Background: an optimization exercise with open tools, aiming at small area and a short achievable clock period. Do not read the settings as production practice.
Where RTL was checked, it was by simulation tests only, not by an equivalence proof against the original.
Some runs may be left out. An edit can pass the tests and still lose a function that they never use.
Only the layout flow was run in run 2; the RTL was not checked for function there.
Power is estimated from default activity; no workload was simulated.

`design/flow/run.sh`:
```
#!/bin/bash
# synth_recipe.tcl (not shown) runs the flow's synth.tcl, then flattens the netlist and writes it again
# the make line also repeats each setting of config.mk as NAME=value (left out here)
make -C /OpenROAD-flow-scripts/flow DESIGN_CONFIG=/design/flow/config.mk WORK_HOME=/design/flow/orfs CLKGATE_MAP_FILE= SYNTH_SCRIPT=/design/flow/synth_recipe.tcl finish
```
`design/flow/config.mk`:
```
export PLATFORM = sky130hd
export DESIGN_NAME = core
export DESIGN_NICKNAME = core
export VERILOG_FILES = /design/flow/design.v
export SDC_FILE = /design/flow/constraint.sdc
export NUM_CORES = 4
export LEC_CHECK = 0
export CAP_MARGIN = 20
export CORE_MARGIN = 2
export CORE_UTILIZATION = 40
export SETUP_SLACK_MARGIN = 4
export SLEW_MARGIN = 20
export SYNTH_HIERARCHICAL = 1
```
`design/flow/constraint.sdc`:
```
create_clock -name core_clock -period 12.0 [get_ports {clk_i}]
set_input_delay 2.4000 -clock core_clock [delete_from_list [all_inputs] [get_ports {clk_i}]]
set_output_delay 2.4000 -clock core_clock [all_outputs]
set_load 0.01 [all_outputs]
```
`design/flow/design.v`:
```
module core (
    input  clk_i,
    input  rst_i,
    input  [31:0] inst_i,
    input  [31:0] data_i,
    output [31:0] inst_addr_o,
    output [31:0] data_o,
    output [31:0] data_addr_o,
    output        data_rw_o,
    output [1:0]  data_width_o,
    output        fence_o
);
wire [6:0] op  = inst_i[6:0];
wire [4:0] rd  = inst_i[11:7];
wire [2:0] f3  = inst_i[14:12];
wire [4:0] rs1 = inst_i[19:15];
wire [4:0] rs2 = inst_i[24:20];
wire is_lui   = (op == 7'b0110111);
wire is_auipc = (op == 7'b0010111);
wire is_jal   = (op == 7'b1101111);
wire is_jalr  = (op == 7'b1100111);
wire is_br    = (op == 7'b1100011);
wire is_load  = (op == 7'b0000011);
wire is_store = (op == 7'b0100011);
wire is_alui  = (op == 7'b0010011);
wire is_alur  = (op == 7'b0110011);
wire is_fence = (op == 7'b0001111);
wire [31:0] imm_i = {{20{inst_i[31]}}, inst_i[31:20]};
wire [31:0] imm_b = {{19{inst_i[31]}}, inst_i[31], inst_i[7], inst_i[30:25], inst_i[11:8], 1'b0};
wire [31:0] imm_j = {{11{inst_i[31]}}, inst_i[31], inst_i[19:12], inst_i[20], inst_i[30:21], 1'b0};
wire [31:0] imm_u = {inst_i[31:12], 12'b0};
wire [11:0] imm_ls = is_store ? {inst_i[31:25], inst_i[11:7]} : inst_i[31:20];
reg  [31:0] regs [1:31];
wire [32*32-1:0] regs_flat;
wire [31:0] sel1, sel2;
assign regs_flat[31:0] = 32'b0;
genvar g;
generate for (g = 1; g < 32; g = g + 1) begin : rf
    assign regs_flat[g*32 +: 32] = regs[g];
end endgenerate
generate for (g = 0; g < 32; g = g + 1) begin : dec
    assign sel1[g] = (rs1 == g);
    assign sel2[g] = (rs2 == g);
end endgenerate
wire [31:0] rs1_v, rs2_v;
rf_read rp1 (.sel(sel1), .r(regs_flat), .q(rs1_v));
rf_read rp2 (.sel(sel2), .r(regs_flat), .q(rs2_v));
reg  [31:1] pc;
wire [31:0] pc_w = {pc, 1'b0};
wire [31:0] pc4 = {pc[31:2] + 30'd1, 2'b00};
wire [31:0] pc_imm = is_jal ? imm_j : (is_br ? imm_b : imm_u);
wire [31:0] pc_sum = pc_w + pc_imm;
wire [31:0] agu = rs1_v + {{20{imm_ls[11]}}, imm_ls};
wire        use_rs2 = is_alur | is_br;
wire [31:0] op2     = use_rs2 ? rs2_v : imm_i;
wire        sub     = is_br | (f3 != 3'b000) | (is_alur & inst_i[30]);
wire [31:0] op2x    = op2 ^ {32{sub}};
wire [32:0] sum     = {1'b0, rs1_v} + {1'b0, op2x} + {32'b0, sub};
wire        ltu     = ~sum[32];
wire        lt      = ltu ^ rs1_v[31] ^ op2[31];
wire        eq      = &(rs1_v ^ op2x);   
wire        shl     = ~f3[2];
wire        sra     = inst_i[30];
wire [4:0]  shamt   = op2[4:0];
reg  [31:0] sh_in, sh_rev;
integer j;
always @* begin
    for (j = 0; j < 32; j = j + 1)
        sh_in[j] = shl ? rs1_v[31-j] : rs1_v[j];
end
wire signed [32:0] sh_ext = {sra & rs1_v[31], sh_in};
wire [32:0] sh_out = sh_ext >>> shamt;
always @* begin
    for (j = 0; j < 32; j = j + 1)
        sh_rev[j] = shl ? sh_out[31-j] : sh_out[j];
end
reg [31:0] alu;
always @* begin
    case (f3)
        3'b000: alu = sum[31:0];
        3'b001: alu = sh_rev;
        3'b010: alu = {31'b0, lt};
        3'b011: alu = {31'b0, ltu};
        3'b100: alu = rs1_v ^ op2;
        3'b101: alu = sh_rev;
        3'b110: alu = rs1_v | op2;
        default: alu = rs1_v & op2;
    endcase
end
wire taken = (f3[2] ? (f3[1] ? ltu : lt) : eq) ^ f3[0];
wire [31:0] ld;
wire        ld_sign = ~f3[2] & (f3[0] ? data_i[15] : data_i[7]);
assign ld[7:0]   = data_i[7:0];
assign ld[15:8]  = (f3[1] | f3[0]) ? data_i[15:8] : {8{ld_sign}};
assign ld[31:16] = f3[1] ? data_i[31:16] : {16{ld_sign}};
wire [31:0] wd = (is_alui | is_alur) ? alu :
                 is_load             ? ld :
                 is_lui              ? imm_u :
                 is_auipc            ? pc_sum : pc4;
wire        we = ~rst_i & (is_lui | is_auipc | is_jal | is_jalr | is_load | is_alui | is_alur);
integer k;
always @(posedge clk_i) begin
    for (k = 1; k < 32; k = k + 1)
        if (we && rd == k)
            regs[k] <= wd;
end
always @(posedge clk_i) begin
    if (rst_i)
        pc <= 31'b0;
    else if (is_jalr)
        pc <= agu[31:1];
    else if (is_jal | (is_br & taken))
        pc <= pc_sum[31:1];
    else
        pc <= pc4[31:1];
end
assign inst_addr_o  = pc_w;
assign data_o       = rs2_v;
assign data_addr_o  = agu;
assign data_rw_o    = is_store & ~rst_i;
assign data_width_o = {~f3[1] & ~f3[0], ~f3[1]};
assign fence_o      = is_fence;
endmodule
module rf_read (
    input  [31:0]       sel,
    input  [32*32-1:0]  r,
    output [31:0]       q
);
genvar b, i;
generate for (b = 0; b < 32; b = b + 1) begin : bt
    wire [9:0] y;
    for (i = 0; i < 10; i = i + 1) begin : grp
        rf_aoi222 u (.a(sel[3*i+1]), .b(r[(3*i+1)*32+b]),
                     .c(sel[3*i+2]), .d(r[(3*i+2)*32+b]),
                     .e(sel[3*i+3]), .f(r[(3*i+3)*32+b]), .y(y[i]));
    end
    assign q[b] = ~&y | (sel[31] & r[31*32+b]);
end endgenerate
endmodule
module rf_aoi222 (input a, input b, input c, input d, input e, input f, output y);
assign y = ~((a & b) | (c & d) | (e & f));
endmodule
```
==> results.ini, run 1 <==
[cells_and_area]
final_layout_size_suffix_gt1_share_pct = 23.0
design.final.nets = 4882
finalInstanceArea_um2 = 65800
area.growth.synth_to_final_pct = 25.5

[clock_tree]
cts-buffers-inserted = 105
cts_num_sinks = 1023
clock_insertion_delay_worst_skew_ps = 770
post_cts_hold_fix_bufs = 0
cts_root_buf = clkbuf_16
htree_levels = 3
max-clock-path-buffers = 3
cts_tree = built
clk_transition_reported_paths_ps = 70

[worst_hold_path]
hold_depth = 3
min_path_type = flip-flop to flip-flop

[route]
via_count = 47900
route.met3.wl_um = 39200
wl_met2_um = 107000
viasPerCell = 7.38
post-route-drc-count = 0
detail_route.iter0.violations = 12100
routedLengthMet1_um = 90300
highest_layer = met5
detail_route.wl_per_cell_um = 39.7
detail_route.first_pass.iterations = 13

[power]
cellLeakagePower_uw = 0.0237
post-layout-total-power_uw = 8960
sw_frac_of_total_pct = 28.9
power_switching_uw = 2590
cell_internal_pwr_uw = 6380
sequentialPowerShare_pct = 43.7

[sta]
slew_violations = 0
skew_ps = 62.4
timing.final.ws_setup_ps = 2570
relSlewSlack_pct = 18.6
setup-tns-final_ps = 0
final_hold_viol_count = 0
min_cycle_time_layout_ps = 9430
fmax_mhz = 106
slew_at_the_pin_closest_to_its_max_slew_limit_ps = 1220

[floorplan]
die-area_um2 = 134000
placement_rows = 132
boundaryPins = 166
start_util_pct = 40.4

[global_route]
grtUsageMet1_pct = 47.5
grtUsageMet3_pct = 10.9
grt_max_degree = 53
antenna_found_initial = 5
gr_util_all_layers_pct = 36.8
grt.met2_usage_pct = 53.5
globalRouteOverflowTotal = 0
grt_pass1_wl_um = 351000
globalRoute.busiestLayer = met2

[place]
port_bufs = 164
routabilityCongestion = 1.02
dpl_worst_slack_ps = 1140

[critical_path]
crit_path_end_kind = output pin
timing.reg2reg.setup_slack_ps = 6120
r2r_cells = 18
startpoint_type = input pin
critical_path.max_fanout = 7
timing.critical_path.required_ps = 9600
critical_path.cell_chain = buf_12 > nand3b_1 > buf_6 > nor2_4 > buf_6 > buf_4 > a222oi_1 > nand4_1 > a2111o_2 > ha_4 > nand3_4 > or2_4 > inv_1 > o211ai_1 > a211oi_2 > buf_4 > o211ai_1 > buf_4 > buf_6 > a21oi_2 > xor2_1 > buf_4 > buf_6
worstPathArrival_ps = 7030
reg2reg_from = regs[19][7]
max_stage_delay_ps = 570
r2r-end = regs[15][26]
timing_worst_setup_path_type = input pin to output pin

[synth]
synthesis.yosys.warnings = 8
synth.cell_area_um2 = 52400

[job]
max-cap-violations = 0

[outcome]
status = complete, no violations

==> run 1: repair_timing <==
item                       4_1_cts  5_1_grt
resized for setup              397      126
setup endpoints to repair     1087      620
setup buffers                  235       50
cloned                          19        1
pin swaps                      187      100
==> run 1: flip-flops by register name, indices dropped and copies added (netlist names) <==
name and count:
regs 992, pc 31
==> run 1: worst max path at each step <==
stage                    start         endpoint  cells after the start  slack (ps)
global placement    inst_i[16]  data_addr_o[18]                     16        1070
global route        inst_i[19]  data_addr_o[28]                     23        2610
finish              inst_i[19]  data_addr_o[30]                     23        2570
CTS                 inst_i[19]  data_addr_o[31]                     18        2870
detailed placement  inst_i[15]  data_addr_o[18]                     16        1140
floorplan           inst_i[18]  data_addr_o[31]                     16        3640
==> run 1: critical path: cells and delay by family <==
| family | cells | cell delay [ps] |
|---|---|---|
| compound gates | 6 | 1750 |
| buf+inv | 10 | 1280 |
| simple gates | 5 | 1050 |
| fa+ha+maj | 1 | 340 |
| xor+xnor | 1 | 200 |
==> run 1: stage by stage <==
stage               hold WS, ps  utilization (%)  instances
floorplan                   675                -       4009
global placement            706             44.9       5984
detailed placement          715             44.9       5985
CTS                         726             49.9       6434
global route                777             50.7       6486
finish                      732             50.7       6491
==> run 1: power groups by stage <==
| stage | clock network (µW) | logic, µW | registers, µW |
|---|---|---|---|
| detailed placement | 0 | 1450 | 3990 |
| CTS | 3280 | 1630 | 3910 |
| floorplan | 0 | 771 | 3990 |
| global placement | 0 | 1450 | 3990 |
| global route | 3410 | 1820 | 3910 |
| finish | 3260 | 1790 | 3910 |
==> run 1: cell type report <==
type	count	area, µm²
fillers	11200	64000
clock buffers	133	2730
well taps	1742	2180
clock inverters	62	661
multi-input cells	2760	23300
diodes	5	12.5
inverters	101	385
repair buffers	665	6120
flip-flops and latches	1023	30400
==> run 1: placed cells by master (no fill, tap or decap), drive strengths merged, types with 21 or more instances in the layout <==
master	n
nand2	267
dfxtp	31
xor2	52
a222oi	642
mux2i	93
a21oi	215
o211ai	26
a211oi	36
nor3	32
buf	537
clkinv	48
o21ai	162
ha	157
inv	103
nand4	151
mux2	46
edfxtp	992
nor2	246
xnor2	95
clkbuf	138
nand3	52
a21o	68
o221ai	21
clkdlybuf4s50	121
a2111o	64
Run 1, floorplan with the power grid:
Bar = 100 µm. Pins as bars on the die edge.
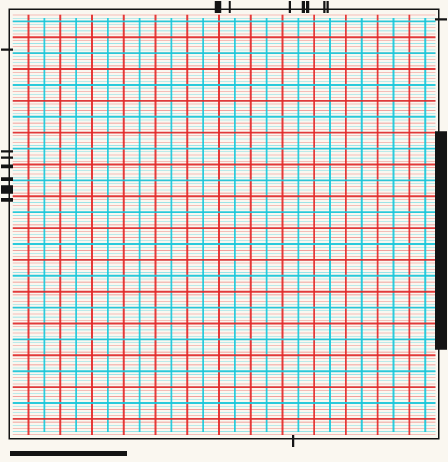
VSS -> red
VDD -> cyan
rows = 132
signal pins = 166
die extent in y: 366 µm
Max rail drop VDD: 0.000121 V
Die W: 366 µm
Core ar.: 130,000 µm²

Run 1, gate-type map:
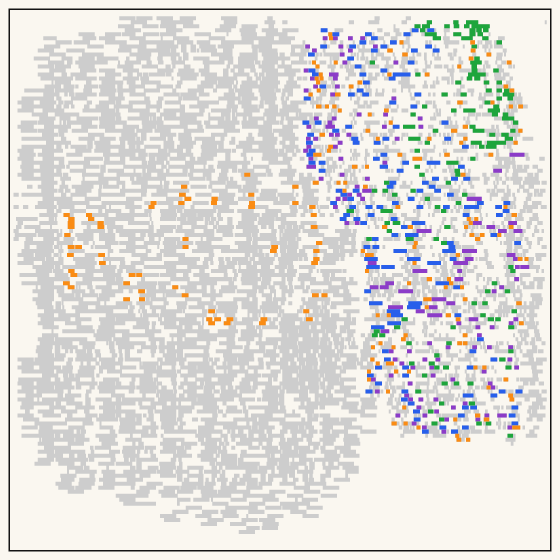
multiplexers -> green  # cells 148, where a column on the right
XOR/XNOR gates -> purple  # cells 147
AND-OR and OR-AND gates -> orange  # cells 201
adder and majority cells -> blue  # cells 160
final standard cell count with taps included and fillers excluded: 6,491
commonest non-fill, non-tap cell in the layout: edfxtp_1
multi-input combinational area share: 35.4%

Run 1, routed metal, one colour a layer:
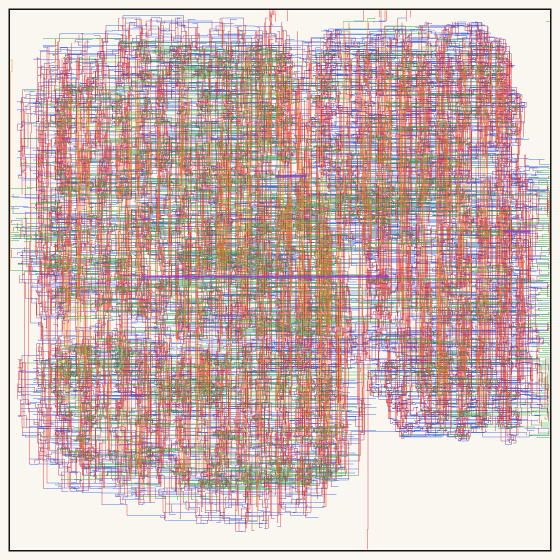
met3 -> green  # wire length 39.2 mm
met5 -> purple  # wire length 202 µm
met4 -> orange  # wire length 20.9 mm
met1 -> blue  # wire length 90.3 mm
met2 -> red  # wire length 107 mm

Run 1, the clock network:
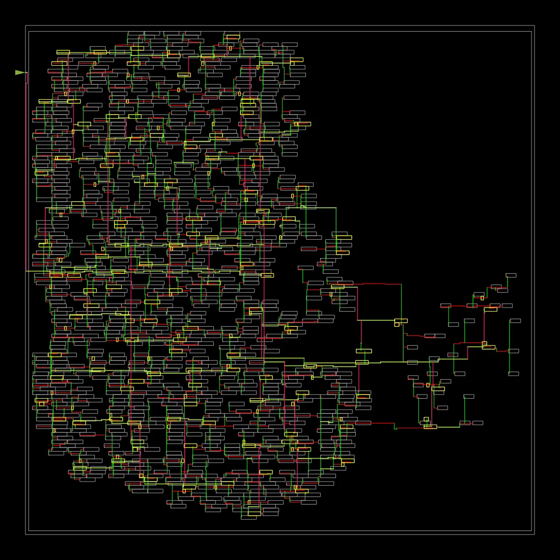

--- run 2 (changed files replaced; the others as in run 1) ---
==> design/flow/design.v <==
module core (
    input  clk_i,
    input  rst_i,
    input  [31:0] inst_i,
    input  [31:0] data_i,
    output [31:0] inst_addr_o,
    output [31:0] data_o,
    output [31:0] data_addr_o,
    output        data_rw_o,
    output [1:0]  data_width_o,
    output        fence_o
);
wire [6:0] opcode_w;
wire [4:0] rd_w;
wire [2:0] funct3_w;
wire [4:0] rs1_w;
wire [4:0] rs2_w;
wire [6:0] funct7_w;
wire [31:0] wd_w;
assign opcode_w = inst_i[6:0];
assign rd_w     = inst_i[11:7];
assign funct3_w = inst_i[14:12];
assign rs1_w    = inst_i[19:15];
assign rs2_w    = inst_i[24:20];
assign funct7_w = inst_i[31:25];
reg [1:0] PCsel;
reg       WAsel;
reg [1:0] WBsel;
reg       Op1sel;
reg       Op2sel;
reg [3:0] ALUsel;
reg [1:0] immsel;
reg [31:0] rd1_w;
reg [31:0] rd2_w;
wire [31:0] pc_next_w;
reg [31:0] result_r;
reg        data_rw_r;
reg        fence_r;
reg [31:0] pc;
wire [31:0] jalr_target_w;
assign pc_next_w = {pc[31:2], 2'b0} + 32'd4;
assign jalr_target_w = rd1_w + {{20{funct7_w[6]}}, funct7_w, rs2_w};
assign data_addr_o = result_r;
assign data_rw_o = data_rw_r & ~rst_i;
assign data_o = rd2_w;
assign inst_addr_o = pc;
assign fence_o = fence_r;
always @ (posedge clk_i) begin
    if (rst_i)
        pc <= 32'b0;
    else
    case (PCsel)
        0:
             pc <= pc_next_w;
        1:
             pc <= pc + {{12{funct7_w[6]}}, rs1_w, funct3_w, rs2_w[0], funct7_w[5:0], rs2_w[4:1], 1'b0};
        2:
             pc <= jalr_target_w & 32'hFFFFFFFE;
        3:
             pc <= pc + {{20{funct7_w[6]}}, rd_w[0], funct7_w[5:0], rd_w[4:1], 1'b0};
    endcase
end
wire [31:0] op2_w;
wire [31:0] op1_w;
wire [31:0] imm_w;
reg [31:0] mem_r;
reg [1:0]  data_width_r;
assign data_width_o = data_width_r;
assign op2_w = Op2sel ? rd2_w : imm_w;
assign op1_w = Op1sel ? pc : rd1_w;
assign imm_w = immsel[1] ? {funct7_w, rs2_w, rs1_w, funct3_w, 12'b0} : (immsel[0] ? {{20{funct7_w[6]}}, funct7_w, rd_w} : {{20{funct7_w[6]}}, funct7_w, rs2_w});
assign wd_w = WBsel[1] ? mem_r : (WBsel[0] ? result_r : pc_next_w);
always @ * begin
    mem_r = data_i;
    data_width_r = 2'b00;
    if (funct3_w == 3'b001 || funct3_w == 3'b001) begin
        mem_r = {{16{data_i[15]}}, data_i[15:0]};
        data_width_r = 2'b01;
    end
    else if (funct3_w == 3'b101) begin
        mem_r = {16'b0000000000000000, data_i[15:0]};
        data_width_r = 2'b01;
    end
    else if (funct3_w == 3'b000 || funct3_w == 3'b000) begin
        mem_r = {{24{data_i[7]}}, data_i[7:0]};
        data_width_r = 2'b11;
    end
    else if (funct3_w == 3'b100) begin
        mem_r = {24'b000000000000000000000000, data_i[7:0]};
        data_width_r = 2'b11;
    end
end
function [0:0] less_than_signed;
    input [31:0] x;
    input [31:0] y;
    reg [31:0] v;
begin
    v = (x - y);
    if (x[31] != y[31])
        less_than_signed = x[31];
    else
        less_than_signed = v[31];
end
endfunction
function [0:0] greater_than_signed;
    input [31:0] x;
    input [31:0] y;
    reg [31:0] v;
begin
    v = (y - x);
    if (x[31] != y[31])
        greater_than_signed = y[31];
    else
        greater_than_signed = v[31];
end
endfunction
reg branch_token_r;
always @ * begin
    branch_token_r = 0;
    if (funct3_w == 3'b000) begin
        branch_token_r = (rd1_w == rd2_w);
    end
    else if (funct3_w == 3'b001) begin
        branch_token_r = (rd1_w != rd2_w);
    end
    else if (funct3_w == 3'b100) begin
        branch_token_r = less_than_signed(rd1_w, rd2_w);
    end
    else if (funct3_w == 3'b101) begin
        branch_token_r = greater_than_signed(rd1_w, rd2_w) | (rd2_w == rd1_w);
    end
    else if (funct3_w == 3'b110) begin
        branch_token_r = (rd1_w < rd2_w);
    end
    else if (funct3_w == 3'b111) begin
        branch_token_r = (rd1_w >= rd2_w);
    end
end
always @ * begin
    PCsel = 0;
    WAsel = 0;
    WBsel = 2'b00;
    data_rw_r = 0;
    immsel = 2'b00;
    Op2sel = 0;
    Op1sel = 0;
    ALUsel = 4'b0000;
    fence_r = 0;
    if (opcode_w == 7'b1101111) begin
        PCsel = 1;
        WAsel = 1;
        WBsel = 2'b00;
        data_rw_r = 0;
    end
    else if (opcode_w == 7'b1100111) begin
        PCsel = 2;
        immsel = 2'b00;
        WAsel = 1;
        WBsel = 2'b00;
        data_rw_r = 0;
    end
    else if (opcode_w == 7'b1100011 && branch_token_r) begin
        PCsel = 3;
        WAsel = 0;
        WBsel = 2'b00;
        data_rw_r = 0;
    end
    else if (opcode_w == 7'b0110111) begin
        immsel = 2'b10;
        Op2sel = 0;
        ALUsel = 4'b0000;
        WAsel  = 1;
        WBsel  = 2'b01;
        data_rw_r = 0;
    end
    else if (opcode_w == 7'b0010111) begin
        immsel = 2'b10;
        Op1sel = 1;
        Op2sel = 0;
        ALUsel = 4'b0100;
        WAsel  = 1;
        WBsel  = 2'b01;
        data_rw_r = 0;
    end
    else if (opcode_w == 7'b0000011) begin
        immsel = 2'b00;
        Op1sel = 0;
        Op2sel = 0;
        ALUsel = 4'b0100;
        WAsel  = 1;
        WBsel  = 2'b10;
        data_rw_r = 0;
    end
    else if (opcode_w == 7'b0100011) begin
        immsel = 2'b01;
        Op1sel = 0;
        Op2sel = 0;
        ALUsel = 4'b0100;
        WAsel  = 0;
        data_rw_r = 1;
    end
    else if (opcode_w == 7'b0010011) begin
        immsel = 2'b00;
        Op1sel = 0;
        Op2sel = 0;
        WAsel  = 1;
        WBsel  = 2'b01;
        data_rw_r = 0;
        case (funct3_w)
            3'b000:
                 ALUsel = 4'b0100;
            3'b010:
                 ALUsel = 4'b1011;
            3'b011:
                 ALUsel = 4'b1010;
            3'b100:
                 ALUsel = 4'b1001;
            3'b110:
                 ALUsel = 4'b1000;
            3'b111:
                 ALUsel = 4'b0111;
            3'b001:
                 ALUsel = 4'b0001;
            3'b101:
                 ALUsel = (funct7_w == 7'b0000000) ?  4'b0010 : 4'b0011;
        endcase
    end
    else if (opcode_w == 7'b0110011) begin
        Op1sel = 0;
        Op2sel = 1;
        WAsel  = 1;
        WBsel  = 2'b01;
        data_rw_r = 0;
        case (funct3_w)
            3'b000:
                 ALUsel = (funct7_w == 7'b0000000) ? 4'b0100 : 4'b0110;
            3'b010:
                 ALUsel = 4'b1011;
            3'b011:
                 ALUsel = 4'b1010;
            3'b100:
                 ALUsel = 4'b1001;
            3'b110:
                 ALUsel = 4'b1000;
            3'b111:
                 ALUsel = 4'b0111;
            3'b001:
                 ALUsel = 4'b0001;
            3'b101:
                 ALUsel = (funct7_w == 7'b0000000) ? 4'b0010 : 4'b0011;
        endcase
    end
    else if (opcode_w == 7'b0001111) begin
        WAsel  = 0;
        fence_r= 1;
    end
end
reg [31:16]     shift_right_fill_r;
reg [31:0]      shift_right_1_r;
reg [31:0]      shift_right_2_r;
reg [31:0]      shift_right_4_r;
reg [31:0]      shift_right_8_r;
reg [31:0]      shift_left_1_r;
reg [31:0]      shift_left_2_r;
reg [31:0]      shift_left_4_r;
reg [31:0]      shift_left_8_r;
wire [31:0]     sub_res_w = op1_w - op2_w;
always @ *
begin
    shift_right_fill_r = 16'b0;
    shift_right_1_r = 32'b0;
    shift_right_2_r = 32'b0;
    shift_right_4_r = 32'b0;
    shift_right_8_r = 32'b0;
    shift_left_1_r = 32'b0;
    shift_left_2_r = 32'b0;
    shift_left_4_r = 32'b0;
    shift_left_8_r = 32'b0;
    case (ALUsel)
       4'b0001 :
       begin
            if (op2_w[0] == 1'b1)
                shift_left_1_r = {op1_w[30:0],1'b0};
            else
                shift_left_1_r = op1_w;
            if (op2_w[1] == 1'b1)
                shift_left_2_r = {shift_left_1_r[29:0],2'b00};
            else
                shift_left_2_r = shift_left_1_r;
            if (op2_w[2] == 1'b1)
                shift_left_4_r = {shift_left_2_r[27:0],4'b0000};
            else
                shift_left_4_r = shift_left_2_r;
            if (op2_w[3] == 1'b1)
                shift_left_8_r = {shift_left_4_r[23:0],8'b00000000};
            else
                shift_left_8_r = shift_left_4_r;
            if (op2_w[4] == 1'b1)
                result_r = {shift_left_8_r[15:0],16'b0000000000000000};
            else
                result_r = shift_left_8_r;
       end
       4'b0010, 4'b0011:
       begin
            if (op1_w[31] == 1'b1 && ALUsel == 4'b0011)
                shift_right_fill_r = 16'b1111111111111111;
            else
                shift_right_fill_r = 16'b0000000000000000;
            if (op2_w[0] == 1'b1)
                shift_right_1_r = {shift_right_fill_r[31], op1_w[31:1]};
            else
                shift_right_1_r = op1_w;
            if (op2_w[1] == 1'b1)
                shift_right_2_r = {shift_right_fill_r[31:30], shift_right_1_r[31:2]};
            else
                shift_right_2_r = shift_right_1_r;
            if (op2_w[2] == 1'b1)
                shift_right_4_r = {shift_right_fill_r[31:28], shift_right_2_r[31:4]};
            else
                shift_right_4_r = shift_right_2_r;
            if (op2_w[3] == 1'b1)
                shift_right_8_r = {shift_right_fill_r[31:24], shift_right_4_r[31:8]};
            else
                shift_right_8_r = shift_right_4_r;
            if (op2_w[4] == 1'b1)
                result_r = {shift_right_fill_r[31:16], shift_right_8_r[31:16]};
            else
                result_r = shift_right_8_r;
       end       
       4'b0100 : 
       begin
            result_r      = (op1_w + op2_w);
       end
       4'b0110 : 
       begin
            result_r      = sub_res_w;
       end
       4'b0111 : 
       begin
            result_r      = (op1_w & op2_w);
       end
       4'b1000  : 
       begin
            result_r      = (op1_w | op2_w);
       end
       4'b1001 : 
       begin
            result_r      = (op1_w ^ op2_w);
       end
       4'b1010 : 
       begin
            result_r      = (op1_w < op2_w) ? 32'h1 : 32'h0;
       end
       4'b1011 : 
       begin
            if (op1_w[31] != op2_w[31])
                result_r  = op1_w[31] ? 32'h1 : 32'h0;
            else
                result_r  = sub_res_w[31] ? 32'h1 : 32'h0;            
       end
       default  : 
       begin
            result_r      = op2_w;
       end
    endcase
end
reg [31:0] x0, x1, x2, x3, x4, x5, x6, x7, x8, x9, x10, x11, x12, x13, x14, x15, x16, x17, x18, x19, x20, x21, x22, x23, x24, x25, x26, x27, x28, x29, x30, x31;
always @ * begin
    case (rs1_w)
        5'd0: rd1_w = 32'b0;
        5'd1: rd1_w = x1;
        5'd2: rd1_w = x2;
        5'd3: rd1_w = x3;
        5'd4: rd1_w = x4;
        5'd5: rd1_w = x5;
        5'd6: rd1_w = x6;
        5'd7: rd1_w = x7;
        5'd8: rd1_w = x8;
        5'd9: rd1_w = x9;
        5'd10: rd1_w = x10;
        5'd11: rd1_w = x11;
        5'd12: rd1_w = x12;
        5'd13: rd1_w = x13;
        5'd14: rd1_w = x14;
        5'd15: rd1_w = x15;
        5'd16: rd1_w = x16;
        5'd17: rd1_w = x17;
        5'd18: rd1_w = x18;
        5'd19: rd1_w = x19;
        5'd20: rd1_w = x20;
        5'd21: rd1_w = x21;
        5'd22: rd1_w = x22;
        5'd23: rd1_w = x23;
        5'd24: rd1_w = x24;
        5'd25: rd1_w = x25;
        5'd26: rd1_w = x26;
        5'd27: rd1_w = x27;
        5'd28: rd1_w = x28;
        5'd29: rd1_w = x29;
        5'd30: rd1_w = x30;
        5'd31: rd1_w = x31;
    endcase
end
always @ * begin
    case (rs2_w)
        5'd0: rd2_w = 32'b0;
        5'd1: rd2_w = x1;
        5'd2: rd2_w = x2;
        5'd3: rd2_w = x3;
        5'd4: rd2_w = x4;
        5'd5: rd2_w = x5;
        5'd6: rd2_w = x6;
        5'd7: rd2_w = x7;
        5'd8: rd2_w = x8;
        5'd9: rd2_w = x9;
        5'd10: rd2_w = x10;
        5'd11: rd2_w = x11;
        5'd12: rd2_w = x12;
        5'd13: rd2_w = x13;
        5'd14: rd2_w = x14;
        5'd15: rd2_w = x15;
        5'd16: rd2_w = x16;
        5'd17: rd2_w = x17;
        5'd18: rd2_w = x18;
        5'd19: rd2_w = x19;
        5'd20: rd2_w = x20;
        5'd21: rd2_w = x21;
        5'd22: rd2_w = x22;
        5'd23: rd2_w = x23;
        5'd24: rd2_w = x24;
        5'd25: rd2_w = x25;
        5'd26: rd2_w = x26;
        5'd27: rd2_w = x27;
        5'd28: rd2_w = x28;
        5'd29: rd2_w = x29;
        5'd30: rd2_w = x30;
        5'd31: rd2_w = x31;
    endcase
end
always @ (posedge clk_i) begin
    if (WAsel && !rst_i) begin
    case (rd_w)
        5'd0: x0 <= 32'b0;
        5'd1: x1 <= wd_w;
        5'd2: x2 <= wd_w;
        5'd3: x3 <= wd_w;
        5'd4: x4 <= wd_w;
        5'd5: x5 <= wd_w;
        5'd6: x6 <= wd_w;
        5'd7: x7 <= wd_w;
        5'd8: x8 <= wd_w;
        5'd9: x9 <= wd_w;
        5'd10: x10 <= wd_w;
        5'd11: x11 <= wd_w;
        5'd12: x12 <= wd_w;
        5'd13: x13 <= wd_w;
        5'd14: x14 <= wd_w;
        5'd15: x15 <= wd_w;
        5'd16: x16 <= wd_w;
        5'd17: x17 <= wd_w;
        5'd18: x18 <= wd_w;
        5'd19: x19 <= wd_w;
        5'd20: x20 <= wd_w;
        5'd21: x21 <= wd_w;
        5'd22: x22 <= wd_w;
        5'd23: x23 <= wd_w;
        5'd24: x24 <= wd_w;
        5'd25: x25 <= wd_w;
        5'd26: x26 <= wd_w;
        5'd27: x27 <= wd_w;
        5'd28: x28 <= wd_w;
        5'd29: x29 <= wd_w;
        5'd30: x30 <= wd_w;
        5'd31: x31 <= wd_w;
    endcase
    end
end
endmodule
==> design/flow/config.mk <==
export PLATFORM = sky130hd
export DESIGN_NAME = core
export DESIGN_NICKNAME = core
export VERILOG_FILES = /design/flow/design.v
export SDC_FILE = /design/flow/constraint.sdc
export NUM_CORES = 4
export LEC_CHECK = 0
export CAP_MARGIN = 20
export CORE_MARGIN = 2
export CORE_UTILIZATION = 40
export SLEW_MARGIN = 20
Run 2, the clock network:
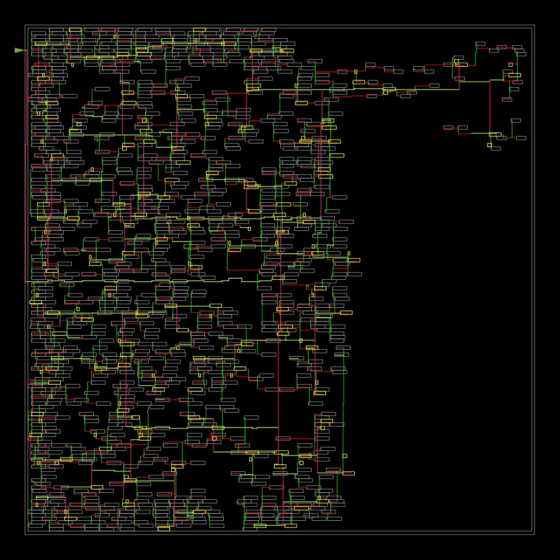
power in the clock group: 3500 µW
worst-skew pair later-pin latency: 790 ps
TritonCTS buffer count: 108

Run 2, gate-type map:
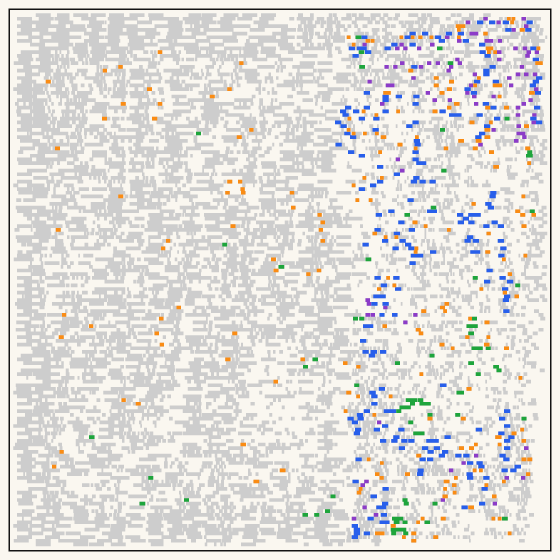
adder and majority cells -> blue  # cells 225
multiplexers -> green  # cells 68
XOR/XNOR gates -> purple  # cells 93
AND-OR and OR-AND gates -> orange  # cells 223, where all over the die
multi-input combinational area share: 38.0%
final standard cell count with taps included and fillers excluded: 9,036

==> run 2 against run 1 <==
Flip-flop and latch count unchanged; utilization decreased by 0.39 points; critical endpoint is now data_addr_o[27]; final cell count increased by 39%; largest power group unchanged.
==> results.ini, run 2 <==
[route]
viasPerCell = 7.29  ; was 7.38
post-route-drc-count = 0  ; unchanged
detail_route.first_pass.iterations = 10  ; was 13
detail_route.iter0.violations = 11700  ; was 12,100
detail_route.wl_per_cell_um = 45.0  ; was 39.7 µm
via_count = 65900  ; was 47,900

[global_route]
grt_max_degree = 61  ; was 53
grt_pass1_wl_um = 538000  ; was 351,000 µm
globalRouteOverflowTotal = 0  ; unchanged

[clock_tree]
post_cts_hold_fix_bufs = 0  ; unchanged
clk_transition_reported_paths_ps = 70  ; about the same
cts_root_buf = clkbuf_16  ; unchanged
htree_levels = 3  ; unchanged
max-clock-path-buffers = 3  ; unchanged
cts_num_sinks = 1023  ; unchanged
cts_tree = built  ; unchanged

[critical_path]
worstPathBufferInverterCount = 12  ; was 10
crit_family = compound AO/OA/AOI/OAI gates  ; unchanged
max_stage_delay_ps = 700  ; was 570 ps
worstPathArrival_ps = 9440  ; was 7030 ps
startpoint_type = input pin  ; unchanged
timing.critical_path.required_ps = 9600  ; about the same
timing_worst_setup_path_type = input pin to output pin  ; unchanged

[cells_and_area]
postLayoutCoreUtil_pct = 50.3  ; was 50.7%
final_common_cell = edfxtp_1  ; unchanged
area.growth.synth_to_final_pct = 25.2  ; was 25.5%

[outcome]
status = complete, no violations  ; unchanged

[sta]
final_hold_viol_count = 0  ; unchanged
slew_at_the_pin_closest_to_its_max_slew_limit_ps = 1270  ; was 1220 ps
slew_violations = 0  ; unchanged
relSlewSlack_pct = 15.2  ; was 18.6%
skew_ps = 98.9  ; was 62.4 ps
fmax_mhz = 84.5  ; was 106 MHz
min_cycle_time_layout_ps = 11840  ; was 9430 ps
final.hold.worst_slack_ps = 757  ; was 732 ps

[job]
max-cap-violations = 0  ; unchanged

[synth]
synthesis.yosys.warnings = 1  ; was 8
synth.cell_area_um2 = 61700  ; was 52,400 µm²

[floorplan]
placement_rows = 144  ; was 132
boundaryPins = 166  ; unchanged
die-area_um2 = 157000  ; was 134,000 µm²

[worst_hold_path]
min_path_type = flip-flop to flip-flop  ; unchanged

[power]
cellLeakagePower_uw = 0.0290  ; was 0.0237 µW

Run 2, floorplan with the power grid:
Bar = 100 µm. Pins as bars on the die edge.
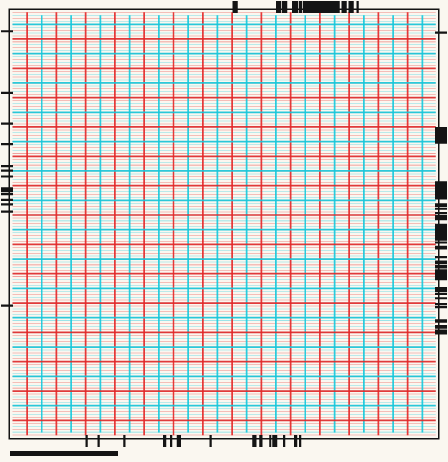
VDD -> cyan
VSS -> red
met5 straps = 28
met4 straps = 28
rows = 144
met1 rails = 145
Max rail drop VDD: 0.000134 V
die extent in y: 397 µm
Die W: 397 µm
Core ar.: 154,000 µm²

Run 2, I/O nets highlighted:
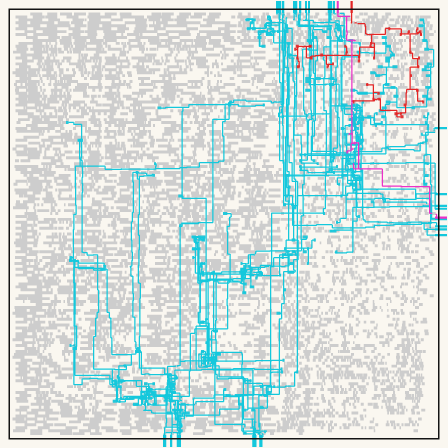
data_width_o -> magenta  # direction output, end cells 2, buffers 2, wire 314 µm
inst_i -> cyan  # direction input, end cells 343, buffers 83, wire 14,200 µm
rst_i -> red  # direction input, end cells 36, buffers 2, wire 504 µm

run 2: cell types whose count changed in the layout (fill, tap and decap cells not counted), sizes merged, moves of 85 or more:
cell,delta
a222oi,-608
and3,+164
buf,+492
nand4,+89
nand3,+700
nor2,+110
a22oi,+425
inv,+85
run 2: tightest hold or removal path: stages, from the launching register on:
cell	delay (ps)
dfxtp_1	390
xnor2_1	240
a211oi_1	70
run 2: final cells by class:
cell class | count | area [µm²]
inverters | 188 | 706
multi-input cells | 4371 | 29400
repair buffers | 1189 | 10500
fillers | 14100 | 76400
clock buffers | 121 | 2750
well taps | 2044 | 2560
diodes | 20 | 50.0
clock inverters | 80 | 890
flip-flops and latches | 1023 | 30400
run 2: repair_timing:
action	CTS	global route
pin swaps	4	11
buffers inserted	5	5
gates cloned	0	0
setup endpoints to repair	2	10
gates resized for setup	14	38
run 2: power by group:
group	leakage, µW	switching, µW	internal [µW]
sequential	0.00926	7.44	3910
combinational	0.0180	1600	848
clock	0.00176	1570	1930
run 2: logic make-up after synthesis:
family | after synthesis | synth area share, %
compound gates | 1681 | 19.6
xor+xnor | 93 | 1.32
fa+ha+maj | 225 | 4.64
buf+inv | 661 | 4.56
flops | 1023 | 49.3
mux | 68 | 1.30
other cells | 1 | 0.00608
simple gates | 2303 | 19.3
run 2: final timing paths:
check | depth (start not counted) | endpoint | slack [ps] | startpoint
setup reg to reg | 47 | pc[29] | 2790 | x13[1]
hold / removal | 2 | pc[7] | 760 | pc[7]
setup / recovery | 27 | data_addr_o[27] | 160 | inst_i[16]
hold reg to reg | 2 | pc[7] | 760 | pc[7]
run 2: stage by stage:
step	cell area [µm²]	instances	TNS [ps]	power, µW	setup WS [ps]
finish	77300	9036	0	9860	163
global route	77200	9019	-9.55	10000	-9.55
CTS	77000	9011	0	9720	3.08
detailed placement	73200	8805	-1710	6280	-439
global placement	73200	8805	-1400	6290	-368
floorplan	61700	6055	0	5020	1120
run 2: layer usage:
metal / global-route usage, % / share of wire, %
met5: 0 / 0.068
met4: 45.6 / 12
met3: 17.1 / 13
met2: 74.3 / 42
met1: 57.1 / 33
Run 2, routed metal, one colour a layer:
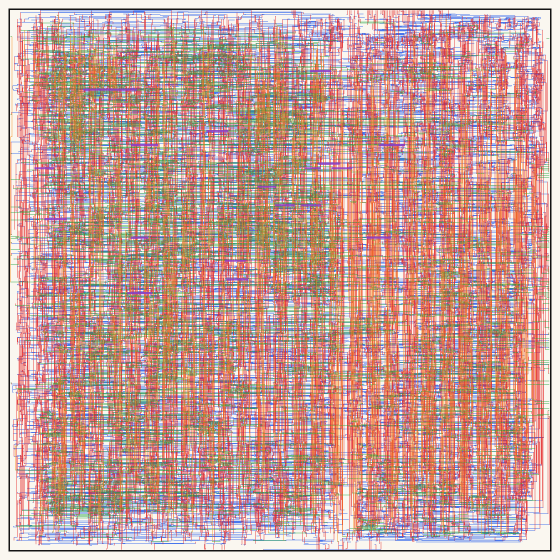

## Run 3: large edit since run 2, in outline
design/flow/design.v: 478 -> 2246 lines; modules unchanged: 0
  core: edited, 478 -> 111 lines
  rf_read: new, 22 lines
  rf_aoi222: new, 3 lines
  rf_nand2: new, 3 lines
  rf_nand3: new, 3 lines
  rf_nand4: new, 3 lines
  rf_nor3: new, 3 lines
  ks_nand2: new, 3 lines
  ks_nor2: new, 3 lines
  ks_a21oi: new, 3 lines
  ks_o21ai: new, 3 lines
  ks_inv: new, 3 lines
  ks_xor2: new, 3 lines
  ks_xnor2: new, 3 lines
  ks_add32: new, 714 lines
  ks_add32c: new, 776 lines
  sh_mux2i: new, 3 lines
  sh_nand2: new, 3 lines
  sh_mux2: new, 3 lines
  sh_inv: new, 3 lines
  alu_shift: new, 241 lines
  mx_aoi22: new, 3 lines
  wb_mux: new, 232 lines
  pc_mux: new, 99 lines
==> module ks_nor2 as of run 3 <==
module ks_nor2 (input a, input b, output y);
assign y = ~(a | b);
endmodule
==> module rf_nand2 as of run 3 <==
module rf_nand2 (input a, input b, output y);
assign y = ~(a & b);
endmodule
==> module rf_aoi222 as of run 3 <==
module rf_aoi222 (input a, input b, input c, input d, input e, input f, output y);
assign y = ~((a & b) | (c & d) | (e & f));
endmodule
==> module sh_mux2 as of run 3 <==
module sh_mux2 (input a0, input a1, input s, output y);
assign y = s ? a1 : a0;
endmodule
==> module core as of run 3 <==
module core (
    input  clk_i,
    input  rst_i,
    input  [31:0] inst_i,
    input  [31:0] data_i,
    output [31:0] inst_addr_o,
    output [31:0] data_o,
    output [31:0] data_addr_o,
    output        data_rw_o,
    output [1:0]  data_width_o,
    output        fence_o
);
wire [6:0] op  = inst_i[6:0];
wire [4:0] rd  = inst_i[11:7];
wire [2:0] f3  = inst_i[14:12];
wire [4:0] rs1 = inst_i[19:15];
wire [4:0] rs2 = inst_i[24:20];
wire is_lui   = (op == 7'b0110111);
wire is_auipc = (op == 7'b0010111);
wire is_jal   = (op == 7'b1101111);
wire is_jalr  = (op == 7'b1100111);
wire is_br    = (op == 7'b1100011);
wire is_load  = (op == 7'b0000011);
wire is_store = (op == 7'b0100011);
wire is_alui  = (op == 7'b0010011);
wire is_alur  = (op == 7'b0110011);
wire is_fence = (op == 7'b0001111);
wire [31:0] imm_i = {{20{inst_i[31]}}, inst_i[31:20]};
wire [31:0] imm_b = {{19{inst_i[31]}}, inst_i[31], inst_i[7], inst_i[30:25], inst_i[11:8], 1'b0};
wire [31:0] imm_j = {{11{inst_i[31]}}, inst_i[31], inst_i[19:12], inst_i[20], inst_i[30:21], 1'b0};
wire [31:0] imm_u = {inst_i[31:12], 12'b0};
wire [11:0] imm_ls = is_store ? {inst_i[31:25], inst_i[11:7]} : inst_i[31:20];
reg  [31:0] regs [1:31];
wire [32*32-1:0] regs_flat;
wire [31:0] sel1, sel2;
assign regs_flat[31:0] = 32'b0;
genvar g;
generate for (g = 1; g < 32; g = g + 1) begin : rf
    assign regs_flat[g*32 +: 32] = regs[g];
end endgenerate
generate for (g = 0; g < 32; g = g + 1) begin : dec
    assign sel1[g] = (rs1 == g);
    assign sel2[g] = (rs2 == g);
end endgenerate
wire [31:0] rs1_n, rs2_n;       
rf_read rp1 (.sel(sel1), .r(regs_flat), .qn(rs1_n));
rf_read rp2 (.sel(sel2), .r(regs_flat), .qn(rs2_n));
wire [31:0] rs1_v = ~rs1_n;
wire [31:0] rs2_v = ~rs2_n;
reg  [31:1] pc;
wire [31:0] pc_w = {pc, 1'b0};
wire [31:0] pc4 = {pc[31:2] + 30'd1, 2'b00};
wire [31:0] pc_imm = is_jal ? imm_j : (is_br ? imm_b : imm_u);
wire [31:0] pc_sum = pc_w + pc_imm;
wire [31:0] agu;
ks_add32 u_agu (.an(rs1_n), .bn(~{{20{imm_ls[11]}}, imm_ls}), .s(agu));
wire        use_rs2 = op[5];
wire [31:0] op2     = use_rs2 ? rs2_v : imm_i;
wire        sub     = op[6] | (f3[2:1] == 2'b01) | (op[5] & inst_i[30] & (f3 == 3'b000));
wire [31:0] op2x    = op2 ^ {32{sub}};
wire [32:0] sum;
wire [31:0] bx, bg, bp;            
ks_add32c u_add (.an(rs1_n), .bn(~op2x), .cin(sub), .s(sum[31:0]), .cout(sum[32]),
                 .ox(bx), .og(bg), .op(bp));
wire        ltu     = ~sum[32];
wire        lt      = ltu ^ rs1_v[31] ^ op2[31];
wire        eq      = &bx;           
wire [31:0] sh_res;
alu_shift u_sh (.a(rs1_v), .shamt(op2[4:0]), .shl(~f3[2]), .sra(inst_i[30]), .y(sh_res));
wire taken = (f3[2] ? (f3[1] ? ltu : lt) : eq) ^ f3[0];
wire [31:0] ld;
wire        ld_sign = ~f3[2] & (f3[0] ? data_i[15] : data_i[7]);
assign ld[7:0]   = data_i[7:0];
assign ld[15:8]  = (f3[1] | f3[0]) ? data_i[15:8] : {8{ld_sign}};
assign ld[31:16] = f3[1] ? data_i[31:16] : {16{ld_sign}};
wire is_alu = is_alui | is_alur;
wire [31:0] wd;
wb_mux u_wb (
    .s_add  (is_alu & (f3 == 3'b000)),
    .s_sh   (is_alu & (f3[1:0] == 2'b01)),
    .s_xor  (is_alu & (f3 == 3'b100)),
    .s_or   (is_alu & (f3 == 3'b110)),
    .s_and  (is_alu & (f3 == 3'b111)),
    .s_slt  (is_alu & (f3[2:1] == 2'b01)),
    .s_ld   (is_load),
    .s_lui  (is_lui),
    .s_auipc(is_auipc),
    .s_link (is_jal | is_jalr),
    .sum(sum[31:0]), .sh(sh_res), .bx(bx), .bg(bg), .bp(bp), .slt(f3[0] ? ltu : lt),
    .ld(ld), .lui(inst_i[31:12]), .pcs(pc_sum), .pc4(pc4[31:2]),
    .o(wd));
wire        we = ~rst_i & (is_lui | is_auipc | is_jal | is_jalr | is_load | is_alui | is_alur);
integer k;
always @(posedge clk_i) begin
    for (k = 1; k < 32; k = k + 1)
        if (we && rd == k)
            regs[k] <= wd;
end
wire [31:1] pc_d;
wire tgt = is_jal | (is_br & taken);
pc_mux u_pcm (.s_agu(~rst_i & is_jalr), .s_pcs(~rst_i & ~is_jalr & tgt), .s_pc4(~rst_i & ~is_jalr & ~tgt),
              .agu(agu[31:1]), .pcs(pc_sum[31:1]), .pc4(pc4[31:2]), .o(pc_d));
always @(posedge clk_i)
    pc <= pc_d;
assign inst_addr_o  = pc_w;
assign data_o       = rs2_v;
assign data_addr_o  = agu;
assign data_rw_o    = is_store & ~rst_i;
assign data_width_o = {~f3[1] & ~f3[0], ~f3[1]};
assign fence_o      = is_fence;
endmodule
==> module sh_nand2 as of run 3 <==
module sh_nand2 (input a, input b, output y);
assign y = ~(a & b);
endmodule
==> module sh_mux2i as of run 3 <==
module sh_mux2i (input a0, input a1, input s, output y);
assign y = ~(s ? a1 : a0);
endmodule
==> module rf_read as of run 3 <==
module rf_read (
    input  [31:0]       sel,
    input  [32*32-1:0]  r,
    output [31:0]       qn
);
genvar b, i;
generate for (b = 0; b < 32; b = b + 1) begin : bt
    wire [9:0] y;
    wire [2:0] z;
    wire       t;
    for (i = 0; i < 10; i = i + 1) begin : grp
        rf_aoi222 u (.a(sel[3*i+1]), .b(r[(3*i+1)*32+b]),
                     .c(sel[3*i+2]), .d(r[(3*i+2)*32+b]),
                     .e(sel[3*i+3]), .f(r[(3*i+3)*32+b]), .y(y[i]));
    end
    rf_nand2 u_t  (.a(sel[31]), .b(r[31*32+b]), .y(t));
    rf_nand4 u_z0 (.a(y[0]), .b(y[1]), .c(y[2]), .d(y[3]), .y(z[0]));
    rf_nand4 u_z1 (.a(y[4]), .b(y[5]), .c(y[6]), .d(y[7]), .y(z[1]));
    rf_nand3 u_z2 (.a(y[8]), .b(y[9]), .c(t), .y(z[2]));
    rf_nor3  u_q  (.a(z[0]), .b(z[1]), .c(z[2]), .y(qn[b]));
end endgenerate
endmodule
==> module rf_nand3 as of run 3 <==
module rf_nand3 (input a, input b, input c, output y);
assign y = ~(a & b & c);
endmodule
==> module ks_nand2 as of run 3 <==
module ks_nand2 (input a, input b, output y);
assign y = ~(a & b);
endmodule
==> module sh_inv as of run 3 <==
module sh_inv (input a, output y);
assign y = ~a;
endmodule
==> module ks_xor2 as of run 3 <==
module ks_xor2 (input a, input b, output y);
assign y = a ^ b;
endmodule
==> module pc_mux as of run 3 <==
module pc_mux (
    input s_agu, input s_pcs, input s_pc4,
    input [31:1] agu, input [31:1] pcs, input [31:2] pc4,
    output [30:0] o
);
wire y0_0;
mx_aoi22 u1 (.a(s_agu), .b(agu[1]), .c(s_pcs), .d(pcs[1]), .y(y0_0));
sh_inv u2 (.a(y0_0), .y(o[0]));
wire y1_0;
rf_aoi222 u3 (.a(s_agu), .b(agu[2]), .c(s_pcs), .d(pcs[2]), .e(s_pc4), .f(pc4[2]), .y(y1_0));
sh_inv u4 (.a(y1_0), .y(o[1]));
wire y2_0;
rf_aoi222 u5 (.a(s_agu), .b(agu[3]), .c(s_pcs), .d(pcs[3]), .e(s_pc4), .f(pc4[3]), .y(y2_0));
sh_inv u6 (.a(y2_0), .y(o[2]));
wire y3_0;
rf_aoi222 u7 (.a(s_agu), .b(agu[4]), .c(s_pcs), .d(pcs[4]), .e(s_pc4), .f(pc4[4]), .y(y3_0));
sh_inv u8 (.a(y3_0), .y(o[3]));
wire y4_0;
rf_aoi222 u9 (.a(s_agu), .b(agu[5]), .c(s_pcs), .d(pcs[5]), .e(s_pc4), .f(pc4[5]), .y(y4_0));
sh_inv u10 (.a(y4_0), .y(o[4]));
wire y5_0;
rf_aoi222 u11 (.a(s_agu), .b(agu[6]), .c(s_pcs), .d(pcs[6]), .e(s_pc4), .f(pc4[6]), .y(y5_0));
sh_inv u12 (.a(y5_0), .y(o[5]));
wire y6_0;
rf_aoi222 u13 (.a(s_agu), .b(agu[7]), .c(s_pcs), .d(pcs[7]), .e(s_pc4), .f(pc4[7]), .y(y6_0));
sh_inv u14 (.a(y6_0), .y(o[6]));
wire y7_0;
rf_aoi222 u15 (.a(s_agu), .b(agu[8]), .c(s_pcs), .d(pcs[8]), .e(s_pc4), .f(pc4[8]), .y(y7_0));
sh_inv u16 (.a(y7_0), .y(o[7]));
wire y8_0;
rf_aoi222 u17 (.a(s_agu), .b(agu[9]), .c(s_pcs), .d(pcs[9]), .e(s_pc4), .f(pc4[9]), .y(y8_0));
sh_inv u18 (.a(y8_0), .y(o[8]));
wire y9_0;
rf_aoi222 u19 (.a(s_agu), .b(agu[10]), .c(s_pcs), .d(pcs[10]), .e(s_pc4), .f(pc4[10]), .y(y9_0));
sh_inv u20 (.a(y9_0), .y(o[9]));
wire y10_0;
rf_aoi222 u21 (.a(s_agu), .b(agu[11]), .c(s_pcs), .d(pcs[11]), .e(s_pc4), .f(pc4[11]), .y(y10_0));
sh_inv u22 (.a(y10_0), .y(o[10]));
wire y11_0;
rf_aoi222 u23 (.a(s_agu), .b(agu[12]), .c(s_pcs), .d(pcs[12]), .e(s_pc4), .f(pc4[12]), .y(y11_0));
sh_inv u24 (.a(y11_0), .y(o[11]));
wire y12_0;
rf_aoi222 u25 (.a(s_agu), .b(agu[13]), .c(s_pcs), .d(pcs[13]), .e(s_pc4), .f(pc4[13]), .y(y12_0));
sh_inv u26 (.a(y12_0), .y(o[12]));
wire y13_0;
rf_aoi222 u27 (.a(s_agu), .b(agu[14]), .c(s_pcs), .d(pcs[14]), .e(s_pc4), .f(pc4[14]), .y(y13_0));
sh_inv u28 (.a(y13_0), .y(o[13]));
wire y14_0;
rf_aoi222 u29 (.a(s_agu), .b(agu[15]), .c(s_pcs), .d(pcs[15]), .e(s_pc4), .f(pc4[15]), .y(y14_0));
sh_inv u30 (.a(y14_0), .y(o[14]));
wire y15_0;
rf_aoi222 u31 (.a(s_agu), .b(agu[16]), .c(s_pcs), .d(pcs[16]), .e(s_pc4), .f(pc4[16]), .y(y15_0));
sh_inv u32 (.a(y15_0), .y(o[15]));
wire y16_0;
rf_aoi222 u33 (.a(s_agu), .b(agu[17]), .c(s_pcs), .d(pcs[17]), .e(s_pc4), .f(pc4[17]), .y(y16_0));
sh_inv u34 (.a(y16_0), .y(o[16]));
wire y17_0;
rf_aoi222 u35 (.a(s_agu), .b(agu[18]), .c(s_pcs), .d(pcs[18]), .e(s_pc4), .f(pc4[18]), .y(y17_0));
sh_inv u36 (.a(y17_0), .y(o[17]));
wire y18_0;
rf_aoi222 u37 (.a(s_agu), .b(agu[19]), .c(s_pcs), .d(pcs[19]), .e(s_pc4), .f(pc4[19]), .y(y18_0));
sh_inv u38 (.a(y18_0), .y(o[18]));
wire y19_0;
rf_aoi222 u39 (.a(s_agu), .b(agu[20]), .c(s_pcs), .d(pcs[20]), .e(s_pc4), .f(pc4[20]), .y(y19_0));
sh_inv u40 (.a(y19_0), .y(o[19]));
wire y20_0;
rf_aoi222 u41 (.a(s_agu), .b(agu[21]), .c(s_pcs), .d(pcs[21]), .e(s_pc4), .f(pc4[21]), .y(y20_0));
sh_inv u42 (.a(y20_0), .y(o[20]));
wire y21_0;
rf_aoi222 u43 (.a(s_agu), .b(agu[22]), .c(s_pcs), .d(pcs[22]), .e(s_pc4), .f(pc4[22]), .y(y21_0));
sh_inv u44 (.a(y21_0), .y(o[21]));
wire y22_0;
rf_aoi222 u45 (.a(s_agu), .b(agu[23]), .c(s_pcs), .d(pcs[23]), .e(s_pc4), .f(pc4[23]), .y(y22_0));
sh_inv u46 (.a(y22_0), .y(o[22]));
wire y23_0;
rf_aoi222 u47 (.a(s_agu), .b(agu[24]), .c(s_pcs), .d(pcs[24]), .e(s_pc4), .f(pc4[24]), .y(y23_0));
sh_inv u48 (.a(y23_0), .y(o[23]));
wire y24_0;
rf_aoi222 u49 (.a(s_agu), .b(agu[25]), .c(s_pcs), .d(pcs[25]), .e(s_pc4), .f(pc4[25]), .y(y24_0));
sh_inv u50 (.a(y24_0), .y(o[24]));
wire y25_0;
rf_aoi222 u51 (.a(s_agu), .b(agu[26]), .c(s_pcs), .d(pcs[26]), .e(s_pc4), .f(pc4[26]), .y(y25_0));
sh_inv u52 (.a(y25_0), .y(o[25]));
wire y26_0;
rf_aoi222 u53 (.a(s_agu), .b(agu[27]), .c(s_pcs), .d(pcs[27]), .e(s_pc4), .f(pc4[27]), .y(y26_0));
sh_inv u54 (.a(y26_0), .y(o[26]));
wire y27_0;
rf_aoi222 u55 (.a(s_agu), .b(agu[28]), .c(s_pcs), .d(pcs[28]), .e(s_pc4), .f(pc4[28]), .y(y27_0));
sh_inv u56 (.a(y27_0), .y(o[27]));
wire y28_0;
rf_aoi222 u57 (.a(s_agu), .b(agu[29]), .c(s_pcs), .d(pcs[29]), .e(s_pc4), .f(pc4[29]), .y(y28_0));
sh_inv u58 (.a(y28_0), .y(o[28]));
wire y29_0;
rf_aoi222 u59 (.a(s_agu), .b(agu[30]), .c(s_pcs), .d(pcs[30]), .e(s_pc4), .f(pc4[30]), .y(y29_0));
sh_inv u60 (.a(y29_0), .y(o[29]));
wire y30_0;
rf_aoi222 u61 (.a(s_agu), .b(agu[31]), .c(s_pcs), .d(pcs[31]), .e(s_pc4), .f(pc4[31]), .y(y30_0));
sh_inv u62 (.a(y30_0), .y(o[30]));
endmodule
==> module rf_nand4 as of run 3 <==
module rf_nand4 (input a, input b, input c, input d, output y);
assign y = ~(a & b & c & d);
endmodule
==> module mx_aoi22 as of run 3 <==
module mx_aoi22 (input a, input b, input c, input d, output y);
assign y = ~((a & b) | (c & d));
endmodule
==> module rf_nor3 as of run 3 <==
module rf_nor3 (input a, input b, input c, output y);
assign y = ~(a | b | c);
endmodule
==> module ks_xnor2 as of run 3 <==
module ks_xnor2 (input a, input b, output y);
assign y = ~(a ^ b);
endmodule
==> module ks_o21ai as of run 3 <==
module ks_o21ai (input a1, input a2, input b1, output y);
assign y = ~((a1 | a2) & b1);
endmodule
==> module ks_a21oi as of run 3 <==
module ks_a21oi (input a1, input a2, input b1, output y);
assign y = ~((a1 & a2) | b1);
endmodule
==> module ks_inv as of run 3 <==
module ks_inv (input a, output y);
assign y = ~a;
endmodule
--- a/design/flow/config.mk
+++ b/design/flow/config.mk
@@ -6,6 +6,11 @@
 export NUM_CORES = 4
 export LEC_CHECK = 0
-export CAP_MARGIN = 20
+export CAP_MARGIN = 30
 export CORE_MARGIN = 2
-export CORE_UTILIZATION = 40
-export SLEW_MARGIN = 20
+export CORE_UTILIZATION = 56
+export CTS_BUF_LIST = sky130_fd_sc_hd__clkbuf_8 sky130_fd_sc_hd__clkbuf_16
+export CTS_CLUSTER_DIAMETER = 60
+export CTS_CLUSTER_SIZE = 20
+export SETUP_SLACK_MARGIN = 4
+export SLEW_MARGIN = 30
+export SYNTH_HIERARCHICAL = 1
Run 3, routed metal, one colour a layer:
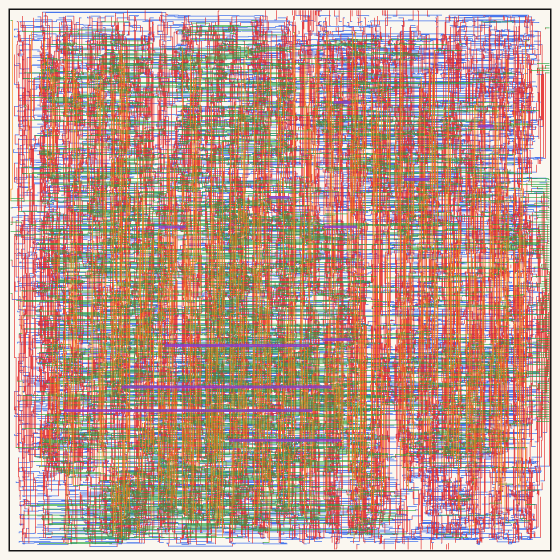
met1 -> blue  # wire length 76.6 mm
met3 -> green  # wire length 43.6 mm
met2 -> red  # wire length 104 mm
met5 -> purple  # wire length 487 µm
met4 -> orange  # wire length 25.9 mm

Run 3, gate-type map:
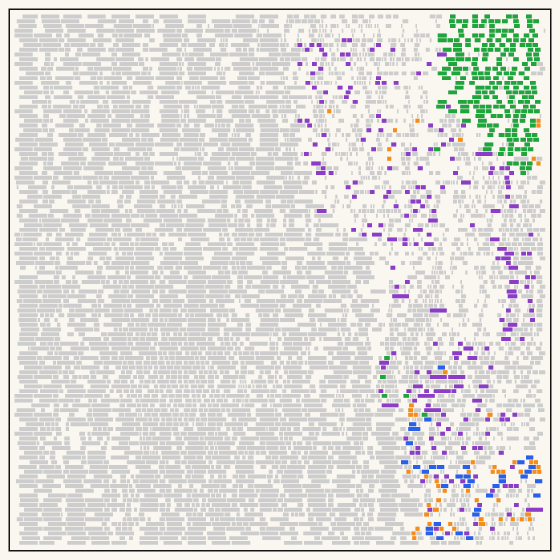
XOR/XNOR gates -> purple  # cells 216
multiplexers -> green  # cells 230, where north-east
AND-OR and OR-AND gates -> orange  # cells 55, where a column on the right
adder and majority cells -> blue  # cells 35, where south-east

==> run 3 against run 2 <==
First-iteration DRC count increased by 15%; via count shrank 26%; non-clock buffer count is 456 lower; die area decreased by 39%; critical endpoint is now data_addr_o[25]; highest routed layer unchanged.
==> results.ini, run 3 <==
[outcome]
status = complete, no violations  ; unchanged

[sta]
skew_ps = 59.5  ; was 98.9 ps
slew_at_the_pin_closest_to_its_max_slew_limit_ps = 1190  ; was 1270 ps
setup-tns-final_ps = 0  ; unchanged
grt_setup_unrepaired = yes
relSlewSlack_pct = 20.4  ; was 15.2%
final-setup-viol-count = 0  ; unchanged
slew_violations = 0  ; unchanged
fmax_mhz = 116  ; was 84.5 MHz
min_cycle_time_layout_ps = 8660  ; was 11,840 ps
final_hold_viol_count = 0  ; unchanged

[floorplan]
placement_rows = 112  ; was 144
placeableCoreArea_um2 = 92900  ; was 154,000 µm²
die_height_um = 310  ; was 397 µm
boundaryPins = 166  ; unchanged
start_util_pct = 56.3  ; was 40.1%
die-area_um2 = 95900  ; was 157,000 µm²
die_width_um = 310  ; was 397 µm

[critical_path]
critical_path.cell_chain = buf_6 > nand3b_1 > buf_4 > nor2_4 > a222oi_1 > nand4_1 > nor3_4 > buf_6 > nand2_4 > a21oi_4 > o21ai_4 > a21oi_4 > o21ai_2 > a21oi_2 > xnor2_2 > buf_2
timing.reg2reg.setup_slack_ps = 5840  ; was 2790 ps
r2r_cells = 23  ; was 47
crit_path_end_kind = output pin  ; unchanged
reg2reg_from = regs[1][12]  ; was x13[1]
critical_path.max_fanout = 10  ; was 19
timing_worst_setup_path_type = input pin to output pin  ; unchanged
startpoint_type = input pin  ; unchanged
timing.critical_path.required_ps = 9600  ; about the same
max_stage_delay_ps = 680  ; was 700 ps
r2r-end = pc[19]  ; was pc[29]
worstPathArrival_ps = 6260  ; was 9440 ps
critical-path-slowest-cell = a222oi_1  ; was nor4_1

[route]
post-route-drc-count = 0  ; unchanged
final_routed_wirelength_across_all_metal_layers_um = 251000  ; was 407,000 µm
detail_route.first_pass.iterations = 15  ; was 10
via_count = 48600  ; was 65,900
detail_route.wl_per_cell_um = 41.6  ; was 45.0 µm
viasPerCell = 8.06  ; was 7.29
detail_route.iter0.violations = 13400  ; was 11,700
drtAntennaViolNets = 0  ; unchanged

[cells_and_area]
final_common_cell = edfxtp_1  ; unchanged
layoutNonFillerInstCount = 6026  ; was 9,036
final_layout_size_suffix_gt1_share_pct = 27.5  ; was 20.8%
flip_flop_count_of_the_largest_register_after_layout = 992
postLayoutCoreUtil_pct = 70.2  ; was 50.3%
area.growth.synth_to_final_pct = 24.5  ; was 25.2%
finalInstanceArea_um2 = 65200  ; was 77,300 µm²
final_cell_mix = edfxtp_1 (992), a222oi_1 (754), buf_4 (449), nand2_1 (294), mux2i_1 (197)  ; was edfxtp_1 (992), buf_4 (926), nand3_1 (751), a22oi_1 (434), nand2_1 (338)
design.final.nets = 4813  ; was 7,170
max_flop_register = regs
reg.largest.list = regs x992, pc x31

[clock_tree]
cts_root_buf = clkbuf_16  ; unchanged
cts_num_sinks = 1023  ; unchanged
htree_levels = 3  ; unchanged
post_cts_hold_fix_bufs = 0  ; unchanged
cts_tree = built  ; unchanged
clk_transition_reported_paths_ps = 60  ; was 70 ps
max-clock-path-buffers = 3  ; unchanged

[place]
dpl.hpwl_um = 159000  ; was 293,000 µm
routabilityCongestion = 1.09  ; was 1.10
postPlaceCellArea_um2 = 57000  ; was 73,200 µm²
post-place-cells = 5490  ; was 8,805
port_bufs = 164  ; unchanged

[power]
sequentialPowerShare_pct = 43.8  ; was 39.7%
sw_frac_of_total_pct = 31.4  ; was 32.2%
vdd_drop_max_v = 0.000148  ; was 0.000134 V
power_switching_uw = 2790  ; was 3170 µW
p_comb_share_pct = 23.7  ; was 24.8%
clkPwrFrac_pct = 32.5  ; was 35.5%
cell_internal_pwr_uw = 6080  ; was 6680 µW
cellLeakagePower_uw = 0.0240  ; was 0.0290 µW

[synth]
syn-mean-instance-area_um2 = 13.0  ; was 10.2 µm²
synth.cell_area_um2 = 52300  ; was 61,700 µm²
synthesis.yosys.warnings = 8  ; was 1
syn_inst = 4012  ; was 6,055

[job]
max-cap-violations = 0  ; unchanged

[worst_hold_path]
hold_depth = 3  ; was 2
worst_hold_path.endpoint = pc[1]  ; was pc[7]
min_path_type = flip-flop to flip-flop  ; unchanged
hold_path.startpoint = pc[1]  ; was pc[7]

[global_route]
gr_util_all_layers_pct = 50.4  ; was 50.2%
grt_max_degree = 51  ; was 61
antenna_found_initial = 9  ; was 30
grt_pass1_wl_um = 336000  ; was 538,000 µm
globalRouteOverflowTotal = 0  ; unchanged

Run 3, floorplan with the power grid:
Bar = 100 µm. Pins as bars on the die edge.
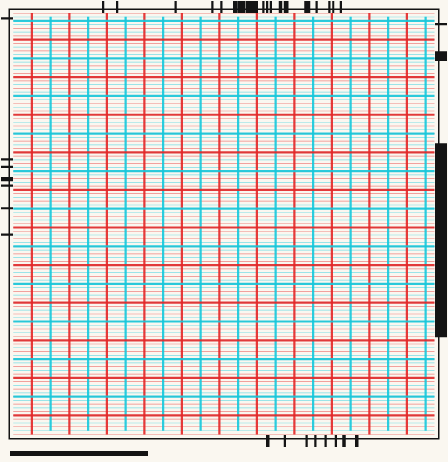
VDD -> cyan
VSS -> red
met5 straps = 22
rows = 112
met1 rails = 113
met4 straps = 22

Run 3, the clock network:
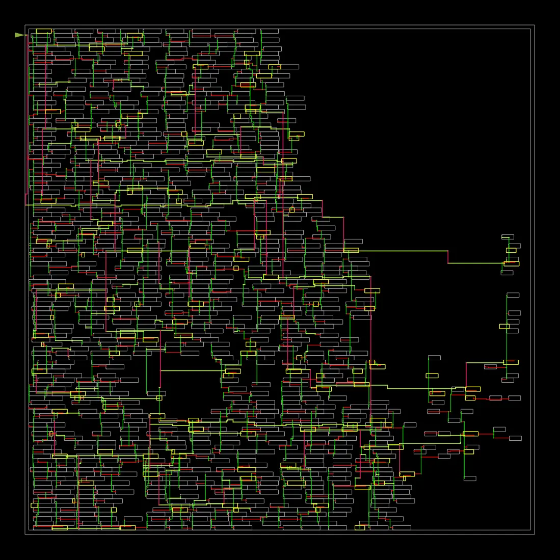
worst-skew pair later-pin latency: 720 ps
TritonCTS buffer count: 81

==> run 3: cell count changes in the layout (fill, tap and decap cells not counted), sizes merged, moves of 157 or more <==
cell | previous run | this run
ha | 216 | 34
and3 | 184 | 10
mux2i | 40 | 197
a22oi | 436 | 13
nand3 | 752 | 123
buf | 1029 | 602
a222oi | 34 | 754
==> run 3: area by class of cell <==
cell class              count  area, µm²
flip-flops and latches   1023      30400
fillers                  6447      27700
multi-input cells        2720      23100
repair buffers            733       6760
clock buffers              82       2050
well taps                1254       1570
clock inverters            58        736
inverters                 153        576
diodes                      3       7.51
==> run 3: through the flow <==
step                      setup WS (ps)  power, µW  hold slack [ps]
after floorplan                    4000       5010              646
after global placement             1190       5610              680
after detailed placement           1400       5600              680
after CTS                          3660       8610              697
after global routing               3460       9000              707
final                              3340       8860              728
==> run 3: critical path, delay by kind of cell <==
kind | cells | cell delay (ps)
and+or+nand+nor | 5 | 1390
buffers and inverters | 4 | 720
AOI/OAI and AO/OA | 6 | 1530
xor gates and xnor gates | 1 | 180
==> run 3: power groups by stage <==
stage               combinational [µW]  sequential, µW  clock [µW]
floorplan                         1050            3960           0
global placement                  1660            3960           0
detailed placement                1640            3960           0
CTS                               1870            3880        2860
global route                      2140            3880        2990
finish                            2100            3880        2880
==> run 3: how the worst max path moves through the flow <==
| stage | startpoint | to | slack, ps | depth (start not counted) |
|---|---|---|---|---|
| after floorplan | inst_i[24] | pc[10] | 4000 | 23 |
| after global placement | inst_i[18] | data_addr_o[14] | 1190 | 15 |
| after detailed placement | inst_i[18] | data_addr_o[13] | 1400 | 14 |
| after CTS | inst_i[18] | data_addr_o[27] | 3660 | 17 |
| after global routing | inst_i[17] | data_addr_o[13] | 3460 | 18 |
| final | inst_i[17] | data_addr_o[25] | 3340 | 16 |
==> run 3: metal layers <==
layer	wire length [µm]	vias to the layer above	track usage [%]	part of all wire [%]
met3	43600	1459	21.5	17
met2	104000	5341	74.3	42
li1	-	18700	-	-
met1	76600	23100	59.0	31
met4	25900	22	36.1	10
met5	486	-	1.67	0.19
==> run 3: what timing repair did <==
| item | CTS | global route |
|---|---|---|
| pin swaps | 234 | 133 |
| gates cloned | 26 | 7 |
| buffers inserted | 277 | 83 |
| resized for setup | 438 | 148 |
| endpoints found under the setup margin | 1087 | 227 |
Run 3, I/O nets highlighted:
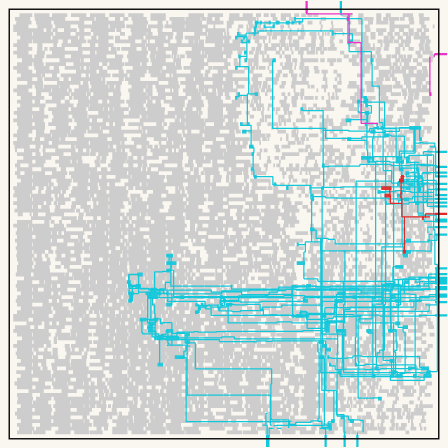

==> inputs of run 4 (changes only) <==
==> design/flow/config.mk (replaced) <==
export PLATFORM = sky130hd
export DESIGN_NAME = core
export DESIGN_NICKNAME = core
export VERILOG_FILES = /design/flow/design.v
export SDC_FILE = /design/flow/constraint.sdc
export NUM_CORES = 4
export LEC_CHECK = 0
export CAP_MARGIN = 30
export CORE_MARGIN = 2
export CORE_UTILIZATION = 56
export CTS_BUF_LIST = sky130_fd_sc_hd__clkbuf_8
export CTS_CLUSTER_DIAMETER = 50
export CTS_CLUSTER_SIZE = 16
export SETUP_SLACK_MARGIN = 4
export SLEW_MARGIN = 30
export SYNTH_HIERARCHICAL = 1
Run 4, I/O nets highlighted:
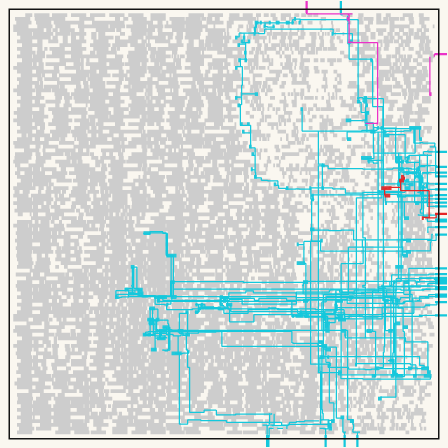
inst_i -> cyan  # direction input, end cells 193, buffers 53, wire 9,300 µm
rst_i -> red  # direction input, end cells 5, buffers 1, wire 85.1 µm
data_width_o -> magenta  # direction output, end cells 2, buffers 2, wire 180 µm
port bufs: 164
I/O pin total: 166

Run 4, gate-type map:
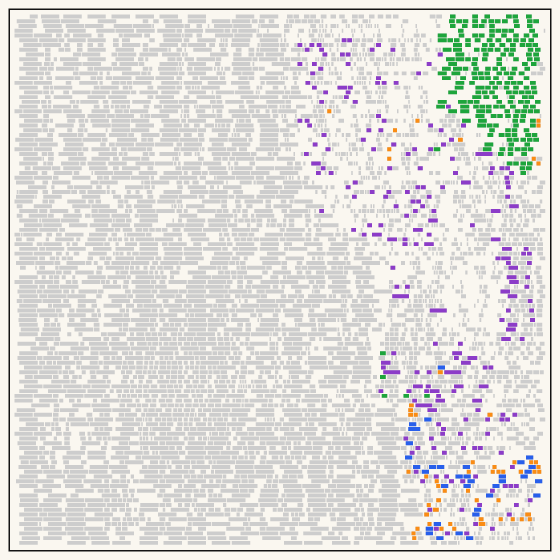
adder and majority cells -> blue  # cells 35, where south-east
AND-OR and OR-AND gates -> orange  # cells 55, where a column on the right
multiplexers -> green  # cells 230, where north-east
XOR/XNOR gates -> purple  # cells 216
final standard cell count with taps included and fillers excluded: 5,998
multi-input combinational area share: 35.8%

Run 4, routed metal, one colour a layer:
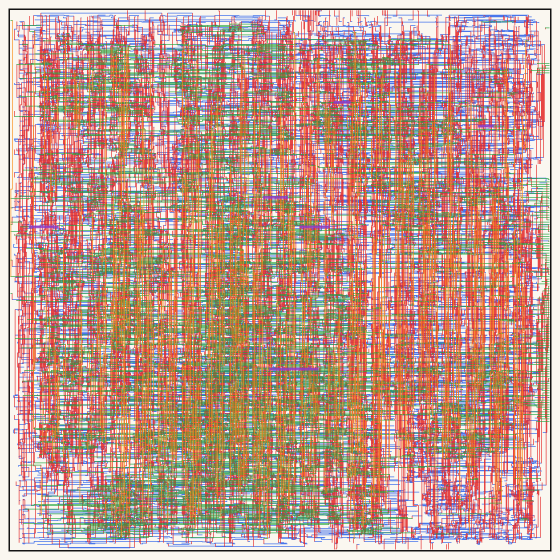
met2 -> red  # wire length 102 mm
met5 -> purple  # wire length 86.5 µm
met1 -> blue  # wire length 77.1 mm
met4 -> orange  # wire length 25.1 mm
met3 -> green  # wire length 41.5 mm
total number of vias: 48,200
routed wire length per instance: 41.0 µm

Run 4, the clock network:
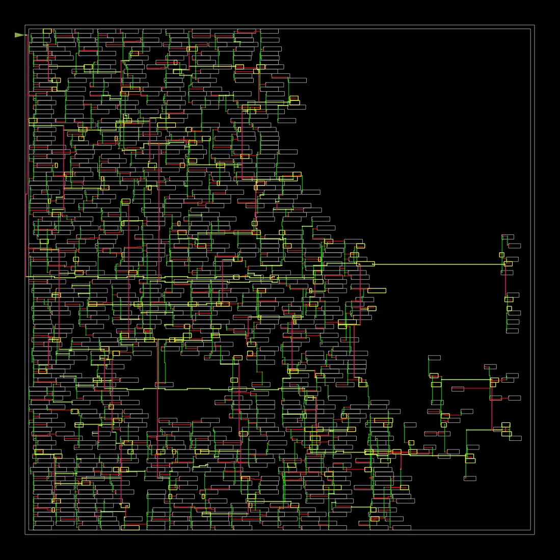
count of flip-flops and latches: 1,023
worst clock skew on the final layout: 105 ps
power in the clock group: 2420 µW
worst-skew pair later-pin latency: 850 ps

==> run 4 against run 3 <==
Worst setup slack worse by 88 ps; still clean on timing, DRC and antenna; clock power is 16% lower; flip-flop and latch count did not move; synthesized cell count stayed put; area after synthesis did not move; highest routed layer unchanged; critical path type unchanged.
==> results.ini, run 4 <==
[power]
cellLeakagePower_uw = 0.0233  ; was 0.0240 µW
sequentialPowerShare_pct = 46.5  ; was 43.8%
vdd_drop_max_v = 0.000141  ; was 0.000148 V
clkPwrFrac_pct = 29.0  ; was 32.5%
p_comb_share_pct = 24.6  ; was 23.7%
power_switching_uw = 2670  ; was 2790 µW
sw_frac_of_total_pct = 32.0  ; was 31.4%
cell_internal_pwr_uw = 5670  ; was 6080 µW

[critical_path]
timing.critical_path.required_ps = 9600  ; about the same
max_stage_delay_ps = 700  ; was 680 ps
worstPathArrival_ps = 6340  ; was 6260 ps
crit_family = simple AND/OR/NAND/NOR gates  ; was compound AO/OA/AOI/OAI gates
critical_path.cell_chain = buf_6 > buf_8 > buf_4 > buf_4 > nand2b_4 > nor2_4 > buf_12 > a222oi_1 > nand4_1 > nor3_2 > buf_6 > nand2_1 > a21oi_2 > o21ai_2 > a21oi_2 > o21ai_2 > a21oi_4 > xnor2_2 > buf_2  ; was buf_6 > nand3b_1 > buf_4 > nor2_4 > a222oi_1 > nand4_1 > nor3_4 > buf_6 > nand2_4 > a21oi_4 > o21ai_4 > a21oi_4 > o21ai_2 > a21oi_2 > xnor2_2 > buf_2
startpoint_type = input pin  ; unchanged
critical-path-slowest-cell = nand4_1  ; was a222oi_1
timing_worst_setup_path_type = input pin to output pin  ; unchanged
critical_path.max_fanout = 6  ; was 10

[global_route]
antenna_found_initial = 8  ; was 9
grt_max_degree = 51  ; unchanged
grt_pass1_wl_um = 331000  ; was 336,000 µm
gr_util_all_layers_pct = 49.6  ; was 50.4%
globalRouteOverflowTotal = 0  ; unchanged

[cells_and_area]
flip_flop_count_of_the_largest_register_after_layout = 992  ; unchanged
finalInstanceArea_um2 = 63700  ; was 65,200 µm²
design.final.nets = 4764  ; was 4,813
max_flop_register = regs  ; unchanged
final_layout_size_suffix_gt1_share_pct = 26.3  ; was 27.5%
reg.largest.list = regs x992, pc x31  ; unchanged
final_cell_mix = edfxtp_1 (992), a222oi_1 (754), buf_4 (417), nand2_1 (295), mux2i_1 (197)  ; was edfxtp_1 (992), a222oi_1 (754), buf_4 (449), nand2_1 (294), mux2i_1 (197)
area.growth.synth_to_final_pct = 21.7  ; was 24.5%

[synth]
syn_inst = 4012  ; unchanged
synthesis.yosys.warnings = 8  ; unchanged
synth.cell_area_um2 = 52300  ; unchanged
syn-mean-instance-area_um2 = 13.0  ; unchanged

[floorplan]
placeableCoreArea_um2 = 92900  ; unchanged
placement_rows = 112  ; unchanged
die-area_um2 = 95900  ; unchanged
die_height_um = 310  ; unchanged

[clock_tree]
cts_tree = built  ; unchanged
cts_num_sinks = 1023  ; unchanged
cts_root_buf = clkbuf_8  ; was clkbuf_16
cts-buffers-inserted = 100  ; was 81
htree_levels = 3  ; unchanged
max-clock-path-buffers = 3  ; unchanged
post_cts_hold_fix_bufs = 0  ; unchanged

[sta]
relSlewSlack_pct = 19.4  ; was 20.4%
final_hold_viol_count = 0  ; unchanged
slew_at_the_pin_closest_to_its_max_slew_limit_ps = 1210  ; was 1190 ps
slew_violations = 0  ; unchanged
final-setup-viol-count = 0  ; unchanged
grt_setup_unrepaired = yes  ; unchanged
setup-tns-final_ps = 0  ; unchanged

[route]
drtAntennaViolNets = 0  ; unchanged
final_routed_wirelength_across_all_metal_layers_um = 246000  ; was 251,000 µm
detail_route.first_pass.iterations = 22  ; was 15
post-route-drc-count = 0  ; unchanged
viasPerCell = 8.04  ; was 8.06
detail_route.iter0.violations = 14200  ; was 13,400

[job]
max-cap-violations = 0  ; unchanged

[outcome]
status = complete, no violations  ; unchanged

[place]
routabilityCongestion = 1.09  ; unchanged
dpl.hpwl_um = 159000  ; unchanged

-- run 4: what timing repair did --
action | 4_1_cts | 5_1_grt
pin swaps | 189 | 146
setup buffers | 235 | 63
resized for setup | 354 | 132
setup endpoints to repair | 1087 | 173
gates cloned | 23 | 4
-- run 4: power by group through the flow --
stage	Combinational [µW]	Sequential (µW)	Clock, µW
global route	2080	3880	2530
floorplan	1050	3960	0
finish	2050	3880	2420
CTS	1850	3880	2400
detailed placement	1640	3960	0
global placement	1660	3960	0
-- run 4: final timing paths --
path | start | endpoint | slack, ps | depth (start not counted)
min reg2reg | pc[1] | pc[1] | 740 | 3
max reg2reg | regs[13][2] | pc[23] | 5690 | 32
max | inst_i[18] | data_addr_o[27] | 3260 | 19
min | pc[1] | pc[1] | 740 | 3
-- run 4: metrics by stage --
stage          instances  setup WS [ps]  power (µW)  utilization (%)  hold slack [ps]
4_1_cts             5923           3610        8120             67.3              695
6_report            5998           3260        8340             68.6              743
3_5_place_dp        5490           1400        5600             61.4              680
3_3_place_gp        5481           1190        5610             61.3              680
2_1_floorplan       4013           4000        5010                -              646
5_1_grt             5991           3190        8490             68.5              719
-- run 4: per-layer routing --
| metal | track usage (%) | wire [µm] | vias up | part of all wire, % |
|---|---|---|---|---|
| li1 | - | - | 18600 | - |
| met1 | 59.7 | 77100 | 23000 | 31 |
| met2 | 73.2 | 102000 | 5296 | 42 |
| met3 | 19.2 | 41500 | 1420 | 17 |
| met4 | 35.6 | 25100 | 12 | 10 |
| met5 | 0 | 86 | - | 0.035 |
-- run 4: cell type report --
class / count / area, µm²
diodes: 8 / 20.0
clock buffers: 101 / 1390
clock inverters: 74 / 837
fillers: 6701 / 29200
inverters: 153 / 576
multi-input cells: 2717 / 22800
flip-flops and latches: 1023 / 30400
well taps: 1254 / 1570
repair buffers: 668 / 6090
-- run 4: worst register-to-register path, delay by kind of cell, from the launching register on --
family                 cells  cell delay [ps]
AND/OR/NAND/NOR            8             2210
AO/OA/AOI/OAI              9             1960
buffers and inverters     14             1460
flip-flops                 1              410
XOR/XNOR                   1              120
==> inputs of run 5 (changes only) <==
--- a/design/flow/design.v
+++ b/design/flow/design.v
@@ -32,19 +32,14 @@
 wire [11:0] imm_ls = is_store ? {inst_i[31:25], inst_i[11:7]} : inst_i[31:20];
 reg  [31:0] regs [1:31];
 wire [32*32-1:0] regs_flat;
-wire [31:0] sel1, sel2;
 assign regs_flat[31:0] = 32'b0;
 genvar g;
 generate for (g = 1; g < 32; g = g + 1) begin : rf
     assign regs_flat[g*32 +: 32] = regs[g];
 end endgenerate
-generate for (g = 0; g < 32; g = g + 1) begin : dec
-    assign sel1[g] = (rs1 == g);
-    assign sel2[g] = (rs2 == g);
-end endgenerate
 wire [31:0] rs1_n, rs2_n;       
-rf_read rp1 (.sel(sel1), .r(regs_flat), .qn(rs1_n));
-rf_read rp2 (.sel(sel2), .r(regs_flat), .qn(rs2_n));
+rf_read rp1 (.rs(rs1), .r(regs_flat), .qn(rs1_n));
+rf_read rp2 (.rs(rs2), .r(regs_flat), .qn(rs2_n));
 wire [31:0] rs1_v = ~rs1_n;
 wire [31:0] rs2_v = ~rs2_n;
 reg  [31:1] pc;
@@ -110,12 +105,16 @@
 assign fence_o      = is_fence;
 endmodule
 module rf_read (
-    input  [31:0]       sel,
+    input  [4:0]        rs,
     input  [32*32-1:0]  r,
     output [31:0]       qn
 );
+wire [31:0] sel_lo, sel_hi;
+rf_dec d_lo (.a(rs), .sel(sel_lo));
+rf_dec d_hi (.a(rs), .sel(sel_hi));
 genvar b, i;
 generate for (b = 0; b < 32; b = b + 1) begin : bt
+    wire [31:0] sel = (b < 16) ? sel_lo : sel_hi;
     wire [9:0] y;
     wire [2:0] z;
     wire       t;
@@ -131,6 +130,15 @@
     rf_nor3  u_q  (.a(z[0]), .b(z[1]), .c(z[2]), .y(qn[b]));
 end endgenerate
 endmodule
+module rf_dec (
+    input  [4:0]  a,
+    output [31:0] sel
+);
+genvar k;
+generate for (k = 0; k < 32; k = k + 1) begin : dk
+    assign sel[k] = (a == k);
+end endgenerate
+endmodule
 module rf_aoi222 (input a, input b, input c, input d, input e, input f, output y);
 assign y = ~((a & b) | (c & d) | (e & f));
 endmodule
--- a/design/flow/config.mk
+++ b/design/flow/config.mk
@@ -8,9 +8,9 @@
 export CAP_MARGIN = 30
 export CORE_MARGIN = 2
 export CORE_UTILIZATION = 56
-export CTS_BUF_LIST = sky130_fd_sc_hd__clkbuf_8
-export CTS_CLUSTER_DIAMETER = 50
-export CTS_CLUSTER_SIZE = 16
+export CTS_BUF_LIST = sky130_fd_sc_hd__clkbuf_8 sky130_fd_sc_hd__clkbuf_16
+export CTS_CLUSTER_DIAMETER = 60
+export CTS_CLUSTER_SIZE = 20
 export SETUP_SLACK_MARGIN = 4
 export SLEW_MARGIN = 30
 export SYNTH_HIERARCHICAL = 1
Run 5, gate-type map:
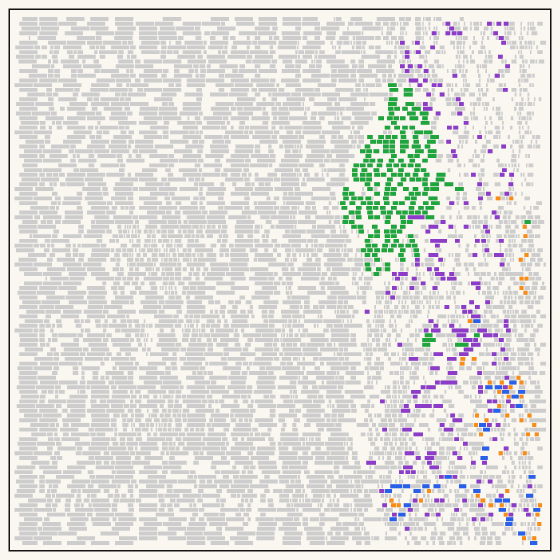
adder and majority cells -> blue  # cells 35, where south-east
XOR/XNOR gates -> purple  # cells 216, where a column on the right
multiplexers -> green  # cells 230
AND-OR and OR-AND gates -> orange  # cells 51
multi-input combinational area share: 36.1%
final standard cell count with taps included and fillers excluded: 5,994

Run 5, routed metal, one colour a layer:
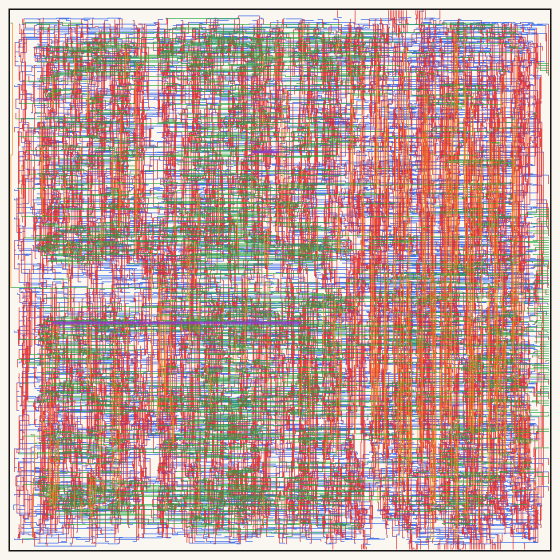
met2 -> red  # wire length 93.8 mm
met4 -> orange  # wire length 12,700 µm
met3 -> green  # wire length 34.5 mm
met5 -> purple  # wire length 156 µm
met1 -> blue  # wire length 73.6 mm

==> run 5 against run 4 <==
Die area up 0.97%; register-to-register slack better by 360 ps; via count down 5.0%; utilization about the same; sequential power about the same; wire length down 13%; sequential share of layout area down 0.29 points; global-route usage down 7.9 points; combinational power down 5%; total power up 2.4%; highest routed layer unchanged.
==> results.ini, run 5 <==
[outcome]
status = complete, no violations  ; unchanged

[clock_tree]
max-clock-path-buffers = 3  ; unchanged
post_cts_hold_fix_bufs = 0  ; unchanged
cts_root_buf = clkbuf_16  ; was clkbuf_8
htree_levels = 3  ; unchanged
cts-buffers-inserted = 77  ; was 100
cts_tree = built  ; unchanged

[route]
post-route-drc-count = 0  ; unchanged
drtAntennaViolNets = 0  ; unchanged
detail_route.iter0.violations = 11100  ; was 14,200
viasPerCell = 7.64  ; was 8.04
detail_route.first_pass.iterations = 13  ; was 22

[synth]
syn_inst = 4117  ; was 4,012
syn-mean-instance-area_um2 = 12.8  ; was 13.0 µm²

[cells_and_area]
final_common_cell = edfxtp_1  ; unchanged
n_fill_cell = 6811  ; was 6,701
finalInstanceArea_um2 = 64100  ; was 63,700 µm²
final_cell_mix = edfxtp_1 (992), a222oi_1 (754), buf_4 (363), nand2_1 (281), nor2_1 (250)  ; was edfxtp_1 (992), a222oi_1 (754), buf_4 (417), nand2_1 (295), mux2i_1 (197)
design.final.nets = 4787  ; was 4,764
area.growth.synth_to_final_pct = 21.3  ; was 21.7%

[sta]
slew_violations = 0  ; unchanged
final.hold.worst_slack_ps = 681  ; was 743 ps
fmax_mhz = 122  ; was 114 MHz
final_hold_viol_count = 0  ; unchanged
slew_at_the_pin_closest_to_its_max_slew_limit_ps = 1240  ; was 1210 ps
setup-tns-final_ps = 0  ; unchanged

[power]
vdd_drop_max_v = 0.000149  ; was 0.000141 V
cellLeakagePower_uw = 0.0233  ; about the same

[critical_path]
timing.critical_path.required_ps = 9600  ; about the same
critical_path.max_fanout = 6  ; unchanged
worstPathArrival_ps = 5810  ; was 6340 ps
crit_path_end_kind = output pin  ; unchanged
critical_path.cell_chain = buf_16 > or3b_4 > nor2_4 > buf_6 > buf_4 > a222oi_1 > nand4_1 > nor3_2 > buf_6 > nand2_2 > a21oi_4 > o21ai_4 > a21oi_2 > buf_4 > o21ai_2 > a21oi_2 > xnor2_2 > buf_2  ; was buf_6 > buf_8 > buf_4 > buf_4 > nand2b_4 > nor2_4 > buf_12 > a222oi_1 > nand4_1 > nor3_2 > buf_6 > nand2_1 > a21oi_2 > o21ai_2 > a21oi_2 > o21ai_2 > a21oi_4 > xnor2_2 > buf_2
crit_family = simple AND/OR/NAND/NOR gates  ; unchanged
timing_worst_setup_path_type = input pin to output pin  ; unchanged
critical-path-slowest-cell = nand4_1  ; unchanged

[floorplan]
boundaryPins = 166  ; unchanged
die_height_um = 311  ; was 310 µm
die-area_um2 = 96900  ; was 95,900 µm²
placement_rows = 112  ; unchanged
start_util_pct = 56.6  ; was 56.3%

[global_route]
grt_max_degree = 64  ; was 51
grtUsageMet3_pct = 13.5  ; was 19.2%
grt_pass1_wl_um = 294000  ; was 331,000 µm
grtUsageMet1_pct = 54.4  ; was 59.7%
antenna_found_initial = 2  ; was 8

[place]
postPlaceCellArea_um2 = 57300  ; was 57,000 µm²
dpl.hpwl_um = 144000  ; was 159,000 µm
routabilityCongestion = 1.09  ; about the same

Run 5, the clock network:
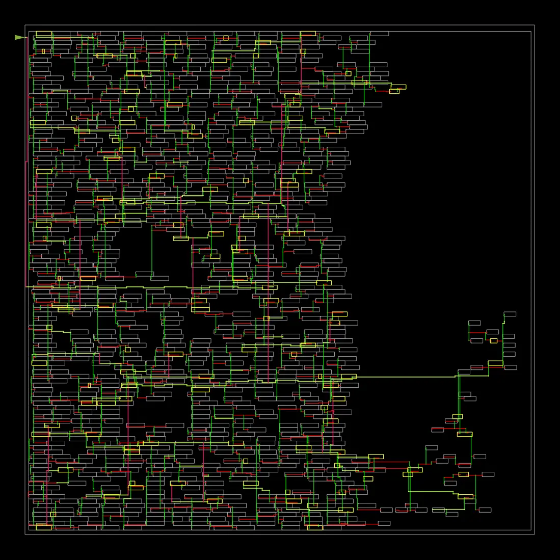
Clock Buffer Count: 79
power in the clock group: 2710 µW

Run 5, I/O nets highlighted:
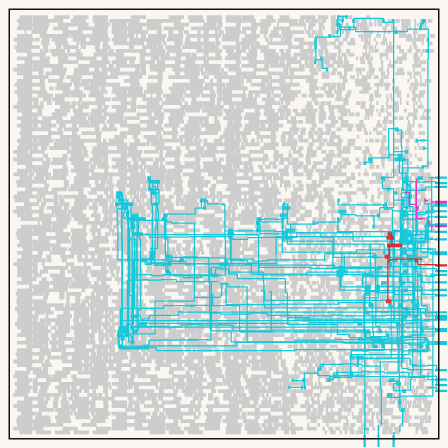
inst_i -> cyan  # direction input, end cells 216, buffers 49, wire 12,100 µm
rst_i -> red  # direction input, end cells 7, buffers 1, wire 102 µm
data_width_o -> magenta  # direction output, end cells 2, buffers 2, wire 68.3 µm

[run 5: final timing paths]
path | end | start | slack, ps | cells past startpoint
worst min-delay path | pc[1] | pc[1] | 680 | 3
worst max register to register | pc[21] | regs[16][8] | 6050 | 24
worst max-delay path | data_addr_o[28] | inst_i[15] | 3790 | 18
worst min register to register | pc[1] | pc[1] | 680 | 3
[run 5: worst register-to-register path: stages, from the launching register on]
cell and delay, ps:
edfxtp_1 390, a222oi_1 430, nand4_1 490, nor3_2 380, nand2_1 170, o21ai_2 210, xnor2_1 260, nor2_2 180
a21oi_2 200, o21ai_1 150, a21oi_2 190, o21ai_1 130, a21oi_2 150, o21ai_2 110, and3_1 220, or4_1 570
nor4_2 250, a31o_2 180, xnor2_2 120, a21oi_2 240, buf_4 170, nor2_4 40, buf_12 170, a222oi_1 320
inv_1 90
[run 5: final cells by class]
cell class / count / area, µm² / share of cell area, %
antenna: 4 / 10.0 / 0.0156
clock buffer: 79 / 1980 / 3.08
clock inverter: 50 / 626 / 0.976
inverter: 149 / 587 / 0.916
multi-input combinational: 2804 / 23100 / 36.1
sequential: 1023 / 30400 / 47.4
tap: 1254 / 1570 / 2.45
timing repair buffer: 631 / 5770 / 9.00
[run 5: through the flow]
step,total power [µW],instances
4_1_cts,8350,5881
3_3_place_gp,5560,5599
5_1_grt,8740,5990
3_5_place_dp,5560,5614
6_report,8540,5994
2_1_floorplan,5010,4118
[run 5: what timing repair did]
item | 4_1_cts | 5_1_grt
resized for setup | 383 | 245
pin swaps | 172 | 206
endpoints found under the setup margin | 996 | 292
cloned | 4 | 12
setup buffers | 134 | 94
[run 5: routing by layer]
metal  wire [µm]  share of wire [%]
met5         155              0.072
met4       12700                5.9
met3       34500                 16
met2       93800                 44
met1       73600                 34
[run 5: power breakdown]
| group | switching [µW] | internal, µW | total (µW) |
|---|---|---|---|
| Clock | 1370 | 1350 | 2710 |
| Sequential | 5.30 | 3870 | 3880 |
| Combinational | 1220 | 724 | 1950 |
Run 5, floorplan with the power grid:
Bar = 100 µm. Pins as bars on the die edge.
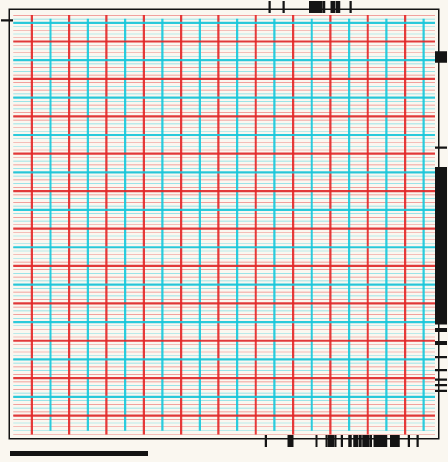

==> inputs of run 6 (changes only) <==
--- a/design/flow/design.v
+++ b/design/flow/design.v
@@ -45,7 +45,7 @@
 reg  [31:1] pc;
 wire [31:0] pc_w = {pc, 1'b0};
 wire [31:0] pc4 = {pc[31:2] + 30'd1, 2'b00};
-wire [31:0] pc_imm = is_jal ? imm_j : (is_br ? imm_b : imm_u);
+wire [31:0] pc_imm = op[2] ? (op[3] ? imm_j : imm_u) : imm_b;
 wire [31:0] pc_sum = pc_w + pc_imm;
 wire [31:0] agu;
 ks_add32 u_agu (.an(rs1_n), .bn(~{{20{imm_ls[11]}}, imm_ls}), .s(agu));
@@ -58,11 +58,13 @@
 ks_add32c u_add (.an(rs1_n), .bn(~op2x), .cin(sub), .s(sum[31:0]), .cout(sum[32]),
                  .ox(bx), .og(bg), .op(bp));
 wire        ltu     = ~sum[32];
-wire        lt      = ltu ^ rs1_v[31] ^ op2[31];
+wire        sx      = rs1_v[31] ^ op2[31];
 wire        eq      = &bx;           
 wire [31:0] sh_res;
 alu_shift u_sh (.a(rs1_v), .shamt(op2[4:0]), .shl(~f3[2]), .sra(inst_i[30]), .y(sh_res));
-wire taken = (f3[2] ? (f3[1] ? ltu : lt) : eq) ^ f3[0];
+wire slt;
+tk_xnor2 u_slt (.a(sum[32]), .b(~f3[0] & sx), .y(slt));
+wire k_cmp = ~f3[0] ^ (~f3[1] & sx);
 wire [31:0] ld;
 wire        ld_sign = ~f3[2] & (f3[0] ? data_i[15] : data_i[7]);
 assign ld[7:0]   = data_i[7:0];
@@ -81,7 +83,7 @@
     .s_lui  (is_lui),
     .s_auipc(is_auipc),
     .s_link (is_jal | is_jalr),
-    .sum(sum[31:0]), .sh(sh_res), .bx(bx), .bg(bg), .bp(bp), .slt(f3[0] ? ltu : lt),
+    .sum(sum[31:0]), .sh(sh_res), .bx(bx), .bg(bg), .bp(bp), .slt(slt),
     .ld(ld), .lui(inst_i[31:12]), .pcs(pc_sum), .pc4(pc4[31:2]),
     .o(wd));
 wire        we = ~rst_i & (is_lui | is_auipc | is_jal | is_jalr | is_load | is_alui | is_alur);
@@ -92,8 +94,13 @@
             regs[k] <= wd;
 end
 wire [31:1] pc_d;
-wire tgt = is_jal | (is_br & taken);
-pc_mux u_pcm (.s_agu(~rst_i & is_jalr), .s_pcs(~rst_i & ~is_jalr & tgt), .s_pc4(~rst_i & ~is_jalr & ~tgt),
+wire tgt_a = ~rst_i & ~is_jalr & (is_jal | (is_br & ~f3[2] & (eq ^ f3[0])));
+wire tgt_b = ~rst_i & ~is_jalr & is_br & f3[2];
+wire cmp_t, s_pcs, s_pc4;
+tk_xor2 u_tk1 (.a(sum[32]), .b(k_cmp), .y(cmp_t));
+tk_a21o u_tk2 (.a1(tgt_b), .a2(cmp_t), .b1(tgt_a), .y(s_pcs));
+tk_nor2 u_tk3 (.a(s_pcs), .b(rst_i | is_jalr), .y(s_pc4));
+pc_mux u_pcm (.s_agu(~rst_i & is_jalr), .s_pcs(s_pcs), .s_pc4(s_pc4),
               .agu(agu[31:1]), .pcs(pc_sum[31:1]), .pc4(pc4[31:2]), .o(pc_d));
 always @(posedge clk_i)
     pc <= pc_d;
@@ -130,6 +137,18 @@
     rf_nor3  u_q  (.a(z[0]), .b(z[1]), .c(z[2]), .y(qn[b]));
 end endgenerate
 endmodule
+module tk_xor2 (input a, input b, output y);
+assign y = a ^ b;
+endmodule
+module tk_xnor2 (input a, input b, output y);
+assign y = ~(a ^ b);
+endmodule
+module tk_a21o (input a1, input a2, input b1, output y);
+assign y = (a1 & a2) | b1;
+endmodule
+module tk_nor2 (input a, input b, output y);
+assign y = ~(a | b);
+endmodule
 module rf_dec (
     input  [4:0]  a,
     output [31:0] sel
==> design/flow/config.mk (replaced) <==
export PLATFORM = sky130hd
export DESIGN_NAME = core
export DESIGN_NICKNAME = core
export VERILOG_FILES = /design/flow/design.v
export SDC_FILE = /design/flow/constraint.sdc
export NUM_CORES = 4
export LEC_CHECK = 0
export CAP_MARGIN = 30
export CORE_MARGIN = 2
export CORE_UTILIZATION = 56
export CTS_BUF_LIST = sky130_fd_sc_hd__clkbuf_8
export CTS_CLUSTER_DIAMETER = 50
export CTS_CLUSTER_SIZE = 16
export SETUP_SLACK_MARGIN = 4
export SLEW_MARGIN = 30
export SYNTH_HIERARCHICAL = 1
Run 6, floorplan with the power grid:
Bar = 100 µm. Pins as bars on the die edge.
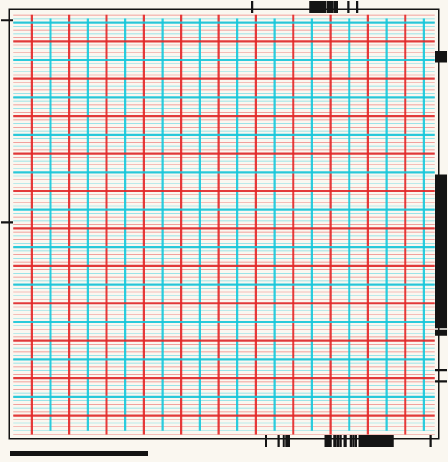
VDD -> cyan
VSS -> red
met4 straps = 22
met1 rails = 113
met5 straps = 22
rows = 112
Max rail drop VDD: 0.000125 V
Die W: 311 µm
die extent in y: 311 µm
Core ar.: 93,300 µm²

Run 6, I/O nets highlighted:
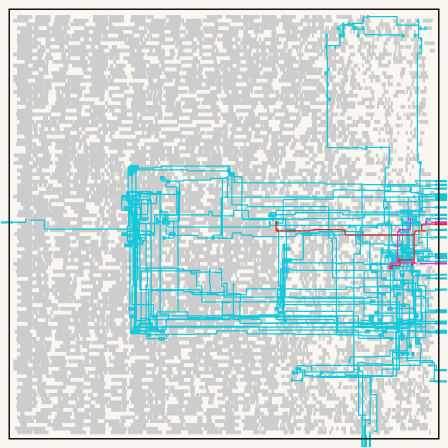
rst_i -> red  # direction input, end cells 5, buffers 1, wire 186 µm
data_width_o -> magenta  # direction output, end cells 2, buffers 2, wire 84.1 µm
inst_i -> cyan  # direction input, end cells 218, buffers 46, wire 11,200 µm

==> run 6 against run 5 <==
Fmax shrank 0.70%; hold slack improved by 68 ps; sequential power about the same; synthesized cell count rose by 0.19%; design area decreased by 2.3%; sequential share of layout area grew 1.1 points; largest cell class unchanged.
==> results.ini, run 6 <==
[synth]
syn_inst = 4125  ; was 4,117
syn-mean-instance-area_um2 = 12.8  ; about the same
synth.cell_area_um2 = 52800  ; was 52,900 µm²
synthesis.yosys.warnings = 8  ; unchanged

[sta]
final_hold_viol_count = 0  ; unchanged
timing.final.ws_setup_ps = 3740  ; was 3790 ps
setup-tns-final_ps = 0  ; unchanged
slew_at_the_pin_closest_to_its_max_slew_limit_ps = 1130  ; was 1240 ps
final-setup-viol-count = 0  ; unchanged
slew_violations = 0  ; unchanged
grt_setup_unrepaired = yes  ; unchanged
fmax_mhz = 121  ; was 122 MHz
relSlewSlack_pct = 25.0  ; was 17.1%
min_cycle_time_layout_ps = 8260  ; was 8210 ps

[cells_and_area]
area.growth.synth_to_final_pct = 18.6  ; was 21.3%
n_fill_cell = 7041  ; was 6,811
final_cell_mix = edfxtp_1 (992), a222oi_1 (754), buf_4 (317), nand2_1 (315), nor2_1 (251)  ; was edfxtp_1 (992), a222oi_1 (754), buf_4 (363), nand2_1 (281), nor2_1 (250)
final_layout_size_suffix_gt1_share_pct = 24.0  ; was 25.2%
flip_flop_count_of_the_largest_register_after_layout = 992  ; unchanged
final_common_cell = edfxtp_1  ; unchanged
max_flop_register = regs  ; unchanged
design.final.nets = 4764  ; was 4,787
reg.largest.list = regs x992, pc x31  ; unchanged
postLayoutCoreUtil_pct = 67.1  ; was 68.6%

[route]
drtAntennaViolNets = 0  ; unchanged
detail_route.first_pass.iterations = 15  ; was 13
via_count = 46200  ; was 45,800
post-route-drc-count = 0  ; unchanged
viasPerCell = 7.70  ; was 7.64
detail_route.wl_per_cell_um = 36.3  ; was 35.8 µm
detail_route.iter0.violations = 11600  ; was 11,100

[floorplan]
start_util_pct = 56.6  ; about the same
boundaryPins = 166  ; unchanged
die-area_um2 = 96800  ; was 96,900 µm²
placement_rows = 112  ; unchanged

[outcome]
status = complete, no violations  ; unchanged

[global_route]
antenna_found_initial = 6  ; was 2
globalRouteOverflowTotal = 0  ; unchanged
grt_max_degree = 63  ; was 64
grt_pass1_wl_um = 296000  ; was 294,000 µm

[clock_tree]
htree_levels = 3  ; unchanged
post_cts_hold_fix_bufs = 0  ; unchanged
clk_transition_reported_paths_ps = 100  ; was 70 ps
max-clock-path-buffers = 3  ; unchanged
cts_root_buf = clkbuf_8  ; was clkbuf_16
cts_tree = built  ; unchanged

[job]
max-cap-violations = 0  ; unchanged

[power]
sw_frac_of_total_pct = 31.1  ; was 30.4%
cell_internal_pwr_uw = 5640  ; was 5940 µW
clkPwrFrac_pct = 29.1  ; was 31.8%
sequentialPowerShare_pct = 47.3  ; was 45.4%
p_comb_share_pct = 23.5  ; was 22.8%
post-layout-total-power_uw = 8190  ; was 8540 µW
power_switching_uw = 2550  ; was 2590 µW
cellLeakagePower_uw = 0.0228  ; was 0.0233 µW

[critical_path]
critical_path.cell_chain = buf_16 > nand3b_1 > buf_4 > nor2_1 > buf_6 > buf_6 > a222oi_1 > nand4_1 > nor3_2 > buf_6 > nand2_2 > a21oi_2 > buf_4 > o21ai_2 > a21oi_2 > o21ai_2 > a21oi_2 > xnor2_2 > buf_2  ; was buf_16 > or3b_4 > nor2_4 > buf_6 > buf_4 > a222oi_1 > nand4_1 > nor3_2 > buf_6 > nand2_2 > a21oi_4 > o21ai_4 > a21oi_2 > buf_4 > o21ai_2 > a21oi_2 > xnor2_2 > buf_2
r2r_cells = 14  ; was 24
timing.reg2reg.setup_slack_ps = 6210  ; was 6050 ps
crit_path_end_kind = output pin  ; unchanged
critical-path-slowest-cell = nand4_1  ; unchanged
crit_start = inst_i[18]  ; was inst_i[15]
reg2reg_from = regs[22][31]  ; was regs[16][8]
critical_path.max_fanout = 9  ; was 6
r2r-end = regs[2][2]  ; was pc[21]
max_stage_delay_ps = 380  ; was 470 ps
worstPathBufferInverterCount = 7  ; was 6
timing.critical_path.required_ps = 9600  ; about the same
worstPathArrival_ps = 5860  ; was 5810 ps
timing_worst_setup_path_type = input pin to output pin  ; unchanged
startpoint_type = input pin  ; unchanged
crit_family = simple AND/OR/NAND/NOR gates  ; unchanged

[worst_hold_path]
hold_depth = 4  ; was 3
min_path_type = flip-flop to flip-flop  ; unchanged
hold_path.startpoint = pc[24]  ; was pc[1]
worst_hold_path.endpoint = pc[24]  ; was pc[1]

[place]
dpl_worst_slack_ps = 1750  ; was 1670 ps
routabilityCongestion = 1.06  ; was 1.09
dpl.hpwl_um = 146000  ; was 144,000 µm
port_bufs = 164  ; unchanged

Run 6, the clock network:
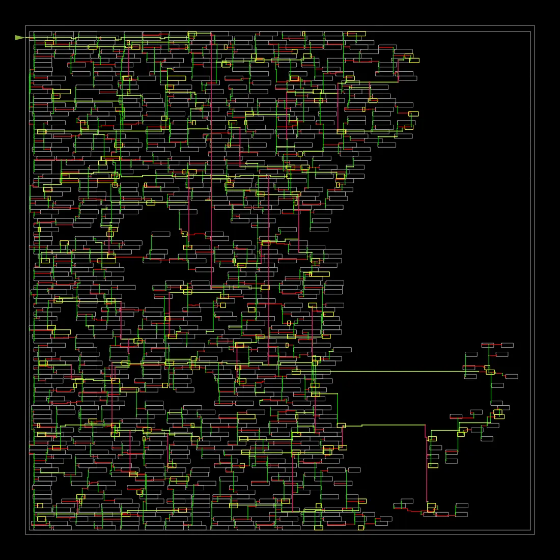
CTS Sinks: 1,023
TritonCTS buffer count: 96
Clock Buffer Count: 100
worst clock skew on the final layout: 51.7 ps
worst-skew pair later-pin latency: 790 ps

Run 6, routed metal, one colour a layer:
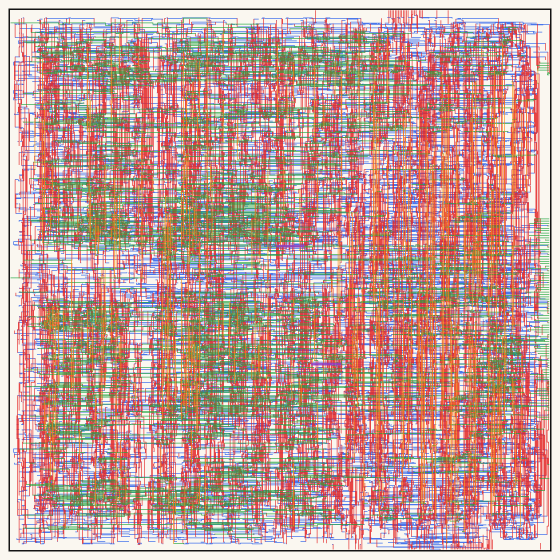
met1 -> blue  # wire length 74.2 mm
met5 -> purple  # wire length 30.4 µm
met2 -> red  # wire length 95.5 mm
met4 -> orange  # wire length 13,100 µm
met3 -> green  # wire length 34.7 mm
final routed wirelength across all metal layers: 217,000 µm
GR Util All Layers: 42.2%

## run 6: metrics by stage
step	area [µm²]	hold slack, ps	cells
after CTS	61400	731	5911
after detailed placement	57400	704	5633
after global routing	62600	773	5994
after floorplan	52900	646	4126
final	62600	749	5996
after global placement	57100	709	5614
## run 6: power groups by stage
stage	Clock, µW	Sequential [µW]	Combinational [µW]
2_1_floorplan	0	3960	1090
3_3_place_gp	0	3960	1660
3_5_place_dp	0	3960	1660
4_1_cts	2390	3880	1780
5_1_grt	2520	3880	1990
6_report	2390	3880	1930
## run 6: worst min-delay path, delay by kind of cell, from the launching register on
family / cells / cell delay, ps
flops: 1 / 350
buf+inv: 2 / 150
xor+xnor: 1 / 140
compound gates: 1 / 90
## run 6: area by class of cell
cell class / count / area (µm²) / share of cell area, %
diodes: 5 / 12.5 / 0.0200
inverters: 157 / 591 / 0.943
clock buffers: 100 / 1380 / 2.20
well taps: 1254 / 1570 / 2.51
repair buffers: 576 / 5230 / 8.35
clock inverters: 69 / 790 / 1.26
multi-input cells: 2812 / 22600 / 36.2
flip-flops and latches: 1023 / 30400 / 48.6
## run 6: what timing repair did
action | in CTS | in global routing
gates resized for setup | 326 | 171
buffers inserted | 108 | 67
cloned | 1 | 12
pin swaps | 119 | 136
endpoints found under the hold margin | 0 | 0
setup endpoints to repair | 839 | 305
## run 6: metal layers
layer	wire (µm)	track usage, %
met5	30	0
met1	74200	55.2
met2	95500	65.7
met4	13100	19.0
met3	34700	11.9
## run 6: worst max-delay path by stage
stage | to | slack [ps] | cells past startpoint
finish | data_addr_o[18] | 3740 | 19
global route | data_addr_o[18] | 3770 | 18
CTS | data_addr_o[18] | 3960 | 16
detailed placement | data_addr_o[15] | 1750 | 14
global placement | data_addr_o[15] | 1660 | 14
floorplan | pc[10] | 4060 | 20
Run 6, gate-type map:
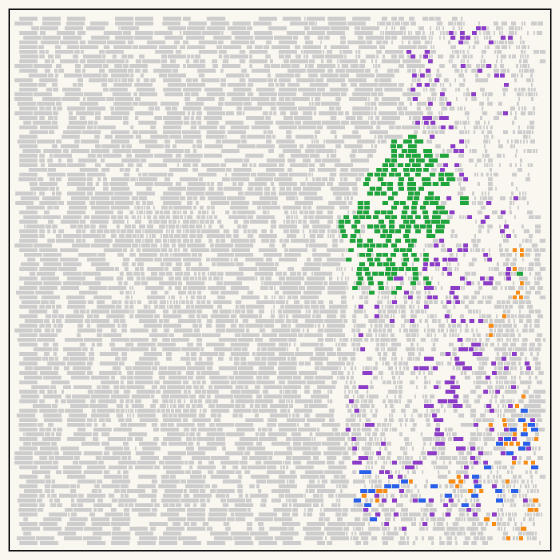

==> inputs of run 7 (changes only) <==
==> design/flow/flow/run.sh (new file) <==
#!/bin/bash
# Layout flow: the standard flow (standard.sh), except that the port
# buffers that global placement inserts, which are delay cells
# (clkdlybuf4s50_1), are replaced by plain buffers (buf_4 on inputs, buf_2 on
# outputs) before the placement-resizing step. Every port keeps its buffer.
set -euo pipefail
R=orfs/results/${FLOW_PLATFORM}/core/base
bash standard.sh 3_3_place_gp > standard_to_place_gp.log 2>&1
ODB_FILE=$R/3_3_place_gp.odb openroad -no_init -exit flow/swap_port_buffers.tcl > swap_port_buffers.log 2>&1
bash standard.sh > standard_finish.log 2>&1
==> design/flow/flow/swap_port_buffers.tcl (new file) <==
# Replace the delay-cell port buffers inserted by buffer_ports with plain
# buffers of the same function (A -> X).
set odb $::env(ODB_FILE)
read_db $odb
set db [ord::get_db]
set bin [$db findMaster sky130_fd_sc_hd__buf_4]
set bout [$db findMaster sky130_fd_sc_hd__buf_2]
set n 0
foreach inst [[ord::get_db_block] getInsts] {
  set name [$inst getName]
  if {[[$inst getMaster] getName] ne "sky130_fd_sc_hd__clkdlybuf4s50_1"} continue
  if {[regexp {^input[0-9]+$} $name]} { $inst swapMaster $bin; incr n }
  if {[regexp {^output[0-9]+$} $name]} { $inst swapMaster $bout; incr n }
}
puts "swapped $n port buffers"
write_db $odb
==> design/flow/standard.sh (new file) <==
#!/bin/bash
# synth_recipe.tcl (not shown) runs the flow's synth.tcl, then flattens the netlist and writes it again
# the make line also repeats each setting of config.mk as NAME=value (left out here)
make -C /OpenROAD-flow-scripts/flow DESIGN_CONFIG=/design/flow/config.mk WORK_HOME=/design/flow/orfs CLKGATE_MAP_FILE= SYNTH_SCRIPT=/design/flow/synth_recipe.tcl "${@:-finish}"
removed: design/flow/run.sh
Run 7, gate-type map:
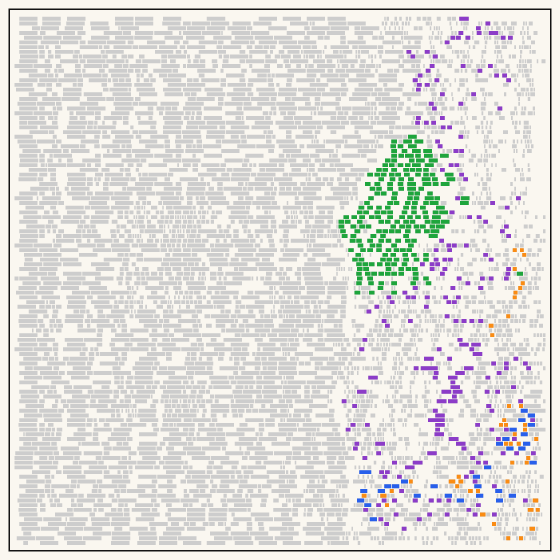
AND-OR and OR-AND gates -> orange  # cells 46, where south-east
XOR/XNOR gates -> purple  # cells 217, where a column on the right
adder and majority cells -> blue  # cells 32, where south-east
multiplexers -> green  # cells 225

Run 7, I/O nets highlighted:
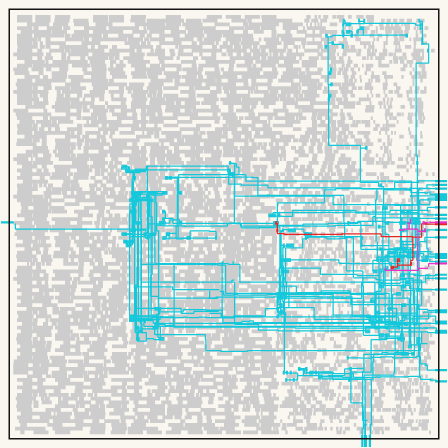
rst_i -> red  # direction input, end cells 5, buffers 1, wire 183 µm
data_width_o -> magenta  # direction output, end cells 2, buffers 2, wire 112 µm
inst_i -> cyan  # direction input, end cells 218, buffers 47, wire 11,400 µm

Run 7, routed metal, one colour a layer:
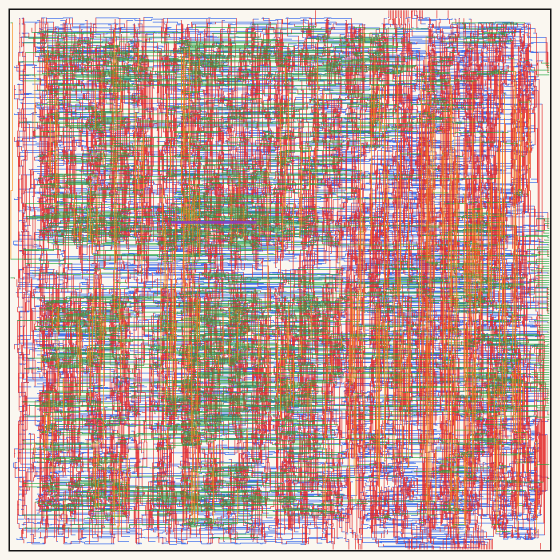
met2 -> red  # wire length 93.7 mm
met1 -> blue  # wire length 73.5 mm
met5 -> purple  # wire length 47.8 µm
met3 -> green  # wire length 34.8 mm
met4 -> orange  # wire length 13,300 µm

Run 7, the clock network:
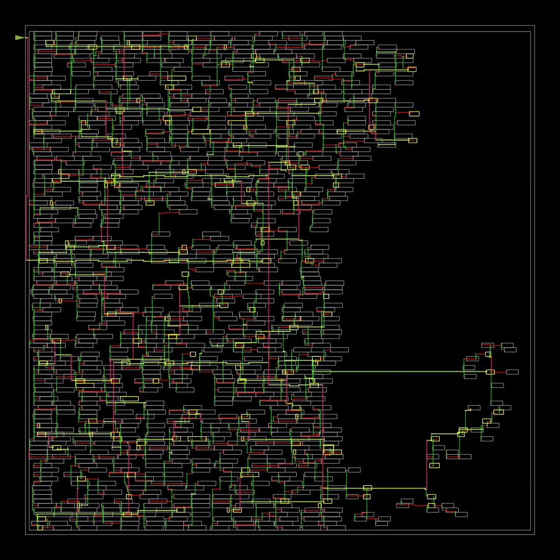
Clock Buffer Count: 95
TritonCTS buffer count: 94
power in the clock group: 2310 µW
worst clock skew on the final layout: 44.4 ps

==> run 7 against run 6 <==
Still clean; wire length shrank 0.93%; fmax is essentially flat; sequential power is essentially flat; final cell count shrank 1.1%; first-iteration DRC count shrank 2.7%; flip-flop and latch count is the same; die area is the same; sequential share of layout area grew 1.0 points; critical path depth shrank 3; largest cell class unchanged.
==> results.ini, run 7 <==
[outcome]
status = complete, no violations  ; unchanged

[route]
drtAntennaViolNets = 0  ; unchanged
detail_route.iter0.violations = 11300  ; was 11,600
via_count = 45700  ; was 46,200
post-route-drc-count = 0  ; unchanged
viasPerCell = 7.70  ; about the same
final_routed_wirelength_across_all_metal_layers_um = 215000  ; was 217,000 µm
detail_route.wl_per_cell_um = 36.3  ; about the same

[floorplan]
placement_rows = 112  ; unchanged
die_height_um = 311  ; unchanged
start_util_pct = 56.6  ; unchanged
placeableCoreArea_um2 = 93300  ; unchanged
boundaryPins = 166  ; unchanged
die_width_um = 311  ; unchanged

[cells_and_area]
sequential_cell_area_um2 = 30400  ; unchanged
final_layout_size_suffix_gt1_share_pct = 24.9  ; was 24.0%
flip_flop_count_of_the_largest_register_after_layout = 992  ; unchanged
design.final.nets = 4707  ; was 4,764
final_common_cell = edfxtp_1  ; unchanged
area_of_the_multi_input_gates_um2 = 22400  ; was 22,600 µm²
finalInstanceArea_um2 = 61300  ; was 62,600 µm²
n_fill_cell = 7117  ; was 7,041
final_cell_mix = edfxtp_1 (992), a222oi_1 (754), buf_4 (346), nand2_1 (323), nor2_1 (270)  ; was edfxtp_1 (992), a222oi_1 (754), buf_4 (317), nand2_1 (315), nor2_1 (251)

[critical_path]
timing.critical_path.required_ps = 9600  ; about the same
max_stage_delay_ps = 690  ; was 380 ps
reg2reg_from = regs[19][0]  ; was regs[22][31]
critical_path.max_fanout = 16  ; was 9
r2r-end = regs[23][31]  ; was regs[2][2]
crit_family = compound AO/OA/AOI/OAI gates  ; was simple AND/OR/NAND/NOR gates
crit_path_end_kind = output pin  ; unchanged
crit_start = inst_i[16]  ; was inst_i[18]
r2r_cells = 15  ; was 14
worstPathArrival_ps = 5870  ; was 5860 ps
critical-path-slowest-cell = a222oi_1  ; was nand4_1
startpoint_type = input pin  ; unchanged
worstPathBufferInverterCount = 4  ; was 7
timing.reg2reg.setup_slack_ps = 6160  ; was 6210 ps
critical_path.cell_chain = clkbuf_16 > nand3b_1 > buf_4 > nor2_4 > a222oi_1 > nand4_1 > nor3_4 > buf_4 > nor2_1 > a21oi_2 > o21ai_2 > a21oi_2 > o21ai_2 > a21oi_2 > xnor2_2 > buf_2  ; was buf_16 > nand3b_1 > buf_4 > nor2_1 > buf_6 > buf_6 > a222oi_1 > nand4_1 > nor3_2 > buf_6 > nand2_2 > a21oi_2 > buf_4 > o21ai_2 > a21oi_2 > o21ai_2 > a21oi_2 > xnor2_2 > buf_2
timing_worst_setup_path_type = input pin to output pin  ; unchanged

[power]
vdd_drop_max_v = 0.000121  ; was 0.000125 V
cellLeakagePower_uw = 0.0225  ; was 0.0228 µW
sw_frac_of_total_pct = 31.2  ; was 31.1%
p_comb_share_pct = 23.1  ; was 23.5%
clkPwrFrac_pct = 28.7  ; was 29.1%
power_switching_uw = 2510  ; was 2550 µW
cell_internal_pwr_uw = 5530  ; was 5640 µW
sequentialPowerShare_pct = 48.2  ; was 47.3%

[sta]
relSlewSlack_pct = 25.8  ; was 25.0%
slew_violations = 0  ; unchanged
slew_at_the_pin_closest_to_its_max_slew_limit_ps = 1110  ; was 1130 ps
min_cycle_time_layout_ps = 8270  ; was 8260 ps
grt_setup_unrepaired = yes  ; unchanged
final_hold_viol_count = 0  ; unchanged
setup-tns-final_ps = 0  ; unchanged

[worst_hold_path]
min_path_type = flip-flop to flip-flop  ; unchanged
worst_hold_path.endpoint = pc[2]  ; was pc[24]
hold_path.startpoint = pc[2]  ; was pc[24]

[synth]
synthesis.yosys.warnings = 8  ; unchanged
synth.cell_area_um2 = 52800  ; unchanged
syn-mean-instance-area_um2 = 12.8  ; unchanged

[global_route]
globalRouteOverflowTotal = 0  ; unchanged
grt_pass1_wl_um = 294000  ; was 296,000 µm
gr_util_all_layers_pct = 41.8  ; was 42.2%
grt_max_degree = 63  ; unchanged
antenna_found_initial = 4  ; was 6

[clock_tree]
cts_tree = built  ; unchanged
cts_root_buf = clkbuf_8  ; unchanged
post_cts_hold_fix_bufs = 0  ; unchanged
cts_num_sinks = 1023  ; unchanged
max-clock-path-buffers = 3  ; unchanged
clock_insertion_delay_worst_skew_ps = 790  ; about the same
htree_levels = 3  ; unchanged

[place]
postPlaceCellArea_um2 = 56700  ; was 57,400 µm²
routabilityCongestion = 1.06  ; unchanged
port_bufs = 164  ; unchanged
dpl.hpwl_um = 146000  ; about the same

[job]
max-cap-violations = 0  ; unchanged

[run 7: stage by stage]
stage          hold WS, ps  power, µW  std cells  utilization (%)  setup slack, ps
2_1_floorplan          646       5050       4126                -             4060
6_report               763       8050       5933             65.7             3730
3_3_place_gp           709       5620       5614             61.1             1660
3_5_place_dp           712       5560       5633             60.8             2940
5_1_grt                776       8240       5932             65.7             3780
4_1_cts                737       7890       5877             64.4             3960
[run 7: cell type report]
type                    instances  area share, %
clock buffers                  95           2.13
clock inverters                69           1.25
flip-flops and latches       1023           49.6
well taps                    1254           2.56
repair buffers                524           6.91
diodes                          2        0.00816
multi-input cells            2809           36.6
inverters                     157          0.963
[run 7: power groups by stage]
stage / sequential [µW] / clock, µW / combinational (µW)
3_3_place_gp: 3960 / 0 / 1660
2_1_floorplan: 3960 / 0 / 1090
4_1_cts: 3880 / 2310 / 1700
3_5_place_dp: 3960 / 0 / 1590
6_report: 3880 / 2310 / 1860
5_1_grt: 3880 / 2450 / 1920
[run 7: metal layers]
| layer | vias to the layer above | GRT usage (%) | share of wire (%) |
|---|---|---|---|
| met3 | 745 | 12.7 | 16 |
| met5 | - | 0 | 0.022 |
| li1 | 18600 | - | - |
| met1 | 22100 | 54.2 | 34 |
| met4 | 2 | 18.7 | 6.2 |
| met2 | 4259 | 65.1 | 44 |
[run 7: how the worst max path moves through the flow]
stage                            to  slack [ps]  cells past startpoint
CTS                 data_addr_o[15]        3960                     14
global route        data_addr_o[30]        3780                     17
finish              data_addr_o[31]        3730                     16
global placement    data_addr_o[15]        1660                     14
floorplan                    pc[10]        4060                     20
detailed placement           pc[25]        2940                     22
[run 7: worst reg2reg max path: cells and delay by family, from the launching register on]
family          cells  cell delay, ps
simple gates        4            1990
flops               1             410
xor+xnor            2             410
buf+inv             1             330
compound gates      8            2170
[run 7: timing repair]
action | CTS | global route
setup buffers | 80 | 42
gates cloned | 0 | 10
pin swaps | 82 | 131
gates resized for setup | 137 | 128
setup endpoints to repair | 61 | 216

static timing again, ports no longer ideal:
The flow's constraints put no driver on any port. The routed layouts listed below were extracted and timed again, unchanged, in two steps. Step 1, drivers: a clkbuf_16 drives clk_i and a buf_2 each remaining input, both assumed. Step 2 adds t to the input delays and takes it off the output delays; t is the mean of the earliest and latest rising clock arrival at the registers after step 1. Input paths then give back, and output paths get back, about the clock's delay inside the block. a / b / c = ideal ports / drivers / drivers and shift; a / b = the first two.
run	t, ns	setup WS [ns]	worst slew at a driven data input, ns
run 1	0.809	2.566 / 2.500 / 2.500	0.09
run 2	0.819	0.163 / 0.144 / -0.194	0.11
run 3	0.762	3.344 / 3.302 / 2.980	0.07
run 4	0.871	3.256 / 3.222 / 2.871	0.07
run 5	0.726	3.793 / 3.469 / 3.256	0.39
run 6	0.841	3.735 / 3.417 / 2.967	0.37
run 7	0.827	3.729 / 3.375 / 3.145	0.37
With both steps, setup timing fails in run 2, where it was met with ideal ports. The setup slack of run 6, which loses most, moves by -0.318 ns with the drivers and by -0.768 ns with both steps.
